Background: an optimization exercise with open tools, aiming at small area. Do not read the settings as production practice. Function was checked by simulation only, so behaviour that the tests miss may differ from the original. The series may have gaps, and a smaller design here may also do less where the tests do not look. No activity file was given, so power comes from the tool's default toggle rates.

==> design/flow/design.v <==
module memory_controller( CLK_48MHZ,RESET,SDRAM_STATUS,READ_CMD, GEIG_DATA, MAG_DATA, BA_READ,COL_READ, ROW_READ, 
BA_WRITE, COL_WRITE, ROW_WRITE
,NEXT_READ,NEXT_WRITE,DATA_OUT,BA_OUT,COL_OUT,ROW_OUT,CMD_OUT);
input CLK_48MHZ,RESET,SDRAM_STATUS, READ_CMD;
input [79:0] GEIG_DATA;
input [79:0] MAG_DATA;
input [1:0] BA_READ;
input [8:0] COL_READ;
input [12:0] ROW_READ;
input [1:0] BA_WRITE;
input [8:0] COL_WRITE;
input [12:0] ROW_WRITE;
output NEXT_READ, NEXT_WRITE;
output [15:0] DATA_OUT;
output [1:0] BA_OUT;
output [8:0] COL_OUT;
output [12:0] ROW_OUT;
output [1:0] CMD_OUT;
reg [79:0] geig_prev;
reg [79:0] geig_buffer;
parameter new_geig_cmd =2'b01;
parameter num_geig_cycles = 5;
reg [79:0] mag_prev;
reg [79:0] mag_buffer;
parameter new_mag_cmd =2'b10;
parameter num_mag_cycles = 5;
reg [79:0] data_buffer;
reg read_prev;
parameter new_read_cmd = 2'b11;
reg [23:0] read_address;
reg [23:0] write_address;
reg [7:0] schedule;
reg [2:0] num_cycles;
reg [2:0] write_count;
reg busy_hold;
reg next_write;
reg next_read;
reg [1:0] ba_out;
reg [12:0] row_out;
reg [8:0] col_out;
reg [15:0] data_out;
reg [1:0] cmd_out;
assign NEXT_WRITE = next_write;
assign NEXT_READ = next_read;
assign CMD_OUT = cmd_out;
assign BA_OUT = ba_out;
assign ROW_OUT = row_out;
assign COL_OUT = col_out;
assign DATA_OUT = data_out;
always @(posedge CLK_48MHZ or negedge RESET)
begin
if (RESET==1'b0) begin
    schedule = 8'b00000000;
    busy_hold = 1'b0;
    write_count=4'b0000;
    next_write<=0;
    next_read<=0;
    cmd_out<=2'b00;
    num_cycles=0;
    ba_out<=0;
    row_out<=0;
    col_out<=0;
    data_out<=0;
    write_address=0;
    read_address=0;
    mag_prev=80'b0;
    geig_prev=80'b0;
end else begin
write_address = {BA_WRITE,COL_WRITE,ROW_WRITE};
read_address = {BA_READ,COL_READ,ROW_READ};
if ((schedule[1:0] ==2'b00) && (RESET==1'b1)) begin
    schedule=schedule>>2;
end
if ((geig_prev!=GEIG_DATA) && (RESET==1'b1)) begin
    geig_buffer[79:0] = GEIG_DATA;
    geig_prev = GEIG_DATA;
    if (schedule[1:0] == 2'b00) begin
        schedule[1:0] = new_geig_cmd;
    end else if (schedule[3:2] ==2'b00) begin
        schedule[3:2] = new_geig_cmd;
    end else if (schedule[5:4] == 2'b00) begin
        schedule[5:4] = new_geig_cmd;
    end else begin
        schedule[7:6] = new_geig_cmd;
    end
end else begin
    geig_prev= GEIG_DATA;
end
if ((mag_prev!=MAG_DATA) && (RESET==1'b1)) begin
    mag_buffer[79:0] = MAG_DATA;
    mag_prev = MAG_DATA;
    if (schedule[1:0] == 2'b00) begin
        schedule[1:0] = new_mag_cmd;
    end else if (schedule[3:2] ==2'b00) begin
        schedule[3:2] = new_mag_cmd;
    end else if (schedule[5:4] == 2'b00) begin
        schedule[5:4] = new_mag_cmd;
    end else begin
        schedule[7:6] = new_mag_cmd;
    end
end else begin
    mag_prev=MAG_DATA;
end
if ((READ_CMD ==1'b1) && (read_prev ==1'b0) && (RESET==1'b1))begin
    read_prev=READ_CMD;
    if (schedule[1:0] == 2'b00) begin
        schedule[1:0] = new_read_cmd;
    end else if (schedule[3:2] ==2'b00) begin
        schedule[3:2] = new_read_cmd;
    end else if (schedule[5:4] == 2'b00) begin
        schedule[5:4] = new_read_cmd;
    end else begin
        schedule[7:6] = new_read_cmd;
    end
end else begin
    read_prev = READ_CMD;
end
if (((schedule[1:0] == new_geig_cmd) || (schedule[1:0] == new_mag_cmd)) && (RESET==1'b1)) begin
    if ((schedule[1:0] == new_geig_cmd) && (write_count==0)) begin
        num_cycles=num_geig_cycles;
        data_buffer[79:0] = geig_buffer;
    end else if ((schedule[1:0] == new_mag_cmd) && (write_count==0)) begin
        num_cycles = num_mag_cycles;
        data_buffer[79:0]=mag_buffer;
    end
    if (write_count<num_cycles) begin
        if ((SDRAM_STATUS==1'b1) && (busy_hold==1)) begin
            cmd_out<=2'b00;
        end
        if ((busy_hold==1'b1)&&(SDRAM_STATUS==1'b0)) begin
            next_write<=1'b1;
            data_buffer = data_buffer >>16;
            busy_hold=1'b0;
            write_count=write_count+1;
        end else if ((SDRAM_STATUS==1'b0) && (busy_hold==0)) begin
            next_write<=1'b0;
            cmd_out<=2'b10;
            ba_out<=BA_WRITE;
            row_out<=ROW_WRITE;
            col_out<=COL_WRITE;
            data_out<=data_buffer[15:0];
            busy_hold=1'b1;
        end
    end else if (write_count==num_cycles) begin
        write_count=0;
        schedule=schedule>>2;
    end
end else if ((schedule[1:0]==new_read_cmd) && (RESET==1'b1)) begin
    if (read_address == write_address) begin 
        schedule=schedule>>2;
    end else begin
        if ((SDRAM_STATUS==1'b1) && (busy_hold==1)) begin
            cmd_out<=2'b00;
        end    
        if ((SDRAM_STATUS==1'b0) && (busy_hold==1)) begin
            next_read<=1'b1;
            busy_hold=0;
            schedule=schedule>>2;
        end else if ((SDRAM_STATUS==1'b0) && (busy_hold==0)) begin
            next_read<=1'b0;
            cmd_out<=2'b01;
            ba_out<=BA_READ;
            row_out<=ROW_READ;
            col_out<=COL_READ;
            busy_hold=1'b1;
        end
    end
end
end  
end
endmodule
module sdram_interface(CLK_48MHZ,RESET,TIMESTAMP,A_IN_BANK,A_IN_COL,A_IN_ROW,D_IN,CMD_IN,
SDRAM_DQ_IN,SDRAM_DQ_OUT,SDRAM_DQ_OE,
SDRAM_A0,SDRAM_A1,SDRAM_A2,SDRAM_A3,SDRAM_A4,SDRAM_A5,SDRAM_A6,SDRAM_A7,SDRAM_A8,SDRAM_A9,SDRAM_A10,SDRAM_A11,
SDRAM_A12,
SDRAM_CLK_EN,SDRAM_BA0,SDRAM_BA1,SDRAM_CKE,SDRAM_CS,SDRAM_RAS,SDRAM_CAS,SDRAM_WE,SDRAM_DQML,SDRAM_DQMU,
STATUS,DATA_READ);
parameter t_rc = 4;  
parameter t_ras = 3;  
parameter t_rcd= 1;  
parameter t_rp = 2;  
parameter t_dpl = 1;  
parameter t_rrd =1;  
parameter t_ref = 1;  
input CLK_48MHZ;
input RESET;
input [23:0] TIMESTAMP;
input [1:0] CMD_IN;  
input [1:0] A_IN_BANK;
input [8:0] A_IN_COL;
input [12:0] A_IN_ROW;
input [15:0] D_IN;
input [15:0] SDRAM_DQ_IN;
output [15:0] SDRAM_DQ_OUT;
output SDRAM_DQ_OE;
output SDRAM_A0,SDRAM_A1,SDRAM_A2,SDRAM_A3,SDRAM_A4,SDRAM_A5,SDRAM_A6,SDRAM_A7,SDRAM_A8,SDRAM_A9,SDRAM_A10,
SDRAM_A11,SDRAM_A12,
SDRAM_CLK_EN,SDRAM_BA0,SDRAM_BA1,SDRAM_CKE,SDRAM_CS,SDRAM_RAS,SDRAM_CAS,SDRAM_WE,SDRAM_DQML,SDRAM_DQMU;
output STATUS;
output [15:0] DATA_READ;
reg busy;
assign STATUS=busy;
reg [15:0] dout;  
reg weVAL;  
assign SDRAM_DQ_OUT = dout;
assign SDRAM_DQ_OE = weVAL;
reg [15:0] dread;  
assign DATA_READ[0] = dread[0];
assign DATA_READ[1] = dread[1];
assign DATA_READ[2] = dread[2];
assign DATA_READ[3] = dread[3];
assign DATA_READ[4] = dread[4];
assign DATA_READ[5] = dread[5];
assign DATA_READ[6] = dread[6];
assign DATA_READ[7] = dread[7];
assign DATA_READ[8] = dread[8];
assign DATA_READ[9] = dread[9];
assign DATA_READ[10] = dread[10];
assign DATA_READ[11] = dread[11];
assign DATA_READ[12] = dread[12];
assign DATA_READ[13] = dread[13];
assign DATA_READ[14] = dread[14];
assign DATA_READ[15] = dread[15];
reg [12:0] address;
assign SDRAM_A0 = address[0];
assign SDRAM_A1 = address[1];
assign SDRAM_A2 = address[2];
assign SDRAM_A3 = address[3];
assign SDRAM_A4 = address[4];
assign SDRAM_A5 = address[5];
assign SDRAM_A6 = address[6];
assign SDRAM_A7 = address[7];
assign SDRAM_A8 = address[8];
assign SDRAM_A9 = address[9];
assign SDRAM_A10 = address[10];
assign SDRAM_A11 = address[11];
assign SDRAM_A12 = address[12];
reg pwr_up_hold;
reg pwr_stabalize;
reg [3:0] init_counter;
reg [23:0] ts_delay;
assign SDRAM_CLK_EN = pwr_stabalize;  
reg cke;
reg cs;
reg ras;
reg cas;
reg we;
reg ba0;
reg ba1;
reg dqmu;
reg dqml;
assign SDRAM_CKE = cke;
assign SDRAM_CS =  cs;
assign SDRAM_RAS=  ras;
assign SDRAM_CAS=  cas;
assign SDRAM_WE=   we;
assign SDRAM_BA0=  ba0;
assign SDRAM_BA1=  ba1;
assign SDRAM_DQMU= dqmu;
assign SDRAM_DQML= dqml;
reg write_cycle;
reg write_exit;
reg [3:0] write_counter;
reg read_cycle;
reg [3:0] read_counter;
reg read_exit;
reg idle_cycle;
always @(negedge CLK_48MHZ or negedge RESET)
begin
if (RESET==1'b0) begin
    weVAL<=1'b0;
    pwr_up_hold=1'b1;
    busy=1'b1;
    pwr_stabalize=1'b0;
    init_counter=4'b0;
    write_cycle=1'b0;
    write_exit=1'b0;
    write_counter=4'b0;
    read_cycle=1'b0;
    read_counter=4'b0;
    read_exit=1'b0;
    idle_cycle=1'b0;
    dout<=0;
    address=0;
    dread<=0;
    ts_delay=0;
    cke<=1'b0;
    cs<=1'b0;
    ras<=1'b0;
    cas<=1'b0;
    we<=1'b0;
    ba0<=1'b0;
    ba1<=1'b0;
    dqmu<=1'b0;
    dqml<=1'b0;
end else begin
    if (busy==0) begin
        if (CMD_IN==2) begin
            write_cycle=1;
            write_exit=0;
        end else if (CMD_IN==1) begin
            read_cycle=1;
            read_exit=0;
        end else begin
            idle_cycle=1;
        end
    end
    if (write_cycle==1) begin
        if (write_counter==t_rc+t_ras+2) begin
            cke<=0;
            cs<=0;
            ras<=0;
            cas<=0;
            we<=1;
            address=13'b0;
            busy=0;
            write_cycle=0;
            write_counter=0;
            write_exit=1;
        end
        if ((write_counter>t_rc+t_ras) && (write_counter<t_rc+t_ras+2)) begin
            cke<=1;
            cs<=0;
            ras<=1;
            cas<=1;
            we<=1;
            dqml<=1;
            dqmu<=1;
            weVAL<=0;
            address=13'b0;
            write_counter=write_counter+1;
        end
        if (write_counter==t_rc+t_ras) begin
            cke<=1;
            cs<=0;
            ras<=1;
            cas<=0;
            we<=0;
            address[8:0] = A_IN_COL;
            address[10] =1;
            weVAL<=1;
            dout<=D_IN;  
            write_counter=write_counter+1;
        end
        if ((write_counter>t_rc) && (write_counter<t_rc+t_ras)) begin
            cke<=1;
            cs<=0;
            ras<=1;
            cas<=1;
            we<=1;
            address=13'b0;
            write_counter=write_counter+1;
        end
        if (write_counter==t_rc) begin
            cke<=1;
            cs<=0;
            ras<=0;
            cas<=1;
            we<=1;
            dqmu<=0;
            dqml<=0;
            ba0<=A_IN_BANK[0];
            ba1<=A_IN_BANK[1];
            address=A_IN_ROW;
            write_counter=write_counter+1;
        end
        if ((write_counter>0) && (write_counter<t_rc)) begin
            cke<=1;
            cs<=0;
            ras<=1;
            cas<=1;
            we<=1;
            address=13'b0;
            write_counter=write_counter+1;
        end
        if ((write_counter==0) && (write_exit==0)) begin
            cke<=1;
            cs<=0;
            ras<=1;
            cas<=1;
            we<=1;
            busy=1;
            write_counter=write_counter+1;
        end
    end
    if (read_cycle==1) begin
        if (read_counter==t_rc+t_ras+5) begin
            cke<=0;
            cs<=0;
            ras<=0;
            cas<=0;
            we<=1;
            address=13'b0;
            busy=0;
            read_cycle=0;
            read_counter=0;
            read_exit=1;
        end
        if (read_counter==t_rc+t_ras+4) begin
            cke<=1;
            cs<=0;
            ras<=1;
            cas<=1;
            we<=1;
            dqmu<=1;
            dqml<=1;
            address=13'b0;
            read_counter=read_counter+1;
        end
        if (read_counter==t_rc+t_ras+3) begin
            cke<=1;
            cs<=0;
            ras<=1;
            cas<=1;
            we<=1;
            dread<=SDRAM_DQ_IN;
            address=13'b0;
            read_counter=read_counter+1;
        end
        if ((read_counter>t_rc+t_ras) && (read_counter<t_rc+t_ras+3)) begin
            cke<=1;
            cs<=0;
            ras<=1;
            cas<=1;
            we<=1;
            address=13'b0;
            read_counter=read_counter+1;
        end
        if (read_counter==t_rc+t_ras) begin
            cke<=1;
            cs<=0;
            ras<=1;
            cas<=0;
            we<=1;
            address[8:0] = A_IN_COL;
            address[10] =1; 
            dread<= 16'b0;
            read_counter=read_counter+1;
        end
        if ((read_counter>t_rc) && (read_counter<t_rc+t_ras)) begin
            cke<=1;
            cs<=0;
            ras<=1;
            cas<=1;
            we<=1;
            address=13'b0;
            read_counter=read_counter+1;
        end
        if (read_counter==t_rc) begin
            cke<=1;
            cs<=0;
            ras<=0;
            cas<=1;
            we<=1;
            dqmu<=0;
            dqml<=0;
            ba0<=A_IN_BANK[0];
            ba1<=A_IN_BANK[1];
            address=A_IN_ROW;
            read_counter=read_counter+1;
        end
        if ((read_counter>0) && (read_counter<t_rc)) begin
            cke<=1;
            cs<=0;
            ras<=1;
            cas<=1;
            we<=1;
            address=13'b0;
            read_counter=read_counter+1;
        end
        if ((read_counter==0) && (read_exit==0)) begin
            cke<=1;
            cs<=0;
            ras<=1;
            cas<=1;
            we<=1;
            busy=1;
            read_counter=read_counter+1;
        end
    end
    if (pwr_up_hold==1'b1) begin
        if (TIMESTAMP < 2) begin
            cke<=1'b0;
            cs<=1'b0;
            dqml<=1'b0;
            dqmu<=1'b0;
            dout<=16'b0;
            busy=1;
        end else if ((TIMESTAMP>=2)&&(TIMESTAMP<4)) begin
            pwr_stabalize=1'b1;
            cke<=1'b1;
            dqml<=1'b1;
            dqmu<=1'b1;
        end else if (TIMESTAMP>=4) begin  
            if (init_counter==t_rp+1+t_rc+1+1) begin
                cke<=0;
                cs<=0;
                ras<=0;
                cas<=0;
                we<=1;
                address=13'b0;
                pwr_up_hold=1'b0;  
                busy=0;
            end
            if (init_counter==t_rp+1+t_rc+1) begin
                cke<=1;
                cs<=0;
                ras<=1;
                cas<=1;
                we<=1;
                address=13'b0;
                init_counter=init_counter+1;
            end
            if (init_counter==t_rp+1+t_rc) begin
                cke<=1;
                cs<=0;
                ras<=0;
                cas<=0;
                we<=0;
                ba1<=0;
                ba0<=1;
                address=13'b0001000100000;
                init_counter=init_counter+1;
            end
            if ((init_counter>t_rp+1) && (init_counter<t_rp+1+t_rc)) begin
                cke<=1;
                cs<=0;
                ras<=1;
                cas<=1;
                we<=1;
                address=13'b0;
                init_counter=init_counter+1;
            end
            if ((init_counter==t_rp+1) && (TIMESTAMP==ts_delay)) begin
                cke<=1;
                cs<=0;
                ras<=1;
                cas<=1;
                we<=1;
                init_counter=init_counter+1;
            end
            if ((init_counter==t_rp+1) && (TIMESTAMP!=ts_delay)) begin
                cke<=0;
                cs<=0;
                ras<=1;
                cas<=1;
                we<=1;
                address=13'b0;
            end
            if (init_counter==t_rp) begin
                cke<=0;
                cs<=0;
                ras<=0;
                cas<=0;
                we<=1;
                address=13'b0;
                init_counter=init_counter+1;
                ts_delay=TIMESTAMP+1;
            end
            if ((init_counter>0) && (init_counter<t_rp)) begin
                cke<=1;
                cs<=0;
                ras<=1;
                cas<=1;
                we<=1;
                address=13'b0;
                init_counter=init_counter+1;
            end
            if (init_counter==0) begin
                cke<=1;
                cs<=0;
                ras<=0;
                cas<=1;
                we<=0;
                address[10]=1;
                init_counter=init_counter+1;
            end
        end
    end
end  
end
endmodule
module read_buffer( CLK_48MHZ,RESET,NEXT_BYTE,DATA_READ,ROW_WRITE,READ_CMD,BYTE_OUT);
input CLK_48MHZ, RESET, NEXT_BYTE;
input [15:0] DATA_READ;
input [12:0] ROW_WRITE;
output READ_CMD;
output [7:0] BYTE_OUT;
reg read_cmd;
reg [1:0] init_stage;
reg [8:0] init_wait;
reg [7:0] byte_out;
reg [1:0] position;
reg next_byte_prev;
reg [15:0] buffer_a;
reg [15:0] buffer_b;
assign BYTE_OUT = byte_out;
assign READ_CMD = read_cmd;
always @(posedge CLK_48MHZ or negedge RESET) begin
    if (RESET==1'b0) begin
        read_cmd<=1'b0;
        position<= 2'b00;
        byte_out<=8'b0;
        next_byte_prev<=1'b0;
        init_stage=1;
        init_wait=0;
        buffer_a<=0;
        buffer_b<=0;
    end else begin
        next_byte_prev<=NEXT_BYTE;
        if ((NEXT_BYTE==1'b1) && (next_byte_prev==1'b0) && (init_stage==0)) begin
            if (position==2'b00) begin
                byte_out<=buffer_a[7:0];
                position<=position+1;
            end else if (position==2'b01) begin
                byte_out<=buffer_a[15:8];
                position<=position+1;
            end else if (position==2'b10) begin
                byte_out<=buffer_b[7:0];
                position<=position+1;
            end else begin
                byte_out<=buffer_b[15:8];
                position<=2'b00;
            end
        end
        if ((init_stage==1) && (ROW_WRITE>=13'b0000000000011)) begin
            read_cmd<=1'b1;
            init_stage=2;
        end
        if (init_stage==2) begin
            if (init_wait<300) begin
                buffer_a<=DATA_READ;
                init_wait=init_wait+1;
            end else if ((init_wait>=300) && (init_wait<400)) begin
                read_cmd<=1'b0;
                init_wait=init_wait+1;
            end else if (init_wait>=400) begin
                read_cmd<=1'b1;
                init_wait=0;
                init_stage=0;
            end 
        end
        if ((position==2'b00) && (init_stage==0)) begin
            read_cmd<=1'b1;
        end
        if ((position==2'b01) && (init_stage==0)) begin
            read_cmd<=1'b0;
            buffer_b<=DATA_READ;
        end
        if ((position==2'b10) && (init_stage==0)) begin
            read_cmd<=1'b1;
        end
        if ((position==2'b11) && (init_stage==0)) begin
            buffer_a<=DATA_READ;
            read_cmd<=1'b0;
        end
    end
end
endmodule
module write_address_traversal( CLK,RESET,NEXT, BA_WRITE_OUT, ROW_WRITE_OUT,COL_WRITE_OUT );
input CLK, NEXT, RESET;
output [1:0] BA_WRITE_OUT;
output [8:0] COL_WRITE_OUT;
output [12:0] ROW_WRITE_OUT;
reg [23:0] current_count;
reg next_prev;  
assign BA_WRITE_OUT = current_count[23:22];
assign COL_WRITE_OUT = current_count[21:13];
assign ROW_WRITE_OUT = current_count[12:0];
always @(negedge CLK or negedge RESET)
begin
if (RESET==1'b0) begin
    current_count=24'b0;
    next_prev=1'b0;
end else begin
    if (NEXT && !next_prev) begin
    if (current_count == 24'b111111111111111111111111) begin
        current_count = 24'b0;
    end else begin
        current_count = current_count+1;
    end
end
    next_prev = NEXT;
end
end
endmodule
module read_address_traversal( CLK,NEXT,RESET, BA_READ_OUT, ROW_READ_OUT,COL_READ_OUT );
input CLK,NEXT,RESET;
output [1:0] BA_READ_OUT;
output [8:0] COL_READ_OUT;
output [12:0] ROW_READ_OUT;
reg [23:0] current_count;
reg next_prev;  
assign BA_READ_OUT = current_count[23:22];
assign COL_READ_OUT = current_count[21:13];
assign ROW_READ_OUT = current_count[12:0];
always @(negedge CLK or negedge RESET)
begin
if (RESET==1'b0) begin
    current_count=24'b0;
    next_prev=1'b0;
end else begin
    if (NEXT && !next_prev) begin
    if (current_count == 24'b111111111111111111111111) begin
        current_count = 24'b0;
    end else begin
        current_count = current_count+1;
    end
    end
    next_prev = NEXT;
    end
end
endmodule
module sdram_logger (
    input         clk,           
    input         rst_n,         
    input  [23:0] timestamp,     
    input  [79:0] geig_data,     
    input  [79:0] mag_data,      
    input         next_byte,     
    input  [15:0] sdram_dq_in,   
    output [15:0] sdram_dq_out,  
    output        sdram_dq_oe,   
    output [12:0] sdram_a,
    output [1:0]  sdram_ba,
    output        sdram_clk_en,
    output        sdram_cke,
    output        sdram_cs,
    output        sdram_ras,
    output        sdram_cas,
    output        sdram_we,
    output        sdram_dqml,
    output        sdram_dqmu,
    output [7:0]  byte_out       
);
wire        sdram_status;
wire [15:0] data_read;
wire        next_read, next_write, read_cmd;
wire [15:0] mc_data_out;
wire [1:0]  mc_ba_out, mc_cmd_out;
wire [8:0]  mc_col_out;
wire [12:0] mc_row_out;
wire [1:0]  ba_read, ba_write;
wire [8:0]  col_read, col_write;
wire [12:0] row_read, row_write;
memory_controller memory_controller_0(
    .CLK_48MHZ    ( clk ),
    .RESET        ( rst_n ),
    .SDRAM_STATUS ( sdram_status ),
    .READ_CMD     ( read_cmd ),
    .GEIG_DATA    ( geig_data ),
    .MAG_DATA     ( mag_data ),
    .BA_READ      ( ba_read ),
    .COL_READ     ( col_read ),
    .ROW_READ     ( row_read ),
    .BA_WRITE     ( ba_write ),
    .COL_WRITE    ( col_write ),
    .ROW_WRITE    ( row_write ),
    .NEXT_READ    ( next_read ),
    .NEXT_WRITE   ( next_write ),
    .DATA_OUT     ( mc_data_out ),
    .BA_OUT       ( mc_ba_out ),
    .COL_OUT      ( mc_col_out ),
    .ROW_OUT      ( mc_row_out ),
    .CMD_OUT      ( mc_cmd_out )
);
read_address_traversal read_address_traversal_0(
    .CLK          ( clk ),
    .NEXT         ( next_read ),
    .RESET        ( rst_n ),
    .BA_READ_OUT  ( ba_read ),
    .ROW_READ_OUT ( row_read ),
    .COL_READ_OUT ( col_read )
);
write_address_traversal write_address_traversal_0(
    .CLK           ( clk ),
    .RESET         ( rst_n ),
    .NEXT          ( next_write ),
    .BA_WRITE_OUT  ( ba_write ),
    .ROW_WRITE_OUT ( row_write ),
    .COL_WRITE_OUT ( col_write )
);
read_buffer read_buffer_0(
    .CLK_48MHZ ( clk ),
    .RESET     ( rst_n ),
    .NEXT_BYTE ( next_byte ),
    .DATA_READ ( data_read ),
    .ROW_WRITE ( row_write ),
    .READ_CMD  ( read_cmd ),
    .BYTE_OUT  ( byte_out )
);
sdram_interface sdram_interface_0(
    .CLK_48MHZ    ( clk ),
    .RESET        ( rst_n ),
    .TIMESTAMP    ( timestamp ),
    .A_IN_BANK    ( mc_ba_out ),
    .A_IN_COL     ( mc_col_out ),
    .A_IN_ROW     ( mc_row_out ),
    .D_IN         ( mc_data_out ),
    .CMD_IN       ( mc_cmd_out ),
    .SDRAM_DQ_IN  ( sdram_dq_in ),
    .SDRAM_DQ_OUT ( sdram_dq_out ),
    .SDRAM_DQ_OE  ( sdram_dq_oe ),
    .SDRAM_A0  ( sdram_a[0] ),  .SDRAM_A1  ( sdram_a[1] ),  .SDRAM_A2  ( sdram_a[2] ),
    .SDRAM_A3  ( sdram_a[3] ),  .SDRAM_A4  ( sdram_a[4] ),  .SDRAM_A5  ( sdram_a[5] ),
    .SDRAM_A6  ( sdram_a[6] ),  .SDRAM_A7  ( sdram_a[7] ),  .SDRAM_A8  ( sdram_a[8] ),
    .SDRAM_A9  ( sdram_a[9] ),  .SDRAM_A10 ( sdram_a[10] ), .SDRAM_A11 ( sdram_a[11] ),
    .SDRAM_A12 ( sdram_a[12] ),
    .SDRAM_CLK_EN ( sdram_clk_en ),
    .SDRAM_BA0    ( sdram_ba[0] ),
    .SDRAM_BA1    ( sdram_ba[1] ),
    .SDRAM_CKE    ( sdram_cke ),
    .SDRAM_CS     ( sdram_cs ),
    .SDRAM_RAS    ( sdram_ras ),
    .SDRAM_CAS    ( sdram_cas ),
    .SDRAM_WE     ( sdram_we ),
    .SDRAM_DQML   ( sdram_dqml ),
    .SDRAM_DQMU   ( sdram_dqmu ),
    .STATUS       ( sdram_status ),
    .DATA_READ    ( data_read )
);
endmodule
==> design/flow/run.sh <==
#!/bin/bash
# synth_recipe.tcl (not shown) runs the flow's synth.tcl, then flattens the netlist and writes it again
# the make line also repeats each setting of config.mk as NAME=value (left out here)
make -C /OpenROAD-flow-scripts/flow DESIGN_CONFIG=/design/flow/config.mk WORK_HOME=/design/flow/orfs CLKGATE_MAP_FILE= SYNTH_SCRIPT=/design/flow/synth_recipe.tcl finish
==> design/flow/config.mk <==
export PLATFORM = sky130hd
export DESIGN_NAME = sdram_logger
export DESIGN_NICKNAME = sdram_logger
export VERILOG_FILES = /design/flow/design.v
export SDC_FILE = /design/flow/constraint.sdc
export NUM_CORES = 4
export LEC_CHECK = 0
export CAP_MARGIN = 20
export CORE_MARGIN = 2
export CORE_UTILIZATION = 40
export SLEW_MARGIN = 20
==> design/flow/constraint.sdc <==
create_clock -name core_clock -period 14.0 [get_ports {clk}]
set_input_delay 2.8000 -clock core_clock [delete_from_list [all_inputs] [get_ports {clk}]]
set_output_delay 2.8000 -clock core_clock [all_outputs]
set_load 0.01 [all_outputs]
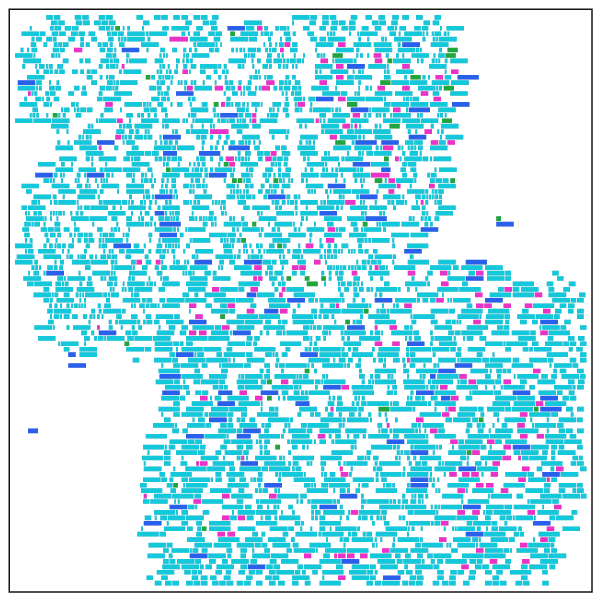
Fig. 1. Cell sizes after repair (run 1).
Scale: 2 px per micron.
Blue marks drive 6 and up, cells 98, share 3.0%. Magenta marks drive 2, cells 183, share 5.5%. Green marks drive 3 to 4, cells 47, share 1.4%. Cyan marks drive 1 or less, cells 2987, share 90%.
Final WS setup: 1.214 ns
fin area: 38680 sq um
Area growth syn-to-layout: 17.69%

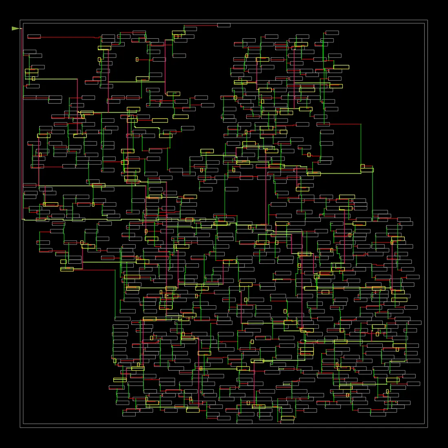
Fig. 2. Clock wiring as the flow saved it (run 1).
clock skew: 0.08609 ns
clock sink count: 663

==> results by group, run 1 <==
Power and ir drop
  • P_sw: 2.749 mW
  • Maximum vdd drop: 105.1 uV
  • Reg power frac: 0.372
  • Pwr dens: approximately 200 nW/um^2

Place
  • Placer congestion estimate: 0.8440
  • DP Wirelength: approximately 67000 microns
  • Placed cell area: 36120 sq um

Die
  • Top Ports: roughly 250
  • Die Area: approximately 84000 sq um
  • Rows: between 100 and 150
  • Area of the core: 81720 sq um
  • Initial Util: 0.4022

Synthesis
  • Netlist cell types: 96
  • Synth Cell Area: 32870 sq um
  • Top cell type's share of synthesized area: 0.2202
  • Top_reg_cell synth: dfrtp_1
  • Number of synthesized flops with an enable pin: between 200 and 250
  • Async S/R FF share, synth: 0.6365
  • Synth cell count leaders: 318 x nand2_1, 273 x dfrtp_1, 246 x o21ai_0, 241 x edfxtp_1, 237 x nor2_1
  • Synthesized flop and latch total: roughly 660
  • Mapped Cells: 3075

Setup path
  • CP top delay family: simple AND/OR/NAND/NOR gates
  • WP data required: 7.46 ns
  • Worst path most repeated cell: nand3_1
  • CP arrival: 6.25 ns
  • Crit. End Element: register
  • Setup CP Type: in2reg
  • Worst Setup Start Kind: input pin
  • Slowest stage cell, crit path: clkdlybuf4s50_1
  • FF-to-FF End: read_buffer_0.buffer_a[4]

Route
  • # DRC: 0
  • WL final: 93380 microns
  • Iteration-0 DRC Markers: 2014
  • Vias after detailed routing: about 24000
  • Vias per cell: 5.402
  • Antenna violation net count after detailed routing: 0

STA
  • Final setup viols: 0
  • Final hold violations: 0
  • Sum Neg Setup Slack: 0 ns
  • Worst slew pin tran: 1.158 ns
  • Max_slew headroom: 0.2211
  • Count of pins over their slew limit: 0

Clock tree
  • Setup Fix Bufs, Post-CTS: 0
  • Root Driver: clkbuf_16

Final layout
  • Final nets: 3499
  • Fraction of layout cells with a size suffix above 1: 0.09894
  • Area of the multi-input gates: 13730 sq um
  • Plain + repair buffers: 282
  • Commonest cells after routing, fill and taps aside: 317 x nand2_1, 273 x dfrtp_1, 249 x clkdlybuf4s50_1, 246 x o21ai_0, 241 x edfxtp_1
  • Fraction of area in multi-input gates: 0.3550
  • Non-CTS inverters: 127
  • Most common cell after layout, fill and taps aside: nand2_1
  • Number of sequential cells: 663
  • Non-clk buf share: 0.07168

Min path
  • Hold path endpoint: sdram_interface_0.pwr_stabalize
  • Hold Crit Start: sdram_interface_0.pwr_stabalize

Status
  • Result of the run: timing/DRC/antenna clean

Global route
  • Largest net degree at the start of global routing: approximately 150
  • Total grt overflow: 0
  • Initial antenna violation count: 12
  • All-Layer GR Usage: 0.2183
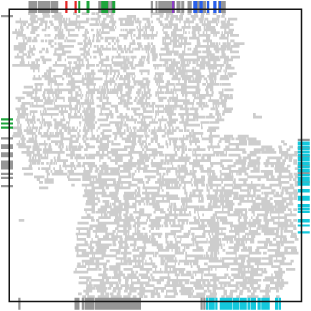
Fig. 3. I/O pins on the die edge (run 1).
Scale: 1 px per micron. Pins as bars across the die edge, other pins in grey.
Blue marks byte_out, pins 8, direction output, edge top. Green marks sdram_a, pins 13, direction output, edge 10 top, 3 left. Cyan marks mag_data, pins 80, direction input, edge 47 bottom, 33 right. Red marks sdram_ba, pins 2, direction output, edge top. Purple marks sdram_dq_oe, pins 1, direction output, edge top.
All pins by edge: 105 bottom, 86 top, 40 right, 20 left.
Die Wd: 290.7 microns
Die Span Y: 290.7 microns
Port-buffer cells: 250

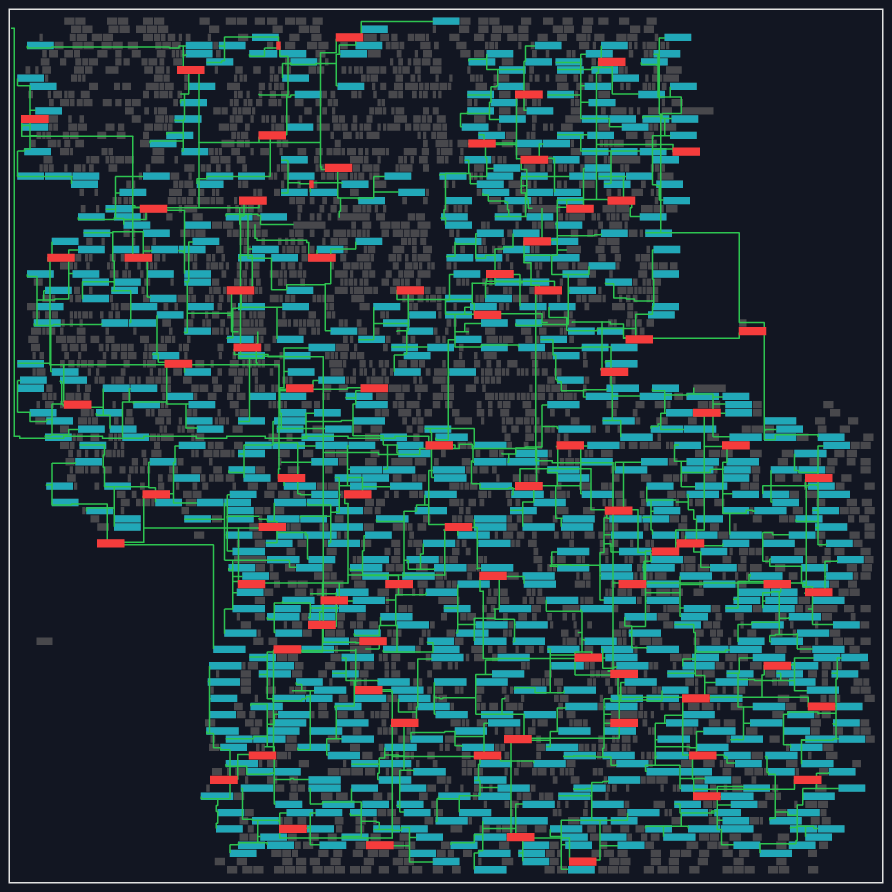
Fig. 4. Routed clock nets over the placement (run 1).
Scale: 3 px per micron.
Red marks cells driving clock nets, count 77. Cyan marks flip-flops, count 663. Green marks clock wires, length 9240 microns.
There are 78 routed clock nets. Position of the flops: widely spread.
clock network power: 2.03 mW
clock power share: 0.270
Clock Latency Late Sink: 0.67 ns

[run 1: power by group through the flow]
| stage | Combinational, mW | Sequential [mW] | Clock (mW) |
|---|---|---|---|
| after detailed placement | 2.68 | 2.84 | 0.00134 |
| after global routing | 3.01 | 2.85 | 2.15 |
| final | 2.70 | 2.81 | 2.03 |
| after floorplan | 1.95 | 2.74 | 0.00134 |
| after global placement | 2.65 | 2.83 | 0.00134 |
| after CTS | 2.69 | 2.81 | 2.08 |
[run 1: metrics by stage]
step	utilization	total power [mW]	std cells	hold WS [ns]
floorplan	-	4.691	3075	0.4107
global placement	0.4421	5.488	4244	0.4189
detailed placement	0.4421	5.519	4244	0.4231
CTS	0.4732	7.576	4385	0.4246
global route	0.4733	8.014	4387	0.4333
finish	0.4734	7.538	4389	0.4195
[run 1: worst max path at each step]
stage | slack [ns] | endpoint | startpoint | cells past startpoint
global placement | 0.63 | sdram_interface_0.ras | timestamp[8] | 13
detailed placement | 0.63 | sdram_interface_0.ras | timestamp[8] | 13
global route | 0.99 | sdram_interface_0.ras | timestamp[8] | 13
finish | 1.21 | sdram_interface_0.ras | timestamp[8] | 13
CTS | 1.27 | sdram_interface_0.ras | timestamp[8] | 13
floorplan | 1.61 | sdram_interface_0.ras | timestamp[8] | 13
[run 1: state kept, by name (all words and copies together), names as in the netlist, 8 cells and up]
signal / flops
memory_controller_0.col_out: 9
memory_controller_0.data_buffer: 80
memory_controller_0.data_out: 16
memory_controller_0.geig_buffer: 80
memory_controller_0.geig_prev: 80
memory_controller_0.mag_buffer: 80
memory_controller_0.mag_prev: 80
memory_controller_0.row_out: 13
memory_controller_0.schedule: 8
read_address_traversal_0.current_count: 24
read_buffer_0.buffer_a: 16
read_buffer_0.buffer_b: 16
read_buffer_0.byte_out: 8
read_buffer_0.init_wait: 9
sdram_interface_0.address: 13
sdram_interface_0.dout: 16
sdram_interface_0.dread: 16
sdram_interface_0.ts_delay: 24
write_address_traversal_0.current_count: 24
[run 1: layer usage]
metal	up-vias	track usage
li1	11250	-
met1	11692	0.3041
met2	632	0.3503
met3	120	0.03824
met4	14	0.06154
met5	-	0
[run 1: cells by family after synthesis]
kind of cell             Yosys count  synth area share
AND/OR/NAND/NOR                  840            0.1176
AO/OA/AOI/OAI                    719            0.1350
flip-flops                       663            0.5416
buffers and inverters            311           0.04187
XOR/XNOR                         279           0.07435
multiplexers                     218           0.07256
adder cells (fa/ha/maj)           45           0.01705
==> run 2: a larger rewrite; changed files in full <==
==> design/flow/design.v <==
module memory_controller(CLK_48MHZ, RESET, SDRAM_STATUS, READ_CMD, GEIG_DATA, MAG_DATA,
    READ_ADDR, WRITE_ADDR, NEXT_READ, NEXT_WRITE, BUSY_HOLD, OP_READ, WORD);
input CLK_48MHZ, RESET, SDRAM_STATUS, READ_CMD;
input [79:0] GEIG_DATA;
input [79:0] MAG_DATA;
input [23:0] READ_ADDR;
input [23:0] WRITE_ADDR;
output NEXT_READ, NEXT_WRITE;
output BUSY_HOLD;
output OP_READ;
output [15:0] WORD;
reg [79:0] geig_prev;
reg [79:0] mag_prev;
reg read_prev;
reg [7:0] schedule;    
reg [2:0] write_count;
reg busy_hold;
reg [15:0] word;
reg [47:0] pend;
assign BUSY_HOLD = busy_hold;
assign OP_READ = (schedule[1:0] == 2'b11);
assign WORD = word;
function [7:0] ins;
    input [7:0] s;
    input [1:0] cmd;
    begin
        ins = s;
        if (s[1:0] == 2'b00) ins[1:0] = cmd;
        else if (s[3:2] == 2'b00) ins[3:2] = cmd;
        else if (s[5:4] == 2'b00) ins[5:4] = cmd;
        else ins[7:6] = cmd;
    end
endfunction
reg [7:0] s_ins;
always @(*) begin
    s_ins = schedule;
    if (geig_prev != GEIG_DATA) s_ins = ins(s_ins, 2'b01);
    if (mag_prev != MAG_DATA) s_ins = ins(s_ins, 2'b10);
    if (READ_CMD && !read_prev) s_ins = ins(s_ins, 2'b11);
end
wire [1:0] head = s_ins[1:0];
wire is_write = (head == 2'b01) || (head == 2'b10);
wire is_read = (head == 2'b11);
wire [79:0] src = head[0] ? GEIG_DATA : MAG_DATA;
wire wc0 = (write_count == 3'd0);
wire wdone = (write_count == 3'd5);
wire step3 = busy_hold && !SDRAM_STATUS;    
wire step1 = !busy_hold && !SDRAM_STATUS;   
wire raw_eq = (READ_ADDR == WRITE_ADDR);
assign NEXT_WRITE = is_write && !wdone && step3;
assign NEXT_READ = is_read && step3;
always @(posedge CLK_48MHZ or negedge RESET) begin
    if (!RESET) begin
        geig_prev <= 80'b0;
        mag_prev <= 80'b0;
        schedule <= 8'b0;
        write_count <= 3'b0;
        busy_hold <= 1'b0;
    end else begin
        geig_prev <= GEIG_DATA;
        mag_prev <= MAG_DATA;
        schedule <= s_ins;
        if (is_write) begin
            if (wdone) begin
                write_count <= 3'd0;
                schedule <= s_ins >> 2;
            end else if (step3) begin
                busy_hold <= 1'b0;
                write_count <= write_count + 3'd1;
            end else if (step1) begin
                busy_hold <= 1'b1;
            end
        end else if (is_read) begin
            if (step3) begin
                busy_hold <= 1'b0;
                schedule <= s_ins >> 2;
            end else if (!busy_hold && raw_eq) begin
                schedule <= s_ins >> 2;
            end else if (step1) begin
                busy_hold <= 1'b1;
            end
        end
    end
end
always @(posedge CLK_48MHZ)
    read_prev <= READ_CMD;
always @(posedge CLK_48MHZ) begin
    if (is_write && !wdone) begin
        if (step3) begin
            if (wc0) begin
                word <= src[31:16];
                pend <= src[79:32];
            end else begin
                word <= pend[15:0];
                pend[31:0] <= pend[47:16];
            end
        end else if (step1 && wc0) begin
            word <= src[15:0];
        end
    end
end
endmodule
module sdram_interface(CLK_48MHZ, RESET, TIMESTAMP, START, OP_READ, A_BANK, A_COL, A_ROW,
    SDRAM_DQ_IN, SDRAM_DQ_OE, SDRAM_A, SDRAM_BA, SDRAM_CLK_EN, SDRAM_CKE, SDRAM_CS,
    SDRAM_RAS, SDRAM_CAS, SDRAM_WE, SDRAM_DQM, STATUS, DATA_READ);
input CLK_48MHZ;
input RESET;
input [23:0] TIMESTAMP;
input START;
input OP_READ;
input [1:0] A_BANK;
input [8:0] A_COL;
input [12:0] A_ROW;
input [15:0] SDRAM_DQ_IN;
output SDRAM_DQ_OE;
output [12:0] SDRAM_A;
output [1:0] SDRAM_BA;
output SDRAM_CLK_EN, SDRAM_CKE, SDRAM_CS, SDRAM_RAS, SDRAM_CAS, SDRAM_WE, SDRAM_DQM;
output STATUS;
output [15:0] DATA_READ;
reg pu;             
reg [3:0] c;
reg cke_pu;         
reg dqm;
reg [1:0] ba;
reg pwr_stabalize;
reg [23:0] ts_delay;
reg [15:0] dread;
wire acc = !pu && (c != 4'd0);
wire ts_lt2 = (TIMESTAMP[23:1] == 23'b0);
wire ts_lt4 = (TIMESTAMP[23:2] == 22'b0);
wire c_wait = (c == 4'd3) || (c == 4'd10);
wire ts_hit = (TIMESTAMP == ts_delay);
wire last = OP_READ ? (c == 4'd12) : (c == 4'd9);
assign STATUS = pu || (c != 4'd0);
assign SDRAM_CLK_EN = pwr_stabalize;
assign SDRAM_CS = 1'b0;
assign SDRAM_CKE = pu ? cke_pu : (c != 4'd0);
assign SDRAM_DQM = dqm;
assign SDRAM_BA = ba;
assign DATA_READ = dread;
assign SDRAM_DQ_OE = !pu && !OP_READ && (c == 4'd8);
assign SDRAM_RAS = pu ? !((c == 4'd0) || (c == 4'd1) || (c == 4'd3) || (c == 4'd8))
                      : !((c == 4'd0) || (c == 4'd5));
assign SDRAM_CAS = !((c == 4'd0) || (c == 4'd8) || (pu && (c == 4'd3)));
assign SDRAM_WE  = pu ? !((c == 4'd0) || (c == 4'd1) || (c == 4'd8))
                      : !((c == 4'd8) && !OP_READ);
assign SDRAM_A = (pu && (c == 4'd1)) ? 13'h0400 :
                 (pu && (c == 4'd8)) ? 13'h0220 :
                 (!pu && (c == 4'd5)) ? A_ROW :
                 (!pu && (c == 4'd8)) ? {3'b001, 1'b0, A_COL} : 13'h0000;
always @(negedge CLK_48MHZ or negedge RESET) begin
    if (!RESET) begin
        pu <= 1'b1;
        c <= 4'd0;
        cke_pu <= 1'b0;
        dqm <= 1'b0;
        ba <= 2'b00;
        pwr_stabalize <= 1'b0;
        ts_delay <= 24'b0;
        dread <= 16'b0;
    end else if (pu) begin
        if (ts_lt2) begin
            cke_pu <= 1'b0;
            dqm <= 1'b0;
        end else if (ts_lt4) begin
            pwr_stabalize <= 1'b1;
            cke_pu <= 1'b1;
            dqm <= 1'b1;
        end else begin
            case (c)
                4'd2: begin    
                    cke_pu <= 1'b0;
                    c <= 4'd3;
                    ts_delay <= TIMESTAMP + 24'd1;
                end
                4'd3, 4'd10: begin
                    cke_pu <= ts_hit;
                    c <= ts_hit ? 4'd4 : 4'd10;
                end
                4'd7: begin    
                    cke_pu <= 1'b1;
                    ba <= 2'b01;
                    c <= 4'd8;
                end
                4'd9: begin    
                    cke_pu <= 1'b0;
                    pu <= 1'b0;
                    c <= 4'd0;
                end
                default: begin   
                    cke_pu <= 1'b1;
                    c <= c + 4'd1;
                end
            endcase
        end
    end else if (c == 4'd0) begin
        if (START) c <= 4'd1;    
    end else begin
        if (last) c <= 4'd0;     
        else c <= c + 4'd1;
        if (c == 4'd4) begin     
            ba <= A_BANK;
            dqm <= 1'b0;
        end
        if (OP_READ ? (c == 4'd11) : (c == 4'd8)) dqm <= 1'b1;
        if (OP_READ && (c == 4'd7)) dread <= 16'b0;
        if (OP_READ && (c == 4'd10)) dread <= SDRAM_DQ_IN;
    end
end
endmodule
module read_buffer( CLK_48MHZ,RESET,NEXT_BYTE,DATA_READ,ROW_WRITE,READ_CMD,BYTE_OUT);
input CLK_48MHZ, RESET, NEXT_BYTE;
input [15:0] DATA_READ;
input [12:0] ROW_WRITE;
output READ_CMD;
output [7:0] BYTE_OUT;
reg read_cmd;
reg [1:0] init_stage;
reg [8:0] init_wait;
reg [7:0] byte_out;
reg [1:0] position;
reg next_byte_prev;
reg [7:0] lo, hi_a, hi_b;
assign BYTE_OUT = byte_out;
assign READ_CMD = read_cmd;
wire run = (init_stage == 2'd0);
wire enter = (init_stage == 2'd1) && (ROW_WRITE >= 13'd3);
wire st2 = (init_stage == 2'd2) || enter;    
wire fill = st2 && (init_wait < 9'd300);
always @(posedge CLK_48MHZ or negedge RESET) begin
    if (!RESET) begin
        read_cmd <= 1'b0;
        position <= 2'b00;
        byte_out <= 8'b0;
        next_byte_prev <= 1'b0;
        init_stage <= 2'd1;
        init_wait <= 9'd0;
    end else begin
        next_byte_prev <= NEXT_BYTE;
        if (NEXT_BYTE && !next_byte_prev && run) begin
            case (position)
                2'b00: byte_out <= lo;
                2'b01: byte_out <= hi_a;
                2'b10: byte_out <= lo;
                default: byte_out <= hi_b;
            endcase
            position <= position + 2'b01;
        end
        if (run) read_cmd <= !position[0];
        if (enter) begin
            read_cmd <= 1'b1;
            init_stage <= 2'd2;
        end
        if (st2) begin
            if (init_wait < 9'd300) begin
                init_wait <= init_wait + 9'd1;
            end else if (init_wait < 9'd400) begin
                read_cmd <= 1'b0;
                init_wait <= init_wait + 9'd1;
            end else begin
                read_cmd <= 1'b1;
                init_wait <= 9'd0;
                init_stage <= 2'd0;
            end
        end
    end
end
always @(posedge CLK_48MHZ) begin
    if (fill || (run && position[0])) lo <= DATA_READ[7:0];
    if (fill || (run && (position == 2'b11))) hi_a <= DATA_READ[15:8];
    if (run && (position == 2'b01)) hi_b <= DATA_READ[15:8];
end
endmodule
module write_address_traversal( CLK,RESET,NEXT, BA_WRITE_OUT, ROW_WRITE_OUT,COL_WRITE_OUT );
input CLK, NEXT, RESET;
output [1:0] BA_WRITE_OUT;
output [8:0] COL_WRITE_OUT;
output [12:0] ROW_WRITE_OUT;
reg [23:0] current_count;
assign BA_WRITE_OUT = current_count[23:22];
assign COL_WRITE_OUT = current_count[21:13];
assign ROW_WRITE_OUT = current_count[12:0];
always @(posedge CLK or negedge RESET)
    if (!RESET) current_count <= 24'b0;
    else current_count <= current_count + {23'b0, NEXT};
endmodule
module read_address_traversal( CLK,RESET,NEXT, BA_READ_OUT, ROW_READ_OUT,COL_READ_OUT );
input CLK, NEXT, RESET;
output [1:0] BA_READ_OUT;
output [8:0] COL_READ_OUT;
output [12:0] ROW_READ_OUT;
reg [23:0] current_count;
assign BA_READ_OUT = current_count[23:22];
assign COL_READ_OUT = current_count[21:13];
assign ROW_READ_OUT = current_count[12:0];
always @(posedge CLK or negedge RESET)
    if (!RESET) current_count <= 24'b0;
    else current_count <= current_count + {23'b0, NEXT};
endmodule
module sdram_logger (
    input         clk,           
    input         rst_n,         
    input  [23:0] timestamp,     
    input  [79:0] geig_data,     
    input  [79:0] mag_data,      
    input         next_byte,     
    input  [15:0] sdram_dq_in,   
    output [15:0] sdram_dq_out,  
    output        sdram_dq_oe,   
    output [12:0] sdram_a,
    output [1:0]  sdram_ba,
    output        sdram_clk_en,
    output        sdram_cke,
    output        sdram_cs,
    output        sdram_ras,
    output        sdram_cas,
    output        sdram_we,
    output        sdram_dqml,
    output        sdram_dqmu,
    output [7:0]  byte_out       
);
wire        sdram_status;
wire [15:0] data_read;
wire        next_read, next_write, read_cmd;
wire        busy_hold, op_read;
wire [1:0]  ba_read, ba_write;
wire [8:0]  col_read, col_write;
wire [12:0] row_read, row_write;
wire        dqm;
memory_controller memory_controller_0(
    .CLK_48MHZ    ( clk ),
    .RESET        ( rst_n ),
    .SDRAM_STATUS ( sdram_status ),
    .READ_CMD     ( read_cmd ),
    .GEIG_DATA    ( geig_data ),
    .MAG_DATA     ( mag_data ),
    .READ_ADDR    ( {ba_read, col_read, row_read} ),
    .WRITE_ADDR   ( {ba_write, col_write, row_write} ),
    .NEXT_READ    ( next_read ),
    .NEXT_WRITE   ( next_write ),
    .BUSY_HOLD    ( busy_hold ),
    .OP_READ      ( op_read ),
    .WORD         ( sdram_dq_out )
);
read_address_traversal read_address_traversal_0(
    .CLK          ( clk ),
    .NEXT         ( next_read ),
    .RESET        ( rst_n ),
    .BA_READ_OUT  ( ba_read ),
    .ROW_READ_OUT ( row_read ),
    .COL_READ_OUT ( col_read )
);
write_address_traversal write_address_traversal_0(
    .CLK           ( clk ),
    .RESET         ( rst_n ),
    .NEXT          ( next_write ),
    .BA_WRITE_OUT  ( ba_write ),
    .ROW_WRITE_OUT ( row_write ),
    .COL_WRITE_OUT ( col_write )
);
read_buffer read_buffer_0(
    .CLK_48MHZ ( clk ),
    .RESET     ( rst_n ),
    .NEXT_BYTE ( next_byte ),
    .DATA_READ ( data_read ),
    .ROW_WRITE ( row_write ),
    .READ_CMD  ( read_cmd ),
    .BYTE_OUT  ( byte_out )
);
sdram_interface sdram_interface_0(
    .CLK_48MHZ    ( clk ),
    .RESET        ( rst_n ),
    .TIMESTAMP    ( timestamp ),
    .START        ( busy_hold ),
    .OP_READ      ( op_read ),
    .A_BANK       ( op_read ? ba_read : ba_write ),
    .A_COL        ( op_read ? col_read : col_write ),
    .A_ROW        ( op_read ? row_read : row_write ),
    .SDRAM_DQ_IN  ( sdram_dq_in ),
    .SDRAM_DQ_OE  ( sdram_dq_oe ),
    .SDRAM_A      ( sdram_a ),
    .SDRAM_BA     ( sdram_ba ),
    .SDRAM_CLK_EN ( sdram_clk_en ),
    .SDRAM_CKE    ( sdram_cke ),
    .SDRAM_CS     ( sdram_cs ),
    .SDRAM_RAS    ( sdram_ras ),
    .SDRAM_CAS    ( sdram_cas ),
    .SDRAM_WE     ( sdram_we ),
    .SDRAM_DQM    ( dqm ),
    .STATUS       ( sdram_status ),
    .DATA_READ    ( data_read )
);
assign sdram_dqml = dqm;
assign sdram_dqmu = dqm;
endmodule
==> design/flow/config.mk <==
export PLATFORM = sky130hd
export DESIGN_NAME = sdram_logger
export DESIGN_NICKNAME = sdram_logger
export VERILOG_FILES = /design/flow/design.v
export SDC_FILE = /design/flow/constraint.sdc
export NUM_CORES = 4
export LEC_CHECK = 0
export CAP_MARGIN = 20
export CORE_MARGIN = 2
export CORE_UTILIZATION = 40
export CTS_BUF_LIST = sky130_fd_sc_hd__clkbuf_4
export SLEW_MARGIN = 20
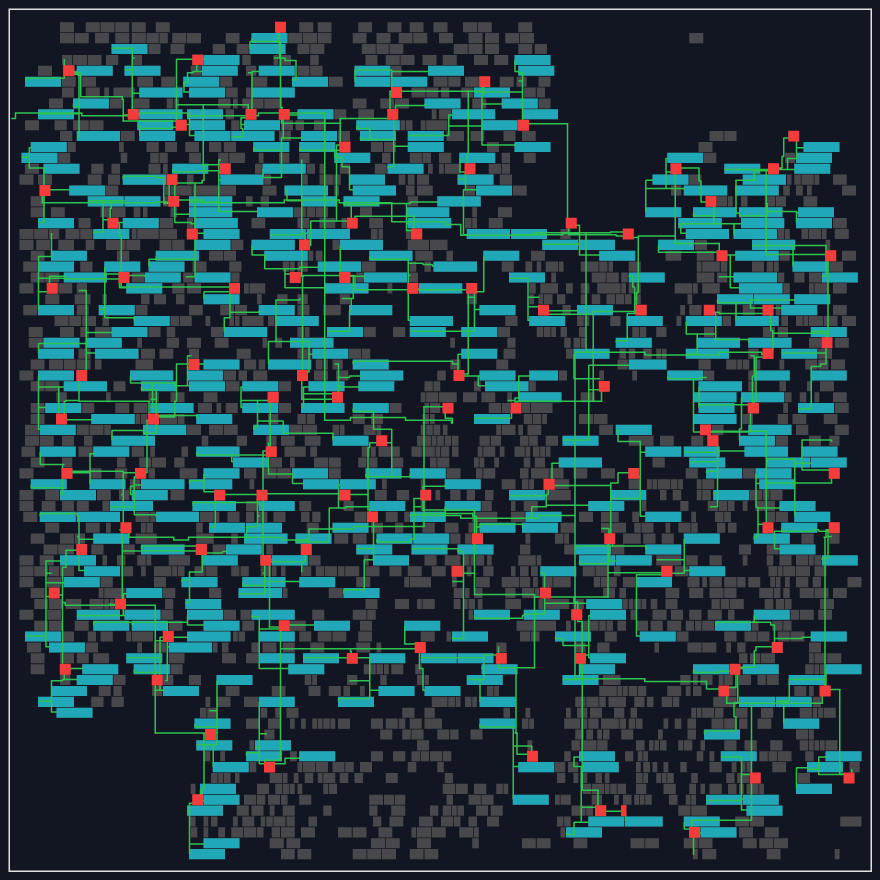
Fig. 5. Routed clock nets over the placement (run 2).
Scale: 4 px per micron.
Red marks cells driving clock nets, count 105. Cyan marks flip-flops, count 382. Green marks clock wires, length 5860 microns.
There are 106 routed clock nets. Position of the flops: widely spread.

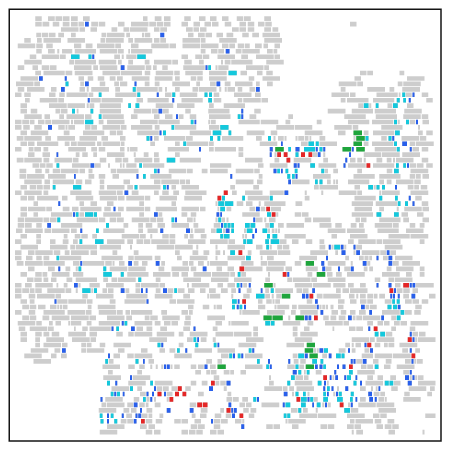
Fig. 6. Logic cells by family (run 2).
Scale: 2 px per micron.
Green marks adder and majority cells, cells 18. Cyan marks inverting AOI/OAI gates, cells 207, where widely spread. Red marks AND and OR gates, cells 37. Blue marks NAND gates, cells 230, where widely spread.

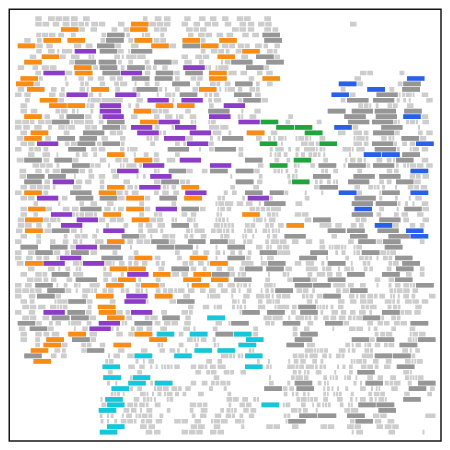
Fig. 7. Register map, names as in the netlist (run 2).
Scale: 2 px per micron.
Blue marks sdram_interface_0.dread, sequential cells 16. Cyan marks sdram_interface_0.ts_delay, sequential cells 24. Green marks read_buffer_0.init_wait, sequential cells 9. Purple marks memory_controller_0.pend, sequential cells 48. Orange marks memory_controller_0.geig_prev, sequential cells 80.
Reg area: 9997 sq um
sequential share of cell area: 0.4468
final core area utilization: 0.5071

==> run 2 against run 1 <==
Still clean on timing, DRC and antenna. Synthesized cell count shrank 50%. Flip-flop and latch count shrank 281. Hold slack better by 0.0030 ns. Clock-buffer cell count increased by 70. Combinational power fell by 63%. Register-to-register slack got worse by 0.39 ns. Clock power is 46% lower. Wire length decreased by 47%. Via count is 46% lower. Critical path type is now reg2out. Critical endpoint is now sdram_a[2].
==> results by group, run 2 <==
Status
  • Result of the run: timing/DRC/antenna clean

Die
  • Die Span Y: ~220 microns
  • Rows: between 70 and 80
  • Die Area: 46280 sq um
  • Die Wd: 215.1 microns
  • Top Ports: between 200 and 300

Synthesis
  • Most frequent cell after synthesis: dfrtp_1
  • Synthesized flop and latch total: approximately 380
  • Synth Cell Area: 17830 sq um
  • Synth cell count leaders: 242 x dfrtp_1, 148 x xnor2_1, 140 x nand2_1, 130 x xor2_1, 105 x o21ai_0
  • Number of synthesized flops with an enable pin: 88
  • Async S/R FF share, synth: 0.7670
  • Top cell type's share of synthesized area: 0.3397
  • Top_reg_cell synth: dfrtp_1
  • Netlist cell types: roughly 60

Setup path
  • Worst Setup Start Kind: register
  • Crit. End Element: output port
  • R2R setup slack: roughly 2.8 ns
  • Slowest stage cell, crit path: clkdlybuf4s50_1
  • CP top delay family: buffers and inverters
  • Critical path depth in cells: 5
  • FF-to-FF End: write_address_traversal_0.current_count[23]
  • CP arrival: 10.26 ns
  • Setup CP Type: reg2out
  • Worst r2r src: sdram_interface_0.c[0]
  • CP startpoint: sdram_interface_0.c[3]
  • Crit path to: sdram_a[2]
  • WP data required: 11.20 ns

Route
  • Vias per cell: 5.083
  • WL final: 49860 microns
  • Vias after detailed routing: 12846
  • Iteration-0 DRC Markers: 749
  • Antenna violation net count after detailed routing: 0
  • # DRC: 0

Place
  • Port-buffer cells: 249
  • Placer congestion estimate: 0.8768
  • Placed cells: 2325
  • DP Wirelength: 35610 microns

Final layout
  • Most common cell after layout, fill and taps aside: clkdlybuf4s50_1
  • Commonest cells after routing, fill and taps aside: 248 x clkdlybuf4s50_1, 242 x dfrtp_1, 164 x clkbuf_4, 148 x xnor2_1, 140 x nand2_1
  • Area growth syn-to-layout: 25.50%
  • Fraction of layout cells with a size suffix above 1: 0.1350
  • Biggest regs: memory_controller_0.geig_prev x80, memory_controller_0.mag_prev x80, memory_controller_0.pend x48

Clock tree
  • Clock Latency Late Sink: approximately 0.87 ns
  • Clock sink count: 382
  • Root Driver: clkbuf_4
  • Setup Fix Bufs, Post-CTS: 0

Power and ir drop
  • Clock network power: 1.09 mW
  • P_sw: 1.168 mW
  • Pwr top: sequential cells
  • Clock power share: 0.308
  • Maximum vdd drop: 74.21 uV
  • Internal Pwr Total: 2.385 mW
  • Seq group: between 1 and 1.5 mW
  • P_leak: between 9 and 10 nW
  • Pwr dens: 158.8 nW/um^2

STA
  • Worst slew pin tran: 0.9736 ns
  • Clock skew: 0.1584 ns
  • Sum Neg Setup Slack: 0 ns
  • Final hold violations: 0
  • Max_slew headroom: 0.3510
  • Final setup viols: 0

Global route
  • Total grt overflow: 0
  • Initial antenna violation count: 14
  • Largest net degree at the start of global routing: 111
  • All-Layer GR Usage: 0.2186

Min path
  • Hold crit path type: reg2reg

Job
  • MaxCap Viol Count: 0
-- run 2: changes by cell type in the layout (fill, tap and decap cells not counted), sizes merged, moves of 29 or more --
cell / previous run / this run
nand2: 319 / 140
a21oi: 194 / 32
edfxtp: 241 / 88
nor2: 240 / 88
o21ai: 251 / 105
inv: 134 / 26
dfrtn: 146 / 49
mux2: 132 / 37
clkbuf: 94 / 164
a2bb2oi: 50 / 2
o22a: 35 / 0
dfrtp: 273 / 242
a31oi: 36 / 7
-- run 2: worst min-delay path by stage --
stage / endpoint / slack, ns / depth (start not counted)
after floorplan: memory_controller_0.read_prev / 0.37 / 0
after global placement: sdram_interface_0.pwr_stabalize / 0.42 / 1
after detailed placement: sdram_interface_0.pwr_stabalize / 0.43 / 1
after CTS: sdram_interface_0.pwr_stabalize / 0.43 / 1
after global routing: sdram_interface_0.pwr_stabalize / 0.44 / 1
final: sdram_interface_0.pwr_stabalize / 0.42 / 1
-- run 2: worst reg2reg max path: cells and delay by family, from the launching register on --
kind / cells / cell delay (ns)
buf+inv: 3 / 0.68
fa+ha+maj: 3 / 0.91
simple gates: 7 / 2.04
xor+xnor: 1 / 0.17
flops: 1 / 0.41
-- run 2: area by class of cell --
class                   count  area (sq um)
repair buffers            261          2587
clock buffers             164          1231
clock inverters            30         252.7
diodes                      9         22.52
inverters                  23         86.33
fillers                  4100         21750
multi-input cells        1066          7456
well taps                 592         740.7
flip-flops and latches    382          9997
-- run 2: cells by family (layout without fill, tap and decap cells) --
| kind of cell | after synthesis | after routing | synth area share |
|---|---|---|---|
| simple gates | 420 | 420 | 0.1121 |
| compound gates | 239 | 239 | 0.08674 |
| flops | 382 | 382 | 0.5607 |
| fa+ha+maj | 18 | 18 | 0.01263 |
| mux | 110 | 110 | 0.06730 |
| xor+xnor | 278 | 278 | 0.1366 |
| other cells | 1 | 10 | 0.0002103 |
| buf+inv | 91 | 478 | 0.02365 |
-- run 2: metal layers --
layer,share of wire,GRT usage,vias up
met5,0.0017,0,-
li1,-,-,6117
met1,0.45,0.2893,6235
met3,0.064,0.06752,100
met2,0.46,0.3427,380
met4,0.025,0.07034,14
-- run 2: metrics by stage --
stage	hold WS [ns]	setup slack, ns	area, sq um
final	0.4226	0.9397	22370
after global placement	0.4231	1.392	20860
after detailed placement	0.4298	1.328	20860
after CTS	0.4343	0.8860	22340
after global routing	0.4371	0.6909	22360
after floorplan	0.3689	2.311	17830
--- run 3 (diff from run 2) ---
--- a/design/flow/config.mk
+++ b/design/flow/config.mk
@@ -8,5 +8,4 @@
 export CAP_MARGIN = 20
 export CORE_MARGIN = 2
 export CORE_UTILIZATION = 40
-export CTS_BUF_LIST = sky130_fd_sc_hd__clkbuf_4
 export SLEW_MARGIN = 20
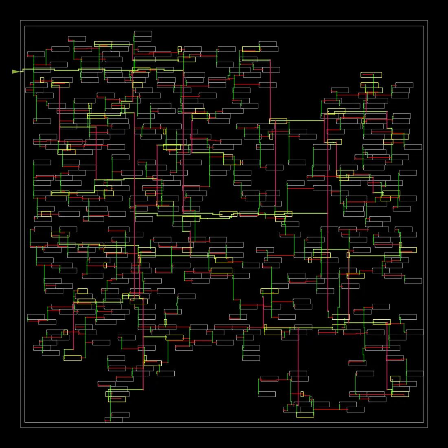
Fig. 8. Clock wiring as the flow saved it (run 3).
clock skew: 0.05041 ns
number of sequential cells: 382
clock network power: 1.15 mW
CLK BUF: 65
clock sink count: 382

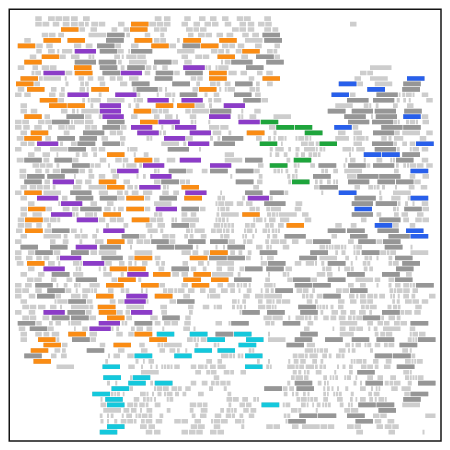
Fig. 9. Register map, names as in the netlist (run 3).
Scale: 2 px per micron.
Purple marks memory_controller_0.pend, sequential cells 48. Cyan marks sdram_interface_0.ts_delay, sequential cells 24. Blue marks sdram_interface_0.dread, sequential cells 16. Orange marks memory_controller_0.geig_prev, sequential cells 80. Green marks read_buffer_0.init_wait, sequential cells 9.

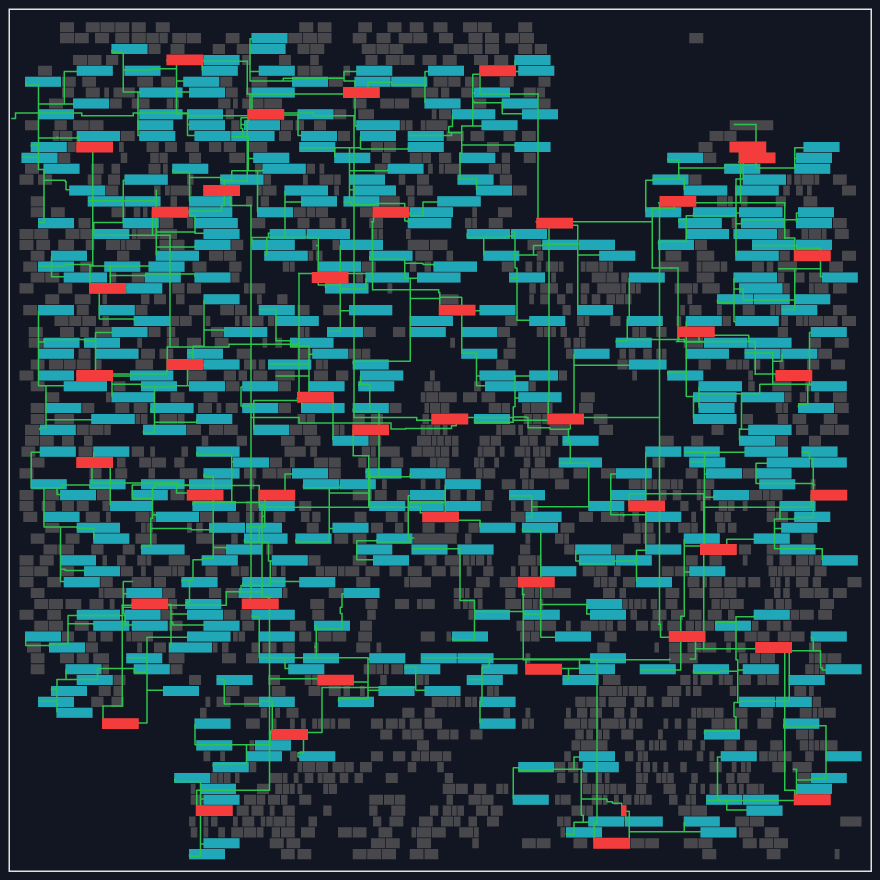
Fig. 10. Routed clock nets over the placement (run 3).
Scale: 4 px per micron.
Cyan marks flip-flops, count 382. Red marks cells driving clock nets, count 44. Green marks clock wires, length 5240 microns.
Position of the flops: widely spread.
Clock Latency Late Sink: 0.61 ns
clock power share: 0.318

==> run 3 against run 2 <==
Die area unchanged. Wire length decreased by 1.2%. Largest power group unchanged. First-iteration DRC count increased by 15%. Global-route usage decreased by 0.30 points. Critical path type unchanged. Hold slack improved by 0.00055 ns. Core utilization decreased by 0.094 points. Flip-flop and latch count unchanged. Clock-buffer cell count decreased by 99. Clock skew decreased by 0.11 ns. Final area decreased by 0.18%. Power increased by 1.6%. Area after synthesis unchanged.
==> results by group, run 3 <==
Synthesis
  • Top cell type's share of synthesized area: 0.3397
  • Most frequent cell after synthesis: dfrtp_1
  • Mapped Cells: 1539
  • Async S/R FF share, synth: 0.7670
  • Netlist cell types: between 60 and 70
  • Top_reg_cell synth: dfrtp_1

Die
  • Rows: 77
  • Die Area: 46280 sq um
  • Area of the core: approximately 44000 sq um
  • Top Ports: 251

Global route
  • Met2 layer usage reported by global route: 0.3437
  • All-Layer GR Usage: 0.2155
  • Total grt overflow: 0
  • Largest net degree at the start of global routing: between 100 and 150
  • Top Usage Layer GRT: met2
  • Met3 Usage GRT: 0.04912
  • Met1 GRT Util: 0.2912

Power and ir drop
  • Pwr dens: ~160 nW/um^2
  • Maximum vdd drop: 96.16 uV
  • Internal Pwr Total: 2.456 mW
  • Reg power frac: 0.408
  • P_leak: 9.267 nW
  • Total power: 3.609 mW

Setup path
  • WP data required: 11.20 ns
  • CP top delay family: buffers and inverters
  • CP arrival: 10.08 ns
  • Worst Setup Start Kind: register
  • Slowest stage cell, crit path: clkdlybuf4s50_1
  • Crit. End Element: output port

Final layout
  • Commonest cells after routing, fill and taps aside: 248 x clkdlybuf4s50_1, 242 x dfrtp_1, 148 x xnor2_1, 140 x nand2_1, 130 x xor2_1
  • Biggest regs: memory_controller_0.geig_prev x80, memory_controller_0.mag_prev x80, memory_controller_0.pend x48
  • # fillers: 4028
  • Final core area utilization: 0.5061
  • Final nets: 1999
  • Area growth syn-to-layout: 25.27%
  • Fraction of layout cells with a size suffix above 1: 0.08168

Job
  • MaxCap Viol Count: 0

Route
  • # DRC: 0
  • Iteration-0 DRC Markers: 860
  • Antenna violation net count after detailed routing: 0
  • Vias after detailed routing: roughly 12000

Clock tree
  • Setup Fix Bufs, Post-CTS: 0
  • Root Driver: clkbuf_16

Place
  • DP Wirelength: 35610 microns
  • Port-buffer cells: 249

STA
  • Final hold violations: 0
  • Sum Neg Setup Slack: 0 ns
  • Max_slew headroom: 0.3444
  • Worst slew pin tran: 0.9834 ns

Min path
  • Hold crit path type: reg2reg

Status
  • Result of the run: timing/DRC/antenna clean
run 3: area by class of cell:
cell class | count | area, sq um | share of cell area
Clock buffer | 65 | 1289 | 0.05771
Timing Repair Buffer | 261 | 2587 | 0.1159
Tap cell | 592 | 740.7 | 0.03317
Inverter | 23 | 86.33 | 0.003866
Antenna cell | 7 | 17.52 | 0.0007844
Multi-Input combinational cell | 1066 | 7456 | 0.3339
Clock inverter | 15 | 158.9 | 0.007115
Sequential cell | 382 | 9997 | 0.4476
run 3: stage by stage:
step                setup slack (ns)  hold slack (ns)  cells  area [sq um]
floorplan                      2.311           0.3689   1539         17830
global placement               1.392           0.4231   2325         20860
detailed placement             1.328           0.4298   2325         20860
CTS                            1.119           0.4342   2404         22310
global route                  0.9398           0.4371   2405         22320
finish                         1.118           0.4231   2411         22330
run 3: path summary, 6_finish.rpt:
check                                                startpoint                                          end  slack (ns)  cells after the start
worst max-delay path                     sdram_interface_0.c[3]                                   sdram_a[2]        1.12                      5
worst min-delay path            sdram_interface_0.pwr_stabalize              sdram_interface_0.pwr_stabalize        0.42                      1
worst max register to register           sdram_interface_0.c[0]  write_address_traversal_0.current_count[23]        2.73                     14
worst min register to register  sdram_interface_0.pwr_stabalize              sdram_interface_0.pwr_stabalize        0.42                      1
max in group asynchronous                                 rst_n                  sdram_interface_0.dread[14]        4.15                      1
min in group asynchronous                                 rst_n   read_address_traversal_0.current_count[22]        2.30                      1
run 3: kinds of logic (layout without fill, tap and decap cells):
family | Yosys count | after routing | synth area share
other cells | 1 | 8 | 0.0002103
flops | 382 | 382 | 0.5607
compound gates | 239 | 239 | 0.08674
fa+ha+maj | 18 | 18 | 0.01263
mux | 110 | 110 | 0.06730
buf+inv | 91 | 364 | 0.02365
simple gates | 420 | 420 | 0.1121
xor+xnor | 278 | 278 | 0.1366
run 3: power by group through the flow:
stage / sequential (mW) / clock (mW) / combinational, mW
finish: 1.47 / 1.15 / 0.987
global route: 1.50 / 1.22 / 1.09
floorplan: 1.46 / 0.000894 / 0.623
global placement: 1.49 / 0.000894 / 0.986
detailed placement: 1.49 / 0.000894 / 0.996
CTS: 1.48 / 1.18 / 1.00
run 3: layer usage:
metal / share of wire / wire, microns
met1: 0.44 / 21720
met2: 0.47 / 22900
met3: 0.065 / 3199
met4: 0.028 / 1356
met5: 0.0014 / 70
--- run 4 (diff from run 3) ---
==> design/flow/flow/run.sh (new file) <==
#!/bin/bash
# Standard ORFS layout (standard.sh), with two changes:
#  - input/output ports are buffered with buf_1 instead of the default choice
#  - clock tree built from small clock buffers, no dummy loads
bash standard.sh \
  'BUFFER_PORTS_ARGS=-buffer_cell sky130_fd_sc_hd__buf_1' \
  'CTS_ARGS=-sink_clustering_enable -repair_clock_nets -dont_use_dummy_load -buf_list {sky130_fd_sc_hd__clkbuf_4}' \
  finish > standard.log 2>&1
==> design/flow/standard.sh (new file) <==
#!/bin/bash
# synth_recipe.tcl (not shown) runs the flow's synth.tcl, then flattens the netlist and writes it again
# the make line also repeats each setting of config.mk as NAME=value (left out here)
make -C /OpenROAD-flow-scripts/flow DESIGN_CONFIG=/design/flow/config.mk WORK_HOME=/design/flow/orfs CLKGATE_MAP_FILE= SYNTH_SCRIPT=/design/flow/synth_recipe.tcl "${@:-finish}"
removed: design/flow/run.sh
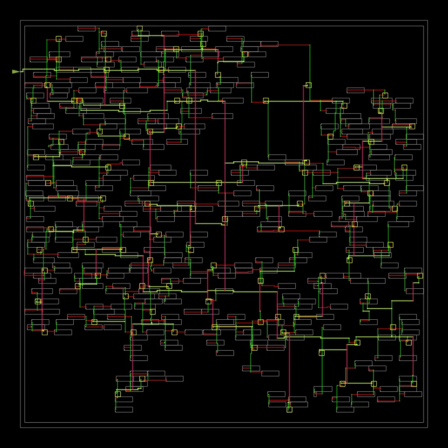
Fig. 11. Clock wiring as the flow saved it (run 4).
clock skew: 0.1578 ns
CLK BUF: 102
clock network power: 0.739 mW
Clock Latency Late Sink: 0.82 ns

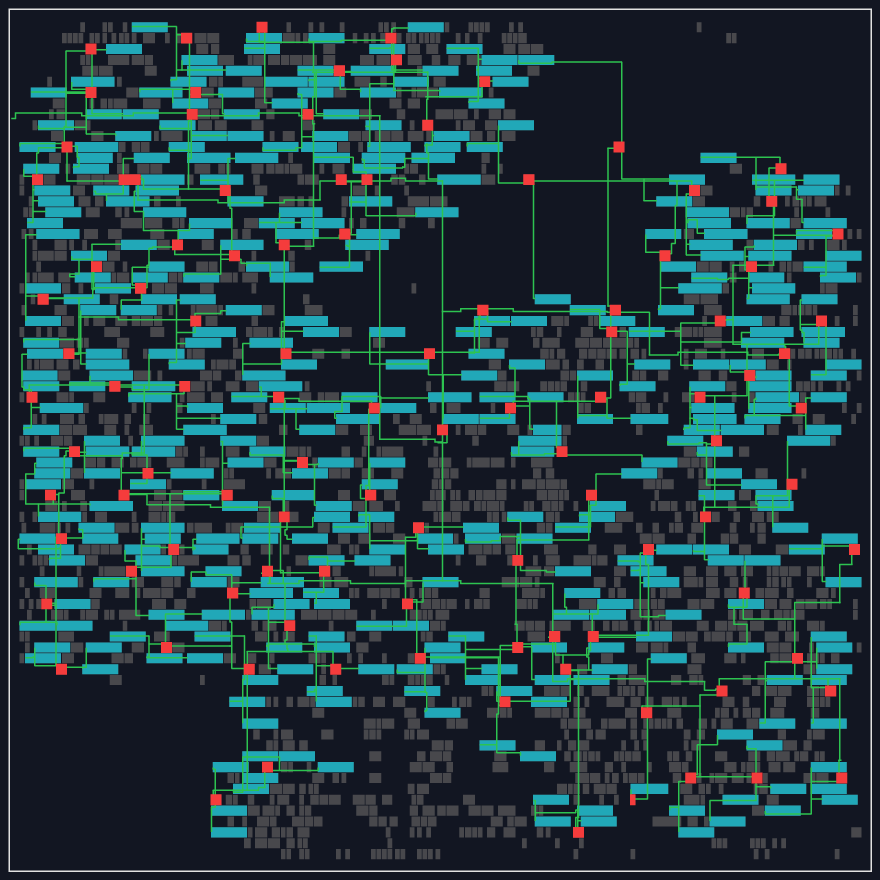
Fig. 12. Routed clock nets over the placement (run 4).
Scale: 4 px per micron.
Red marks cells driving clock nets, count 103. Cyan marks flip-flops, count 382. Green marks clock wires, length 5680 microns.
There are 104 routed clock nets.

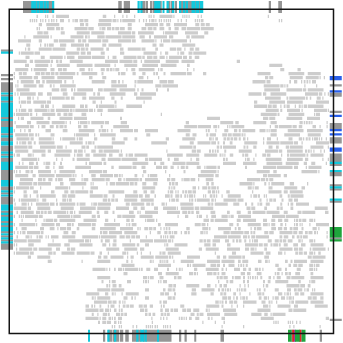
Fig. 13. I/O pins on the die edge (run 4).
Scale: 1.5 px per micron. Pins as bars across the die edge, other pins in grey.
Blue marks byte_out, pins 8, direction output, edge right. Purple marks sdram_dq_oe, pins 1, direction output, edge bottom. Green marks sdram_a, pins 13, direction output, edge 7 bottom, 6 right. Cyan marks mag_data, pins 80, direction input, edge 41 left, 27 top, 8 bottom, 4 right. Red marks sdram_ba, pins 2, direction output, edge bottom.
All pins by edge: 86 left, 66 top, 59 bottom, 40 right.
Die Wd: 215.1 microns
Port-buffer cells: 249
Die Span Y: 215.1 microns

==> run 4 against run 3 <==
Critical path depth unchanged. Synthesized cell count unchanged. Worst setup slack improved by 0.24 ns. Critical endpoint unchanged. Highest routed layer unchanged.
==> results by group, run 4 <==
Final layout
  • Final nets: around 2000
  • Most common cell after layout, fill and taps aside: buf_1
  • Fraction of layout cells with a size suffix above 1: 0.09967
  • Fin area: 20120 sq um
  • Biggest regs: memory_controller_0.geig_prev x80, memory_controller_0.mag_prev x80, memory_controller_0.pend x48
  • Final core area utilization: 0.4560
  • Commonest cells after routing, fill and taps aside: 248 x buf_1, 242 x dfrtp_1, 148 x xnor2_1, 140 x nand2_1, 130 x xor2_1
  • Area growth syn-to-layout: 12.87%
  • Non-Filler Instances: 2440

Global route
  • Met3 Usage GRT: 0.07176
  • Largest net degree at the start of global routing: 158
  • All-Layer GR Usage: 0.2119
  • Met2 layer usage reported by global route: 0.3319
  • Met1 GRT Util: 0.2718
  • Total grt overflow: 0
  • Top Usage Layer GRT: met2
  • Initial antenna violation count: 11

Synthesis
  • Mapped Cells: 1539
  • Async S/R FF share, synth: 0.7670
  • Top_reg_cell synth: dfrtp_1
  • Post-synthesis cell type with the largest combined area: dfrtp_1
  • Synth Cell Area: around 18000 sq um
  • Netlist cell types: 61
  • Most frequent cell after synthesis: dfrtp_1
  • Synth cell count leaders: 242 x dfrtp_1, 148 x xnor2_1, 140 x nand2_1, 130 x xor2_1, 105 x o21ai_0
  • Mean area per synthesized cell: 11.58 sq um
  • Synth area leaders: dfrtp_1 34%, edfxtp_1 15%, xnor2_1 7.3%
  • Number of synthesized flops with an enable pin: 88
  • Top cell type's share of synthesized area: 0.3397
  • Synthesized flop and latch total: ~380

Route
  • Antenna violation net count after detailed routing: 0
  • WL final: about 49000 microns
  • Iteration-0 DRC Markers: 718
  • Drt pass-1 iters: 5
  • # DRC: 0
  • Vias per cell: 5.166
  • Vias after detailed routing: around 13000

Setup path
  • CP top delay family: simple AND/OR/NAND/NOR gates
  • Worst Path Buf+Inv: 2
  • Crit. End Element: output port
  • CP arrival: 9.84 ns
  • Slowest stage cell, crit path: dfrtn_1
  • Worst Setup Start Kind: register
  • R2R setup slack: between 2 and 2.5 ns
  • WP data required: between 10 and 15 ns
  • Setup CP Type: reg2out

Clock tree
  • Clock sink count: 382
  • Post-CTS sizing: 0
  • Root Driver: clkbuf_4
  • CTS H-tree lvls: 3
  • CTS buffer count: just over 100
  • Setup Fix Bufs, Post-CTS: 0
  • CTS Buffer Depth: 3

Place
  • Placement Setup Slack: 1.761 ns
  • DP Wirelength: approximately 35000 microns
  • Placed cell area: 19320 sq um
  • Placer congestion estimate: 0.8697
  • Placed cells: 2326

Min path
  • Hold crit path type: reg2reg

STA
  • Worst slew pin tran: between 1 and 1.5 ns
  • Final hold violations: 0
  • Unrepaired setup endpoints after global routing: false
  • Final setup viols: 0
  • Sum Neg Setup Slack: 0 ns
  • Final WS setup: 1.355 ns
  • Count of pins over their slew limit: 0
  • Hold WS: 0.4264 ns
  • Max_slew headroom: 0.2966

Power and ir drop
  • Total power: approximately 3.1 mW
  • P_leak: 8.359 nW
  • Comb power frac: 0.289
  • P_sw: 1.085 mW
  • Internal Pwr Total: between 2 and 2.5 mW
  • Maximum vdd drop: 85.99 uV
  • Clock power share: 0.238
  • Pwr dens: 154.5 nW/um^2
  • Reg power frac: 0.473

Die
  • Die Area: ~46000 sq um
  • Initial Util: 0.4040
  • Top Ports: 251
  • Rows: 77
  • Area of the core: 44120 sq um

Job
  • MaxCap Viol Count: 0

Status
  • Result of the run: timing/DRC/antenna clean
## run 4: changes by cell type in the layout (fill, tap and decap cells not counted), moves of 6 or more
cell | previous run | this run
buf_1 | 0 | 248
clkdlybuf4s50_1 | 248 | 0
clkbuf_4 | 0 | 103
clkbuf_16 | 43 | 0
clkbuf_8 | 13 | 0
clkbuf_1 | 9 | 0
clkinv_2 | 6 | 0
## run 4: power by group through the flow
stage | Sequential (mW) | Clock [mW] | Combinational [mW]
3_5_place_dp | 1.49 | 0.000894 | 0.909
2_1_floorplan | 1.46 | 0.000894 | 0.623
4_1_cts | 1.47 | 0.777 | 0.912
6_report | 1.47 | 0.739 | 0.898
3_3_place_gp | 1.49 | 0.000894 | 0.898
5_1_grt | 1.49 | 0.830 | 0.999
## run 4: layout make-up
class / count / area, sq um
fill: 4271 / 24000
sequential: 382 / 9997
multi-input combinational: 1066 / 7451
timing repair buffer: 262 / 1049
clock buffer: 102 / 765.7
tap: 592 / 740.7
inverter: 23 / 86.33
antenna: 12 / 30.03
clock inverter: 1 / 3.754
## run 4: worst paths after layout
kind | startpoint | end | depth (start not counted)
worst max-delay path | sdram_interface_0.c[3] | sdram_a[2] | 5
worst min-delay path | read_buffer_0.read_cmd | memory_controller_0.read_prev | 0
worst max register to register | sdram_interface_0.c[0] | write_address_traversal_0.current_count[23] | 15
worst min register to register | read_buffer_0.read_cmd | memory_controller_0.read_prev | 0
max in group asynchronous | rst_n | sdram_interface_0.pu | 2
min in group asynchronous | rst_n | read_buffer_0.byte_out[4] | 1
## run 4: cells by family after synthesis
logic type,share of synthesized area
AO/OA/AOI/OAI,0.08674
XOR/XNOR,0.1366
adder cells (fa/ha/maj),0.01263
buffers and inverters,0.02365
flip-flops,0.5607
multiplexers,0.06730
other,0.0002103
AND/OR/NAND/NOR,0.1121
## run 4: routing by layer
| layer | up-vias | wire length (microns) | share of wire |
|---|---|---|---|
| met2 | 387 | 22580 | 0.46 |
| met5 | - | 33 | 0.00068 |
| li1 | 6038 | - | - |
| met1 | 6072 | 21170 | 0.44 |
| met4 | 4 | 1489 | 0.031 |
| met3 | 103 | 3367 | 0.069 |
--- run 5 (diff from run 4) ---
==> design/flow/flow/run.sh (replaced) <==
#!/bin/bash
# The standard ORFS layout (standard.sh) with these changes:
#  - synthesis: ABC maps the logic with an area-oriented script (synth_area.tcl)
#  - input/output ports are buffered with buf_1
#  - clock tree built from small clock buffers, without dummy loads
# Each tool's output is in ./orfs/logs (ORFS) and ./standard.log (make).
set -uo pipefail
F=$(cd "$(dirname "$0")" && pwd)
export AREA_ABC_SCRIPT=$F/abc_area.script
CTS="${CTS_OVERRIDE:--sink_clustering_enable -repair_clock_nets -dont_use_dummy_load -buf_list {sky130_fd_sc_hd__clkbuf_4}}"
bash standard.sh \
  "SYNTH_SCRIPT=$F/synth_area.tcl" \
  'BUFFER_PORTS_ARGS=-buffer_cell sky130_fd_sc_hd__buf_1' \
  "CTS_ARGS=$CTS" \
  finish > standard.log 2>&1
==> design/flow/flow/abc_area.script (new file) <==
strash
dch
amap
strash
dch
amap
topo
dnsize -c
==> design/flow/flow/synth_area.tcl (new file) <==
# The standard flow's synthesis script (synth_recipe.tcl), with ABC's technology mapping
# run with an area-oriented script (abc_area.script beside this file) in place
# of ORFS's speed script. Registers are mapped before ABC and are unchanged.
proc synth {args} { yosys synth -nofsm -noshare {*}$args }
proc abc {args} {
  set i [lsearch -exact $args -script]
  if { $i >= 0 } { lset args [expr {$i + 1}] $::env(AREA_ABC_SCRIPT) }
  yosys abc {*}$args
}
source $::env(SCRIPTS_DIR)/synth.tcl
# left out here: clear keep_hierarchy, flatten, clean up, hide names made inside functions, write 1_2_yosys.v
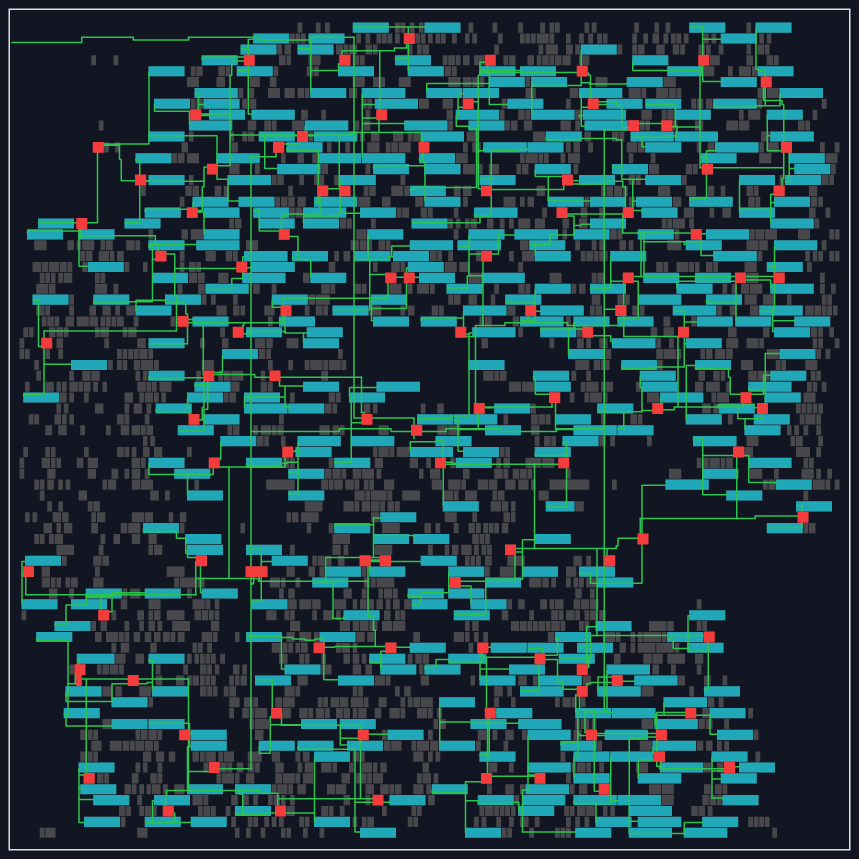
Fig. 14. Routed clock nets over the placement (run 5).
Scale: 4 px per micron.
Clock Latency Late Sink: 0.85 ns
clock network power: 0.742 mW
clock skew: 0.1785 ns

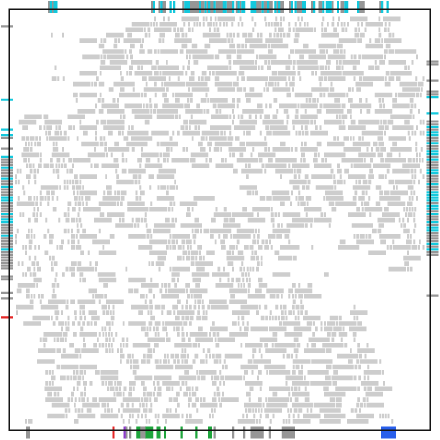
Fig. 15. I/O pins on the die edge (run 5).
Scale: 2 px per micron. Pins as bars across the die edge, other pins in grey.
Blue marks byte_out, pins 8, direction output, edge bottom. Cyan marks mag_data, pins 80, direction input, edge 42 top, 24 right, 14 left. Red marks sdram_ba, pins 2, direction output, edge 1 bottom, 1 left. Purple marks sdram_dq_oe, pins 1, direction output, edge bottom. Green marks sdram_a, pins 13, direction output, edge bottom.
All pins by edge: 92 top, 58 right, 53 left, 48 bottom.

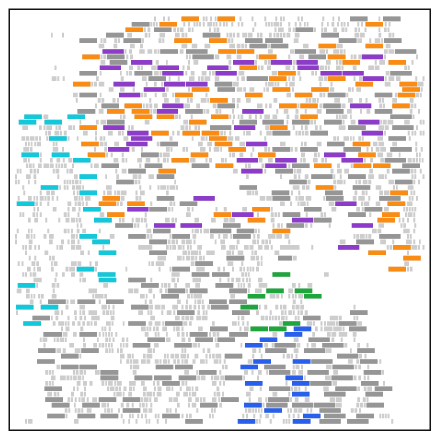
Fig. 16. Register map, names as in the netlist (run 5).
Scale: 2 px per micron.
Blue marks sdram_interface_0.dread, sequential cells 16. Orange marks memory_controller_0.geig_prev, sequential cells 80. Green marks read_buffer_0.init_wait, sequential cells 9. Cyan marks sdram_interface_0.ts_delay, sequential cells 24. Purple marks memory_controller_0.pend, sequential cells 48.
Another 205 sequential cells are not coloured.

==> run 5 against run 4 <==
Clock-buffer cell count up 1. Flip-flop and latch count is the same. Combinational power is 12% lower. Critical endpoint is now sdram_a[8]. Via count is 12% higher. Power fell by 4.6%. Largest cell class unchanged. Synthesized cell count increased by 11%. Clock skew is 0.021 ns higher. Still clean on timing, DRC and antenna. Critical path type unchanged. Clock power barely moved. Wire length grew 1.0%.
==> results by group, run 5 <==
Status
  • Result of the run: timing/DRC/antenna clean

Setup path
  • CP arrival: 10.04 ns
  • CP top delay family: flip-flops
  • WP data required: about 11 ns
  • FF-to-FF End: write_address_traversal_0.current_count[22]
  • R2R cell count: 31
  • Crit Path Max Fanout: 15
  • CP cell instances: clkinv_1 -> nand2_1 -> nor2_1 -> a221o_1 -> buf_1
  • Worst r2r src: sdram_interface_0.c[0]
  • Setup CP Type: reg2out
  • Worst Setup Start Kind: register
  • Crit. End Element: output port
  • R2R setup slack: 1.41 ns
  • Worst Path Buf+Inv: 2

Final layout
  • Area growth syn-to-layout: 15.03%
  • Biggest regs: memory_controller_0.geig_prev x80, memory_controller_0.mag_prev x80, memory_controller_0.pend x48
  • # fillers: a little over 4000
  • Commonest cells after routing, fill and taps aside: 248 x buf_1, 242 x dfrtp_1, 235 x nor2_1, 216 x clkinv_1, 156 x a21oi_1
  • Fin area: 19480 sq um
  • Fraction of layout cells with a size suffix above 1: 0.06044
  • Final nets: about 2300
  • Most common cell after layout, fill and taps aside: buf_1

Synthesis
  • Mapped Cells: 1706
  • Async S/R FF share, synth: 0.7670
  • Top_reg_cell synth: dfrtp_1
  • Synth area leaders: dfrtp_1 36%, edfxtp_1 16%, dfrtn_1 7.2%
  • Post-synthesis cell type with the largest combined area: dfrtp_1
  • Most frequent cell after synthesis: dfrtp_1
  • Synth cell count leaders: 242 x dfrtp_1, 240 x nor2_1, 218 x clkinv_1, 156 x a21oi_1, 133 x nand2_1
  • Synthesized flop and latch total: 382
  • Number of synthesized flops with an enable pin: 88
  • Netlist cell types: 50
  • Synth Cell Area: roughly 17000 sq um
  • Top cell type's share of synthesized area: 0.3575

Power and ir drop
  • Total power: 2.966 mW
  • Maximum vdd drop: 84.86 uV
  • Pwr dens: 152.2 nW/um^2
  • P_leak: 7.408 nW

Job
  • MaxCap Viol Count: 0

Route
  • WL final: 49140 microns
  • Vias per cell: 5.401
  • # DRC: 0
  • Vias after detailed routing: 14144
  • Antenna violation net count after detailed routing: 0
  • Iteration-0 DRC Markers: 839
  • Drt pass-1 iters: 5

Global route
  • Top Usage Layer GRT: met2
  • Met3 Usage GRT: 0.06584
  • Total grt overflow: 0
  • Largest net degree at the start of global routing: between 100 and 150
  • Initial antenna violation count: 12

STA
  • Hold WS: 0.4259 ns
  • Final hold violations: 0
  • Count of pins over their slew limit: 0
  • Sum Neg Setup Slack: 0 ns

Place
  • Placed cell area: 18650 sq um
  • DP Wirelength: 35290 microns
  • Port-buffer cells: 249

Clock tree
  • Post-CTS sizing: 0
  • CTS Buffer Depth: 3
  • Root Driver: clkbuf_4
  • Setup Fix Bufs, Post-CTS: 0
  • CTS H-tree lvls: 3

Die
  • Die Area: 44010 sq um
  • Die Span Y: 209.8 microns
  • Die Wd: roughly 210 microns
  • Initial Util: 0.4047
  • Area of the core: 41850 sq um
  • Rows: 75
  • Top Ports: roughly 250

Min path
  • Hold Crit Start: read_buffer_0.read_cmd
  • Hold crit path type: reg2reg
  • WHS Path Cells: 0
  • Hold path endpoint: memory_controller_0.read_prev
run 5: cell count changes after synthesis, moves of 42 or more:
cell | previous run | this run
clkinv_1 | 2 | 218
nor2_1 | 88 | 240
xnor2_1 | 148 | 0
a21oi_1 | 32 | 156
xor2_1 | 130 | 12
o22ai_1 | 13 | 99
mux2i_1 | 73 | 0
clkbuf_1 | 46 | 0
a22oi_1 | 10 | 52
run 5: per-stage QoR:
stage               setup WS, ns  utilization  cells
finish                     1.161       0.4655   2619
global route              0.6693       0.4651   2612
global placement          0.6928       0.4457   2503
detailed placement        0.6295       0.4457   2503
floorplan                0.04325            -   1706
CTS                        1.133       0.4642   2606
run 5: cell families (layout without fill, tap and decap cells):
logic type,count (synthesis),after routing,synth area share
xor+xnor,12,12,0.006205
fa+ha+maj,18,18,0.01330
other cells,1,13,0.0002214
flops,382,382,0.5902
compound gates,572,572,0.2144
simple gates,501,501,0.1265
buf+inv,220,582,0.04920
run 5: routing by layer:
metal  part of all wire  vias to the layer above
li1                   -                     7013
met1               0.45                     6600
met2               0.44                      436
met3              0.077                       91
met4              0.027                        4
met5            0.00051                        -
run 5: worst max-delay path by stage:
stage / to / slack, ns / start / cells past startpoint
after floorplan: write_address_traversal_0.current_count[22] / 0.04 / sdram_interface_0.c[0] / 31
after global placement: sdram_interface_0.ts_delay[23] / 0.69 / timestamp[1] / 23
after detailed placement: sdram_interface_0.ts_delay[23] / 0.63 / timestamp[1] / 23
after CTS: sdram_a[8] / 1.13 / sdram_interface_0.pu / 5
after global routing: sdram_interface_0.ts_delay[23] / 0.67 / timestamp[0] / 23
final: sdram_a[8] / 1.16 / sdram_interface_0.pu / 5
run 5: layout make-up:
class                      instances  area [sq um]  share of cell area
timing repair buffer             261          1061             0.05446
tap                              539         674.4             0.03461
sequential                       382          9997              0.5131
inverter                         217         814.5             0.04181
multi-input combinational       1104          6130              0.3146
clock inverter                     1         3.754           0.0001927
antenna                           12         30.03            0.001541
clock buffer                     103         773.2             0.03969
run 5: power breakdown:
part | internal, mW | switching, mW
clock | 0.331 | 0.411
sequential | 1.33 | 0.104
combinational | 0.270 | 0.516
--- run 6 (diff from run 5) ---
--- a/design/flow/flow/run.sh
+++ b/design/flow/flow/run.sh
@@ -7,7 +7,7 @@
 set -uo pipefail
 F=$(cd "$(dirname "$0")" && pwd)
 export AREA_ABC_SCRIPT=$F/abc_area.script
-CTS="${CTS_OVERRIDE:--sink_clustering_enable -repair_clock_nets -dont_use_dummy_load -buf_list {sky130_fd_sc_hd__clkbuf_4}}"
+CTS="-sink_clustering_enable -repair_clock_nets -dont_use_dummy_load -sink_clustering_size 24 -sink_clustering_max_diameter 80 -buf_list {sky130_fd_sc_hd__clkbuf_16}"
 bash standard.sh \
   "SYNTH_SCRIPT=$F/synth_area.tcl" \
   'BUFFER_PORTS_ARGS=-buffer_cell sky130_fd_sc_hd__buf_1' \
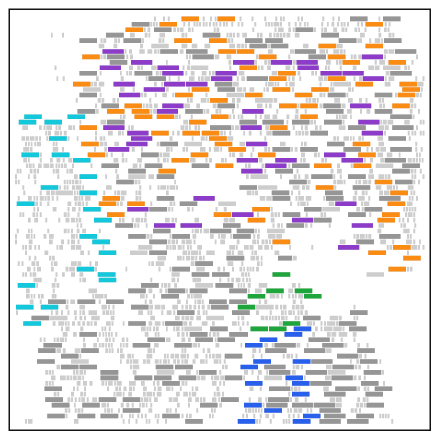
Fig. 17. Register map, names as in the netlist (run 6).
Scale: 2 px per micron.
Cyan marks sdram_interface_0.ts_delay, sequential cells 24. Purple marks memory_controller_0.pend, sequential cells 48. Blue marks sdram_interface_0.dread, sequential cells 16. Orange marks memory_controller_0.geig_prev, sequential cells 80. Green marks read_buffer_0.init_wait, sequential cells 9.

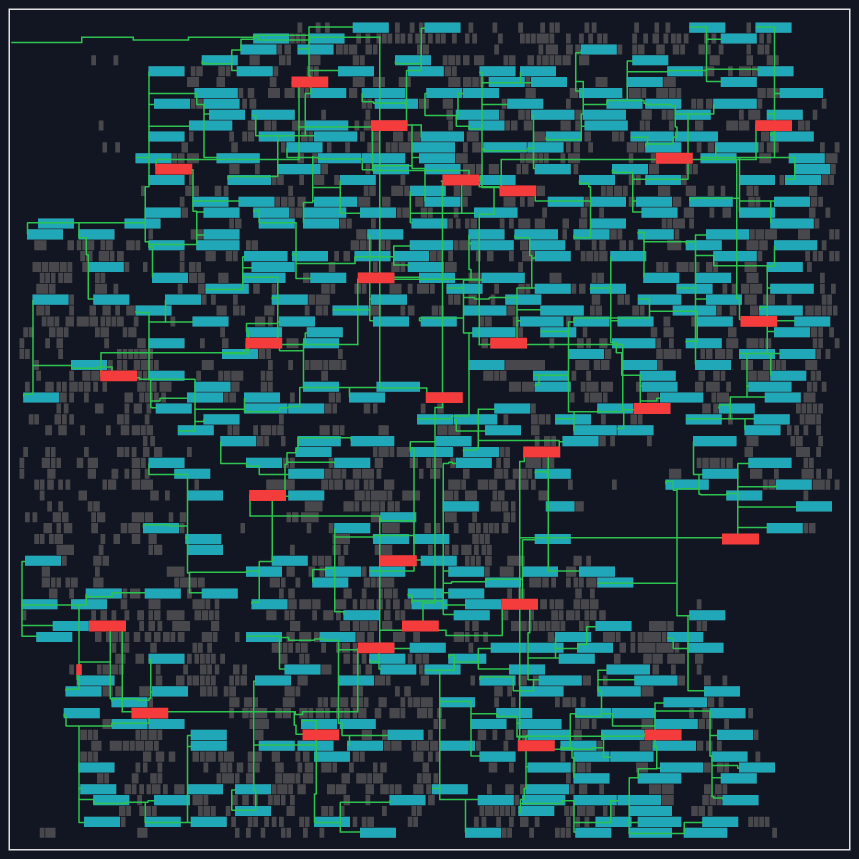
Fig. 18. Routed clock nets over the placement (run 6).
Scale: 4 px per micron.
Cyan marks flip-flops, count 382. Green marks clock wires, length 4780 microns. Red marks cells driving clock nets, count 27.
Position of the flops: widely spread.
clock skew: 0.06043 ns
clock network power: 0.697 mW
clock power share: 0.239
Clock Latency Late Sink: 0.58 ns

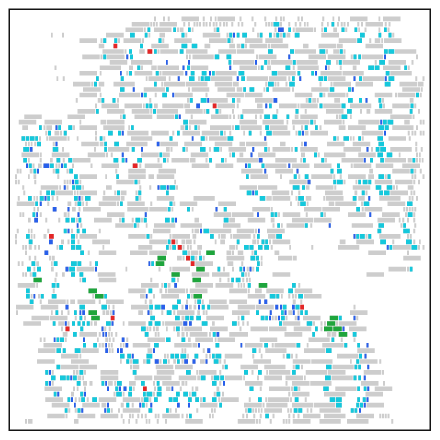
Fig. 19. Logic cells by family (run 6).
Scale: 2 px per micron.
Blue marks NAND gates, cells 168, where widely spread. Red marks AND and OR gates, cells 13. Green marks adder and majority cells, cells 18. Cyan marks inverting AOI/OAI gates, cells 533, where widely spread.

==> run 6 against run 5 <==
Core utilization down 0.32 points. Synthesized cell count unchanged. Wire length down 1.6%. Sequential share of layout area up 0.35 points. First-iteration DRC count up 8.6%. Die area unchanged. Final area down 0.68%. Sequential power about the same. Register-to-register slack worse by 0.15 ns. Critical path depth up 18. Flip-flop and latch count unchanged. Clock skew down 0.12 ns. Highest routed layer unchanged.
==> results by group, run 6 <==
Setup path
  • R2R setup slack: 1.26 ns
  • Critical path depth in cells: 23
  • Worst Path Buf+Inv: 6
  • Crit path to: sdram_interface_0.ts_delay[23]
  • Crit. End Element: register
  • Worst Setup Start Kind: input pin
  • FF-to-FF End: write_address_traversal_0.current_count[22]
  • CP top delay family: simple AND/OR/NAND/NOR gates
  • Slowest stage cell, crit path: nor3_1
  • CP arrival: 6.25 ns
  • CP startpoint: timestamp[1]
  • Worst r2r src: sdram_interface_0.c[0]
  • Worst path most repeated cell: nor2_1
  • R2R cell count: 31
  • Setup CP Type: in2reg
  • WP data required: 7.42 ns
  • CP cell instances: buf_1 -> clkinv_1 -> nor3_1 -> clkinv_1 -> nor3_1 -> clkinv_1 -> nor3_1 -> nand2_1 -> nor2_1 -> nand2_1 -> nor2_1 -> nand2_1 -> nor2_1 -> nand2_1 -> nor2_1 -> nand2_1 -> nor2_1 -> clkinv_1 -> nor3_1 -> clkinv_1 -> nor2_1 -> a31oi_1 -> o22a_1
  • Crit Path Max Fanout: 4

Place
  • Port-buffer cells: 249
  • DP Wirelength: roughly 35000 microns
  • Placer congestion estimate: 0.8859

Route
  • Iteration-0 DRC Markers: 911
  • # DRC: 0
  • Vias per cell: 5.428
  • Top Metal Used: met5
  • Antenna violation net count after detailed routing: 0
  • Vias after detailed routing: 13777
  • DR WL met3: 3378 microns
  • WL met2: 21490 microns
  • Routed met1 length: 22240 microns
  • WL final: 48340 microns
  • Drt pass-1 iters: 5

Final layout
  • Final core area utilization: 0.4624
  • Most common cell after layout, fill and taps aside: buf_1
  • Fraction of layout cells with a size suffix above 1: 0.02411
  • Biggest regs: memory_controller_0.geig_prev x80, memory_controller_0.mag_prev x80, memory_controller_0.pend x48
  • Commonest cells after routing, fill and taps aside: 248 x buf_1, 242 x dfrtp_1, 235 x nor2_1, 216 x clkinv_1, 156 x a21oi_1
  • Final nets: around 2200
  • Area growth syn-to-layout: 14.25%

Synthesis
  • Async S/R FF share, synth: 0.7670
  • Synth area leaders: dfrtp_1 36%, edfxtp_1 16%, dfrtn_1 7.2%
  • Mean area per synthesized cell: 9.928 sq um
  • Most frequent cell after synthesis: dfrtp_1
  • Synth Area in Adders: 0.01330
  • Synth Cell Area: 16940 sq um
  • Yosys warning count: 5
  • Top_reg_cell synth: dfrtp_1
  • Post-Synth Simple-Gate Area: 0.1265
  • Xor/xnor share of the synthesized area: 0.006205
  • Netlist cell types: 50
  • Mux share of post-synthesis cell area: 0
  • Top cell type's share of synthesized area: 0.3575
  • Synthesized flop and latch total: ~380
  • Synth cell count leaders: 242 x dfrtp_1, 240 x nor2_1, 218 x clkinv_1, 156 x a21oi_1, 133 x nand2_1
  • Mapped Cells: 1706
  • Compound-cell area share of the yosys netlist: 0.2144
  • Post-synthesis cell type with the largest combined area: dfrtp_1
  • Largest family of logic cells by synthesized area: compound AO/OA/AOI/OAI gates

Clock tree
  • CTS buffer count: 26
  • Post-CTS sizing: 0
  • Setup Fix Bufs, Post-CTS: 0
  • CTS Buffer Depth: 3
  • CTS H-tree lvls: 1
  • Clock sink count: 382
  • Root Driver: clkbuf_16

Die
  • Die Span Y: 209.8 microns
  • Area of the core: 41850 sq um
  • Initial Util: 0.4047
  • Die Wd: between 200 and 250 microns
  • Rows: 75
  • Die Area: 44010 sq um
  • Top Ports: roughly 250

STA
  • Worst slew pin tran: roughly 1.1 ns
  • Unrepaired setup endpoints after global routing: false
  • Sum Neg Setup Slack: 0 ns
  • Final hold violations: 0
  • Count of pins over their slew limit: 0
  • Final setup viols: 0
  • Max_slew headroom: 0.2530

Power and ir drop
  • Comb power frac: 0.269
  • P_sw: 0.9874 mW
  • Internal Pwr Total: between 1.5 and 2 mW
  • Pwr dens: about 150 nW/um^2
  • P_leak: 7.254 nW
  • Net Sw Frac: 0.3386
  • Reg power frac: 0.492
  • Maximum vdd drop: 82.62 uV

Status
  • Result of the run: timing/DRC/antenna clean

Job
  • MaxCap Viol Count: 0

Min path
  • WHS Path Cells: 1
  • Hold crit path type: reg2reg

Global route
  • Largest net degree at the start of global routing: 116
  • Met1 GRT Util: 0.3098
  • Initial antenna violation count: 12
  • All-Layer GR Usage: 0.2175
  • Total grt overflow: 0
  • Met2 layer usage reported by global route: 0.3350
run 6: cell counts after synthesis:
No cell type changed its count.
run 6: power groups by stage:
| stage | registers [mW] | clock network [mW] | logic [mW] |
|---|---|---|---|
| after floorplan | 1.43 | 0.000972 | 0.508 |
| after global placement | 1.45 | 0.000972 | 0.778 |
| after detailed placement | 1.46 | 0.000972 | 0.788 |
| after CTS | 1.44 | 0.723 | 0.789 |
| after global routing | 1.46 | 0.763 | 0.880 |
| final | 1.44 | 0.697 | 0.785 |
run 6: worst min-delay path by stage:
stage / startpoint / endpoint / slack [ns]
6_report: sdram_interface_0.pwr_stabalize / sdram_interface_0.pwr_stabalize / 0.43
3_3_place_gp: read_buffer_0.read_cmd / memory_controller_0.read_prev / 0.43
5_1_grt: sdram_interface_0.pwr_stabalize / sdram_interface_0.pwr_stabalize / 0.47
4_1_cts: sdram_interface_0.pwr_stabalize / sdram_interface_0.pwr_stabalize / 0.44
3_5_place_dp: sdram_interface_0.pwr_stabalize / sdram_interface_0.pwr_stabalize / 0.43
2_1_floorplan: read_buffer_0.read_cmd / memory_controller_0.read_prev / 0.36
run 6: final cells by class:
| type | instances | area, sq um |
|---|---|---|
| Clock inverter | 1 | 3.754 |
| Antenna cell | 8 | 20.02 |
| Sequential cell | 382 | 9997 |
| Clock buffer | 26 | 650.6 |
| Timing Repair Buffer | 261 | 1061 |
| Tap cell | 539 | 674.4 |
| Inverter | 217 | 814.5 |
| Fill cell | 4030 | 22500 |
| Multi-Input combinational cell | 1104 | 6130 |
run 6: per-stage QoR:
stage               hold WS [ns]  std cells  total power [mW]  area (sq um)  setup slack [ns]
floorplan                 0.3564       1706             1.941         16940           0.04325
global placement          0.4289       2503             2.231         18650            0.6928
detailed placement        0.4271       2503             2.244         18650            0.6295
CTS                       0.4352       2529             2.947         19300             1.220
global route              0.4674       2534             3.099         19340            0.5168
finish                    0.4298       2538             2.917         19350             1.167
run 6: worst reg2reg max path, delay by kind of cell, from the launching register on:
kind / cells / cell delay, ns
adders and majority gates: 4 / 0.70
buffers and inverters: 11 / 1.26
and+or+nand+nor: 15 / 3.09
AOI/OAI and AO/OA: 1 / 0.13
DFF: 1 / 0.40
--- run 7 (diff from run 6) ---
--- a/design/flow/flow/run.sh
+++ b/design/flow/flow/run.sh
@@ -7,7 +7,7 @@
 set -uo pipefail
 F=$(cd "$(dirname "$0")" && pwd)
 export AREA_ABC_SCRIPT=$F/abc_area.script
-CTS="-sink_clustering_enable -repair_clock_nets -dont_use_dummy_load -sink_clustering_size 24 -sink_clustering_max_diameter 80 -buf_list {sky130_fd_sc_hd__clkbuf_16}"
+CTS="-sink_clustering_enable -repair_clock_nets -dont_use_dummy_load -sink_clustering_size 16 -sink_clustering_max_diameter 60 -buf_list {sky130_fd_sc_hd__clkbuf_8}"
 bash standard.sh \
   "SYNTH_SCRIPT=$F/synth_area.tcl" \
   'BUFFER_PORTS_ARGS=-buffer_cell sky130_fd_sc_hd__buf_1' \
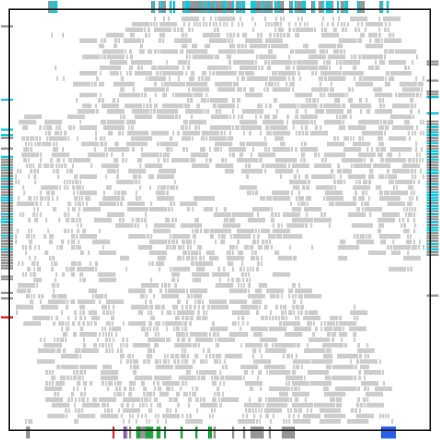
Fig. 20. I/O pins on the die edge (run 7).
Scale: 2 px per micron. Pins as bars across the die edge, other pins in grey.
Blue marks byte_out, pins 8, direction output, edge bottom. Cyan marks mag_data, pins 80, direction input, edge 42 top, 24 right, 14 left. Purple marks sdram_dq_oe, pins 1, direction output, edge bottom. Green marks sdram_a, pins 13, direction output, edge bottom. Red marks sdram_ba, pins 2, direction output, edge 1 bottom, 1 left.
All pins by edge: 92 top, 58 right, 53 left, 48 bottom.

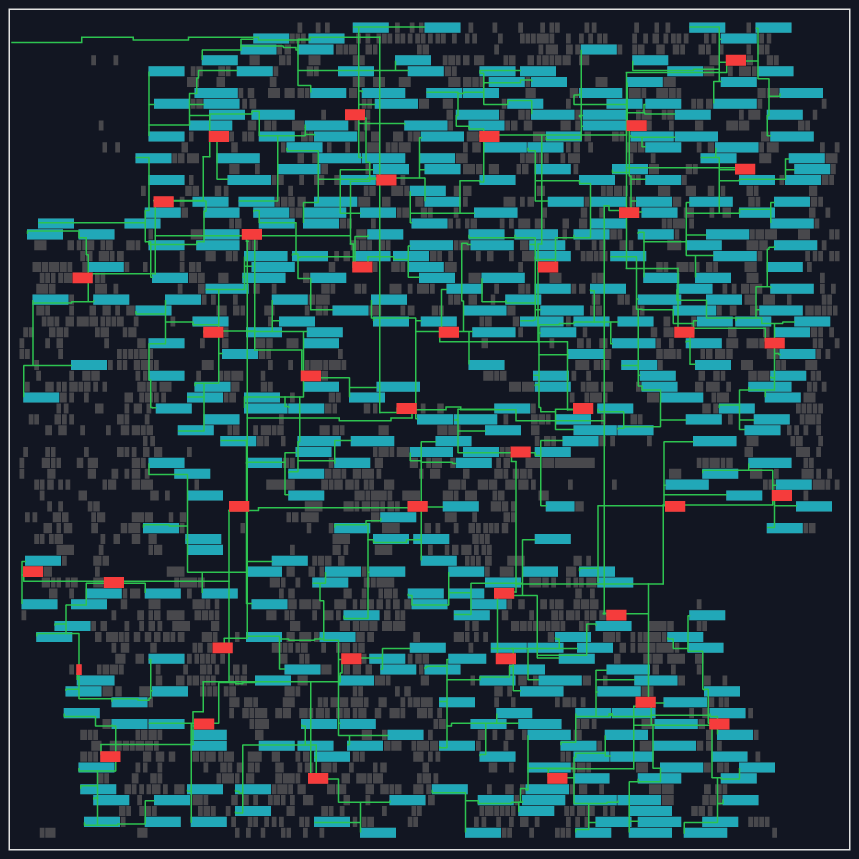
Fig. 21. Routed clock nets over the placement (run 7).
Scale: 4 px per micron.
Cyan marks flip-flops, count 382. Green marks clock wires, length 5090 microns. Red marks cells driving clock nets, count 39.
There are 40 routed clock nets. Position of the flops: widely spread.
clock power share: 0.216
clock skew: 0.08540 ns
Clock Latency Late Sink: 0.63 ns
clock network power: 0.613 mW

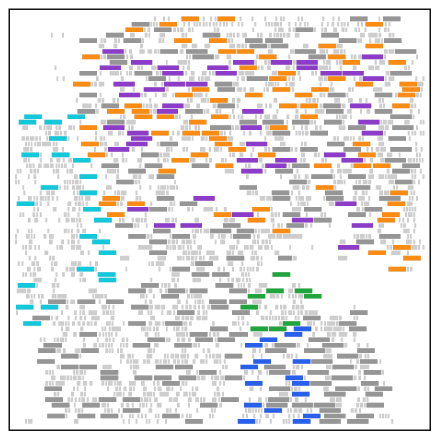
Fig. 22. Register map, names as in the netlist (run 7).
Scale: 2 px per micron.
sequential share of cell area: 0.5200
Seq group: 1.43 mW
final core area utilization: 0.4593

==> run 7 against run 6 <==
Flip-flop and latch count stayed put. Final area is 0.66% lower. Critical path depth stayed put. Critical path type unchanged. Critical endpoint unchanged.
==> results by group, run 7 <==
Clock tree
  • CTS tree: yes
  • CTS buffer count: 38
  • CTS H-tree lvls: 2
  • CTS clk-pin slew, worst paths: 0.05 ns
  • # hold bufs at CTS: 0
  • Root Driver: clkbuf_8
  • CTS Buffer Depth: 3
  • Post-CTS sizing: 0
  • Clock sink count: 382
  • Setup Fix Bufs, Post-CTS: 0

Power and ir drop
  • P_leak: 7.207 nW
  • Maximum vdd drop: about 70 uV
  • Pwr dens: 147.3 nW/um^2

Synthesis
  • Synth cell count leaders: 242 x dfrtp_1, 240 x nor2_1, 218 x clkinv_1, 156 x a21oi_1, 133 x nand2_1
  • Mux share of post-synthesis cell area: 0
  • Async S/R FF share, synth: 0.7670
  • Largest family of logic cells by synthesized area: compound AO/OA/AOI/OAI gates
  • Top_reg_cell synth: dfrtp_1
  • Yosys warning count: 5
  • Synth Cell Area: 16940 sq um
  • Synth Area in Adders: 0.01330
  • Compound-cell area share of the yosys netlist: 0.2144
  • Most frequent cell after synthesis: dfrtp_1
  • Mapped Cells: 1706
  • Number of synthesized flops with an enable pin: 88
  • Sequential fraction of the synthesis area: 0.5902
  • Post-Synth Simple-Gate Area: 0.1265
  • Synthesized flop and latch total: 382
  • Post-synthesis cell type with the largest combined area: dfrtp_1
  • Mean area per synthesized cell: 9.928 sq um
  • Xor/xnor share of the synthesized area: 0.006205
  • Synth area leaders: dfrtp_1 36%, edfxtp_1 16%, dfrtn_1 7.2%
  • Top cell type's share of synthesized area: 0.3575
  • Netlist cell types: 50

Die
  • Rows: 75
  • Die Wd: 209.8 microns
  • Top Ports: between 200 and 300
  • Area of the core: ~42000 sq um
  • Initial Util: 0.4047
  • Die Area: 44010 sq um
  • Die Span Y: 209.8 microns

Final layout
  • Biggest regs: memory_controller_0.geig_prev x80, memory_controller_0.mag_prev x80, memory_controller_0.pend x48
  • Area growth syn-to-layout: 13.50%
  • Final nets: between 2000 and 2500
  • Reg area: 9997 sq um
  • Area of the multi-input gates: 6130 sq um
  • # fillers: 4034
  • Non-Filler Instances: 2550
  • Commonest cells after routing, fill and taps aside: 248 x buf_1, 242 x dfrtp_1, 235 x nor2_1, 216 x clkinv_1, 156 x a21oi_1
  • Fraction of layout cells with a size suffix above 1: 0.02996
  • Most common cell after layout, fill and taps aside: buf_1

Setup path
  • Setup CP Type: in2reg
  • CP arrival: 6.24 ns
  • R2R cell count: 31
  • Crit Path Max Fanout: 5
  • WP data required: 7.39 ns
  • Crit. End Element: register
  • Worst Setup Start Kind: input pin

Place
  • Placer congestion estimate: 0.8859
  • DP Wirelength: 35290 microns
  • Placed cells: 2503
  • Port-buffer cells: approximately 250

Global route
  • First-pass GRT wire length: 74860 microns
  • Vias in the first global route: around 13000
  • Total grt overflow: 0
  • Largest net degree at the start of global routing: 116
  • Initial antenna violation count: 11
  • All-Layer GR Usage: 0.2206

Route
  • Iteration-0 DRC Markers: 898
  • Drt wl/cell: 19.01 microns
  • Antenna violation net count after detailed routing: 0
  • WL final: 48480 microns
  • Drt pass-1 iters: 6
  • # DRC: 0
  • Vias per cell: 5.420
  • Vias after detailed routing: 13821

STA
  • Unrepaired setup endpoints after global routing: false
  • Worst slew pin tran: 1.099 ns
  • Final setup viols: 0
  • Final hold violations: 0
  • Sum Neg Setup Slack: 0 ns
  • Hold WS: 0.4357 ns
  • Max_slew headroom: 0.2674
  • Count of pins over their slew limit: 0

Status
  • Result of the run: timing/DRC/antenna clean

Min path
  • WHS Path Cells: 1
  • Hold crit path type: reg2reg

Job
  • MaxCap Viol Count: 0
-- run 7: through the flow --
stage | area, sq um | worst slack [ns] | total power [mW]
finish | 19220 | 1.148 | 2.831
global route | 19210 | 0.4793 | 3.018
CTS | 19180 | 1.196 | 2.864
detailed placement | 18650 | 0.6295 | 2.244
global placement | 18650 | 0.6928 | 2.231
floorplan | 16940 | 0.04325 | 1.941
-- run 7: cell families after synthesis --
kind of cell | count (synthesis)
XOR/XNOR | 12
buffers and inverters | 220
flip-flops | 382
AO/OA/AOI/OAI | 572
other | 1
adder cells (fa/ha/maj) | 18
AND/OR/NAND/NOR | 501
-- run 7: final timing paths --
check | start | to | slack, ns
max in group asynchronous | rst_n | sdram_interface_0.ts_delay[23] | 3.61
min | sdram_interface_0.pwr_stabalize | sdram_interface_0.pwr_stabalize | 0.44
min reg2reg | sdram_interface_0.pwr_stabalize | sdram_interface_0.pwr_stabalize | 0.44
min in group asynchronous | rst_n | write_address_traversal_0.current_count[20] | 2.33
max reg2reg | sdram_interface_0.c[0] | write_address_traversal_0.current_count[22] | 1.30
max | timestamp[2] | sdram_interface_0.ts_delay[23] | 1.15
-- run 7: routing by layer --
layer	GRT usage	share of wire	up-vias
li1	-	-	6856
met2	0.3344	0.44	386
met1	0.3101	0.46	6480
met5	0	0.0015	-
met4	0.07630	0.027	10
met3	0.05372	0.072	89
-- run 7: cell type report --
| cell class | instances | area share |
|---|---|---|
| clock inverters | 1 | 0.0001953 |
| flip-flops and latches | 382 | 0.5200 |
| multi-input cells | 1104 | 0.3189 |
| inverters | 217 | 0.04237 |
| diodes | 8 | 0.001041 |
| well taps | 539 | 0.03508 |
| clock buffers | 38 | 0.02721 |
| repair buffers | 261 | 0.05519 |
-- run 7: where the power goes --
group	total (mW)	internal (mW)	switching (mW)
sequential	1.43	1.33	0.104
combinational	0.784	0.270	0.514
clock	0.613	0.243	0.370
-- run 7: critical path, stage by stage --
cell      delay (ns)
buf_1           0.13
clkinv_1        0.16
nor3_1          0.27
clkinv_1        0.12
nor3_1          0.26
clkinv_1        0.13
nor3_1          0.20
nand2_1         0.10
nor2_1          0.12
nand2_1         0.08
nor2_1          0.13
nand2_1         0.08
nor2_1          0.14
nand2_1         0.09
nor2_1          0.13
nand2_1         0.08
nor2_1          0.15
clkinv_1        0.10
nor3_1          0.34
clkinv_1        0.17
nor2_1          0.19
a31oi_1         0.11
o22a_1          0.17
--- run 8 (diff from run 7) ---
--- a/design/flow/design.v
+++ b/design/flow/design.v
@@ -11,15 +11,15 @@
 output [15:0] WORD;
 reg [79:0] geig_prev;
 reg [79:0] mag_prev;
+reg prev_clr;          
 reg read_prev;
 reg [7:0] schedule;    
 reg [2:0] write_count;
 reg busy_hold;
-reg [15:0] word;
-reg [47:0] pend;
+reg [15:0] w01, w2, w3, w4;
 assign BUSY_HOLD = busy_hold;
 assign OP_READ = (schedule[1:0] == 2'b11);
-assign WORD = word;
+assign WORD = write_count[2] ? w4 : !write_count[1] ? w01 : write_count[0] ? w3 : w2;
 function [7:0] ins;
     input [7:0] s;
     input [1:0] cmd;
@@ -31,11 +31,13 @@
         else ins[7:6] = cmd;
     end
 endfunction
+wire geig_chg = prev_clr ? (GEIG_DATA != 80'b0) : (geig_prev != GEIG_DATA);
+wire mag_chg = prev_clr ? (MAG_DATA != 80'b0) : (mag_prev != MAG_DATA);
 reg [7:0] s_ins;
 always @(*) begin
     s_ins = schedule;
-    if (geig_prev != GEIG_DATA) s_ins = ins(s_ins, 2'b01);
-    if (mag_prev != MAG_DATA) s_ins = ins(s_ins, 2'b10);
+    if (geig_chg) s_ins = ins(s_ins, 2'b01);
+    if (mag_chg) s_ins = ins(s_ins, 2'b10);
     if (READ_CMD && !read_prev) s_ins = ins(s_ins, 2'b11);
 end
 wire [1:0] head = s_ins[1:0];
@@ -51,14 +53,12 @@
 assign NEXT_READ = is_read && step3;
 always @(posedge CLK_48MHZ or negedge RESET) begin
     if (!RESET) begin
-        geig_prev <= 80'b0;
-        mag_prev <= 80'b0;
+        prev_clr <= 1'b1;
         schedule <= 8'b0;
         write_count <= 3'b0;
         busy_hold <= 1'b0;
     end else begin
-        geig_prev <= GEIG_DATA;
-        mag_prev <= MAG_DATA;
+        prev_clr <= 1'b0;
         schedule <= s_ins;
         if (is_write) begin
             if (wdone) begin
@@ -82,22 +82,23 @@
         end
     end
 end
-always @(posedge CLK_48MHZ)
+always @(posedge CLK_48MHZ) begin
+    geig_prev <= GEIG_DATA;
+    mag_prev <= MAG_DATA;
     read_prev <= READ_CMD;
+end
+wire ld = is_write && !wdone && wc0;
+wire ld3 = ld && step3;              
+wire ld1 = ld && !step3 && step1;    
+wire ld3g = ld3 && head[0], ld3m = ld3 && !head[0];
+wire ld1g = ld1 && head[0], ld1m = ld1 && !head[0];
+wire hold01 = !(ld3 || ld1);
 always @(posedge CLK_48MHZ) begin
-    if (is_write && !wdone) begin
-        if (step3) begin
-            if (wc0) begin
-                word <= src[31:16];
-                pend <= src[79:32];
-            end else begin
-                word <= pend[15:0];
-                pend[31:0] <= pend[47:16];
-            end
-        end else if (step1 && wc0) begin
-            word <= src[15:0];
-        end
-    end
+    w01 <= ({16{ld3g}} & GEIG_DATA[31:16]) | ({16{ld3m}} & MAG_DATA[31:16]) |
+           ({16{ld1g}} & GEIG_DATA[15:0]) | ({16{ld1m}} & MAG_DATA[15:0]) | ({16{hold01}} & w01);
+    w2 <= ({16{ld3g}} & GEIG_DATA[47:32]) | ({16{ld3m}} & MAG_DATA[47:32]) | ({16{!ld3}} & w2);
+    w3 <= ({16{ld3g}} & GEIG_DATA[63:48]) | ({16{ld3m}} & MAG_DATA[63:48]) | ({16{!ld3}} & w3);
+    w4 <= ({16{ld3g}} & GEIG_DATA[79:64]) | ({16{ld3m}} & MAG_DATA[79:64]) | ({16{!ld3}} & w4);
 end
 endmodule
 module sdram_interface(CLK_48MHZ, RESET, TIMESTAMP, START, OP_READ, A_BANK, A_COL, A_ROW,
@@ -124,13 +125,14 @@
 reg dqm;
 reg [1:0] ba;
 reg pwr_stabalize;
-reg [23:0] ts_delay;
+reg [23:0] ts_cap;     
+reg ts_wait_prev;
 reg [15:0] dread;
 wire acc = !pu && (c != 4'd0);
 wire ts_lt2 = (TIMESTAMP[23:1] == 23'b0);
 wire ts_lt4 = (TIMESTAMP[23:2] == 22'b0);
 wire c_wait = (c == 4'd3) || (c == 4'd10);
-wire ts_hit = (TIMESTAMP == ts_delay);
+wire ts_hit = (TIMESTAMP == ts_cap + 24'd1);
 wire last = OP_READ ? (c == 4'd12) : (c == 4'd9);
 assign STATUS = pu || (c != 4'd0);
 assign SDRAM_CLK_EN = pwr_stabalize;
@@ -157,7 +159,6 @@
         dqm <= 1'b0;
         ba <= 2'b00;
         pwr_stabalize <= 1'b0;
-        ts_delay <= 24'b0;
         dread <= 16'b0;
     end else if (pu) begin
         if (ts_lt2) begin
@@ -172,7 +173,6 @@
                 4'd2: begin    
                     cke_pu <= 1'b0;
                     c <= 4'd3;
-                    ts_delay <= TIMESTAMP + 24'd1;
                 end
                 4'd3, 4'd10: begin
                     cke_pu <= ts_hit;
@@ -208,6 +208,11 @@
         if (OP_READ && (c == 4'd10)) dread <= SDRAM_DQ_IN;
     end
 end
+wire ts_wait = pu && c_wait;
+always @(posedge CLK_48MHZ) begin
+    ts_wait_prev <= ts_wait;
+    if (ts_wait && !ts_wait_prev) ts_cap <= TIMESTAMP;
+end
 endmodule
 module read_buffer( CLK_48MHZ,RESET,NEXT_BYTE,DATA_READ,ROW_WRITE,READ_CMD,BYTE_OUT);
 input CLK_48MHZ, RESET, NEXT_BYTE;
==> design/flow/flow/abc_area.script (replaced) <==
&get -n
&st
&dch -f
&nf -a
&put
strash
dch -f
amap
strash
dch -f
amap
topo
dnsize -c
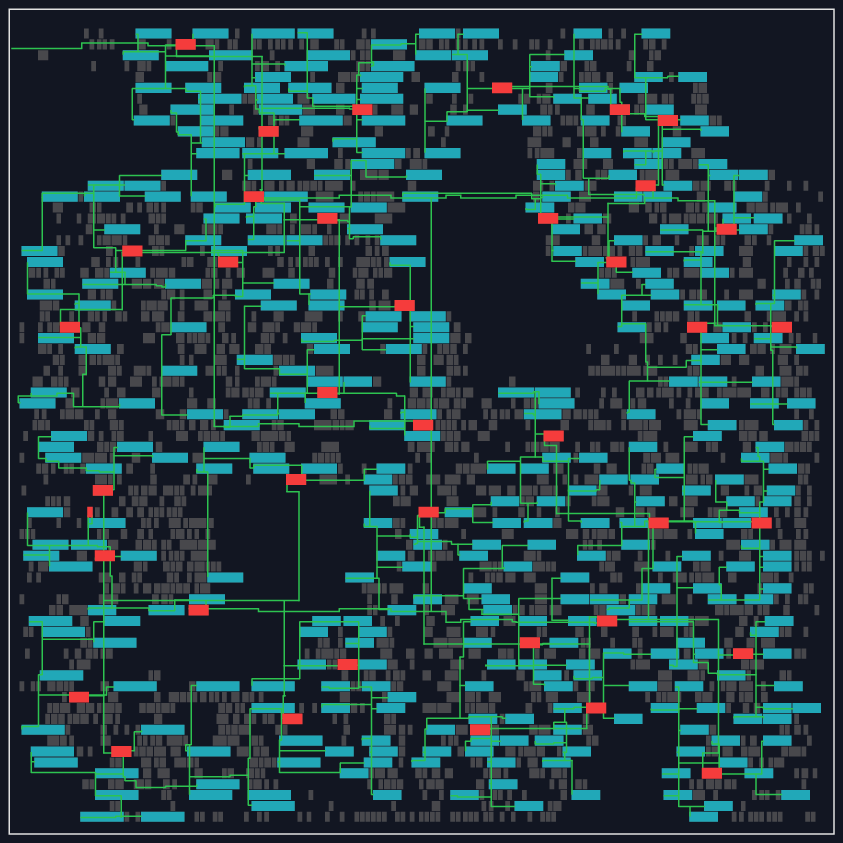
Fig. 23. Routed clock nets over the placement (run 8).
Scale: 4 px per micron.
Green marks clock wires, length 4980 microns. Cyan marks flip-flops, count 384. Red marks cells driving clock nets, count 39.
Position of the flops: widely spread. There are 40 routed clock nets.

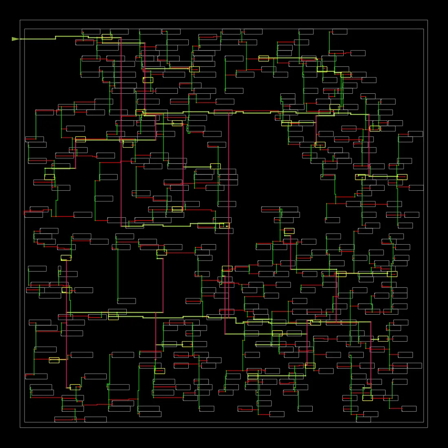
Fig. 24. Clock wiring as the flow saved it (run 8).
Clock Latency Late Sink: 0.64 ns
clock sink count: 384

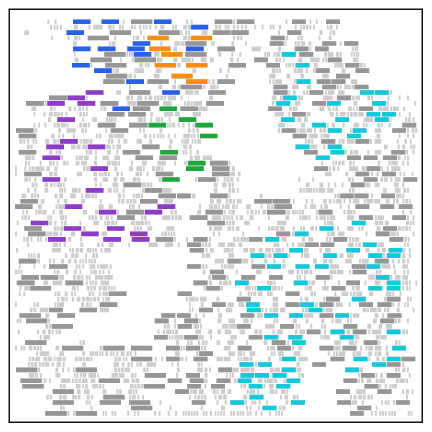
Fig. 25. Register map, names as in the netlist (run 8).
Scale: 2 px per micron.
Seq group: 1.39 mW
sequential share of cell area: 0.4715
final core area utilization: 0.4624
Reg area: 8722 sq um

==> run 8 against run 7 <==
Register-to-register slack improved by 0.34 ns. Die area fell by 3.8%. Worst setup slack worse by 0.11 ns. Critical endpoint is now sdram_interface_0.c[1]. Highest routed layer unchanged.
==> results by group, run 8 <==
Status
  • Result of the run: timing/DRC/antenna clean

Synthesis
  • Post-synthesis cell type with the largest combined area: dfxtp_1

Setup path
  • Setup CP Type: in2reg
  • Crit Path Max Fanout: 5

Final layout
  • Area-dominant cell class after layout: registers
  • Final nets: roughly 2300

Min path
  • Hold crit path type: reg2reg

Global route
  • First-pass GRT wire length: 76560 microns
  • Top Usage Layer GRT: met2

Clock tree
  • Setup Fix Bufs, Post-CTS: 0

Power and ir drop
  • Reg power frac: 0.519
[run 8: worst paths after layout]
| kind | to | depth (start not counted) |
|---|---|---|
| worst min-delay path | sdram_interface_0.pwr_stabalize | 1 |
| worst min register to register | sdram_interface_0.pwr_stabalize | 1 |
| worst max-delay path | sdram_interface_0.c[1] | 15 |
| worst max register to register | read_address_traversal_0.current_count[22] | 28 |
| max in group asynchronous | sdram_interface_0.dread[12] | 2 |
| min in group asynchronous | read_address_traversal_0.current_count[12] | 1 |
[run 8: worst reg2reg max path, delay by kind of cell, from the launching register on]
family	cells	cell delay [ns]
buffers and inverters	10	1.28
flip-flops	1	0.39
AO/OA/AOI/OAI	1	0.10
AND/OR/NAND/NOR	13	2.80
adder cells (fa/ha/maj)	4	0.68

==> layout pictures side by side <==
Congestion heat map.
shot_01.png
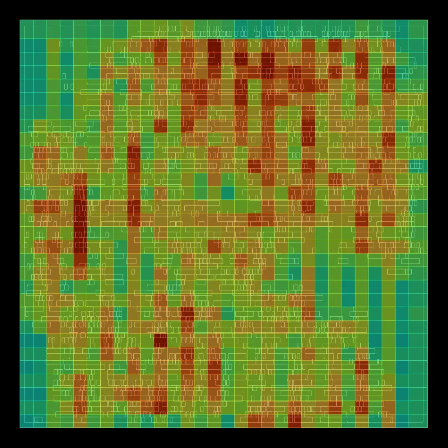
shot_02.png
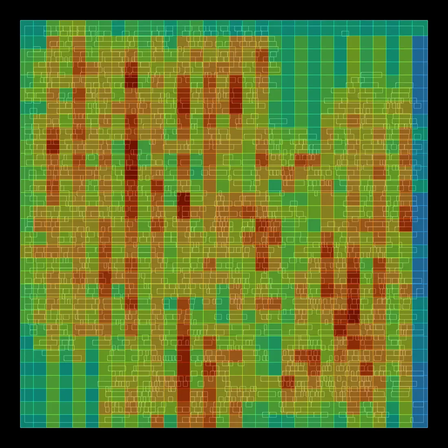
shot_03.png
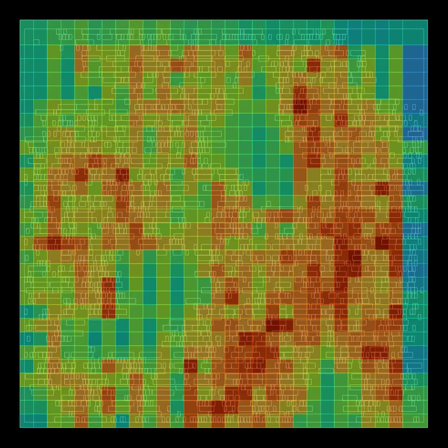
shot_04.png
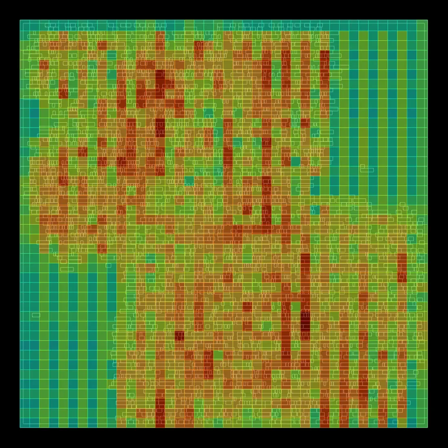
| picture | from |
|---|---|
| shot_01.png | run 7 |
| shot_02.png | run 3 |
| shot_03.png | run 8 |
| shot_04.png | run 1 |

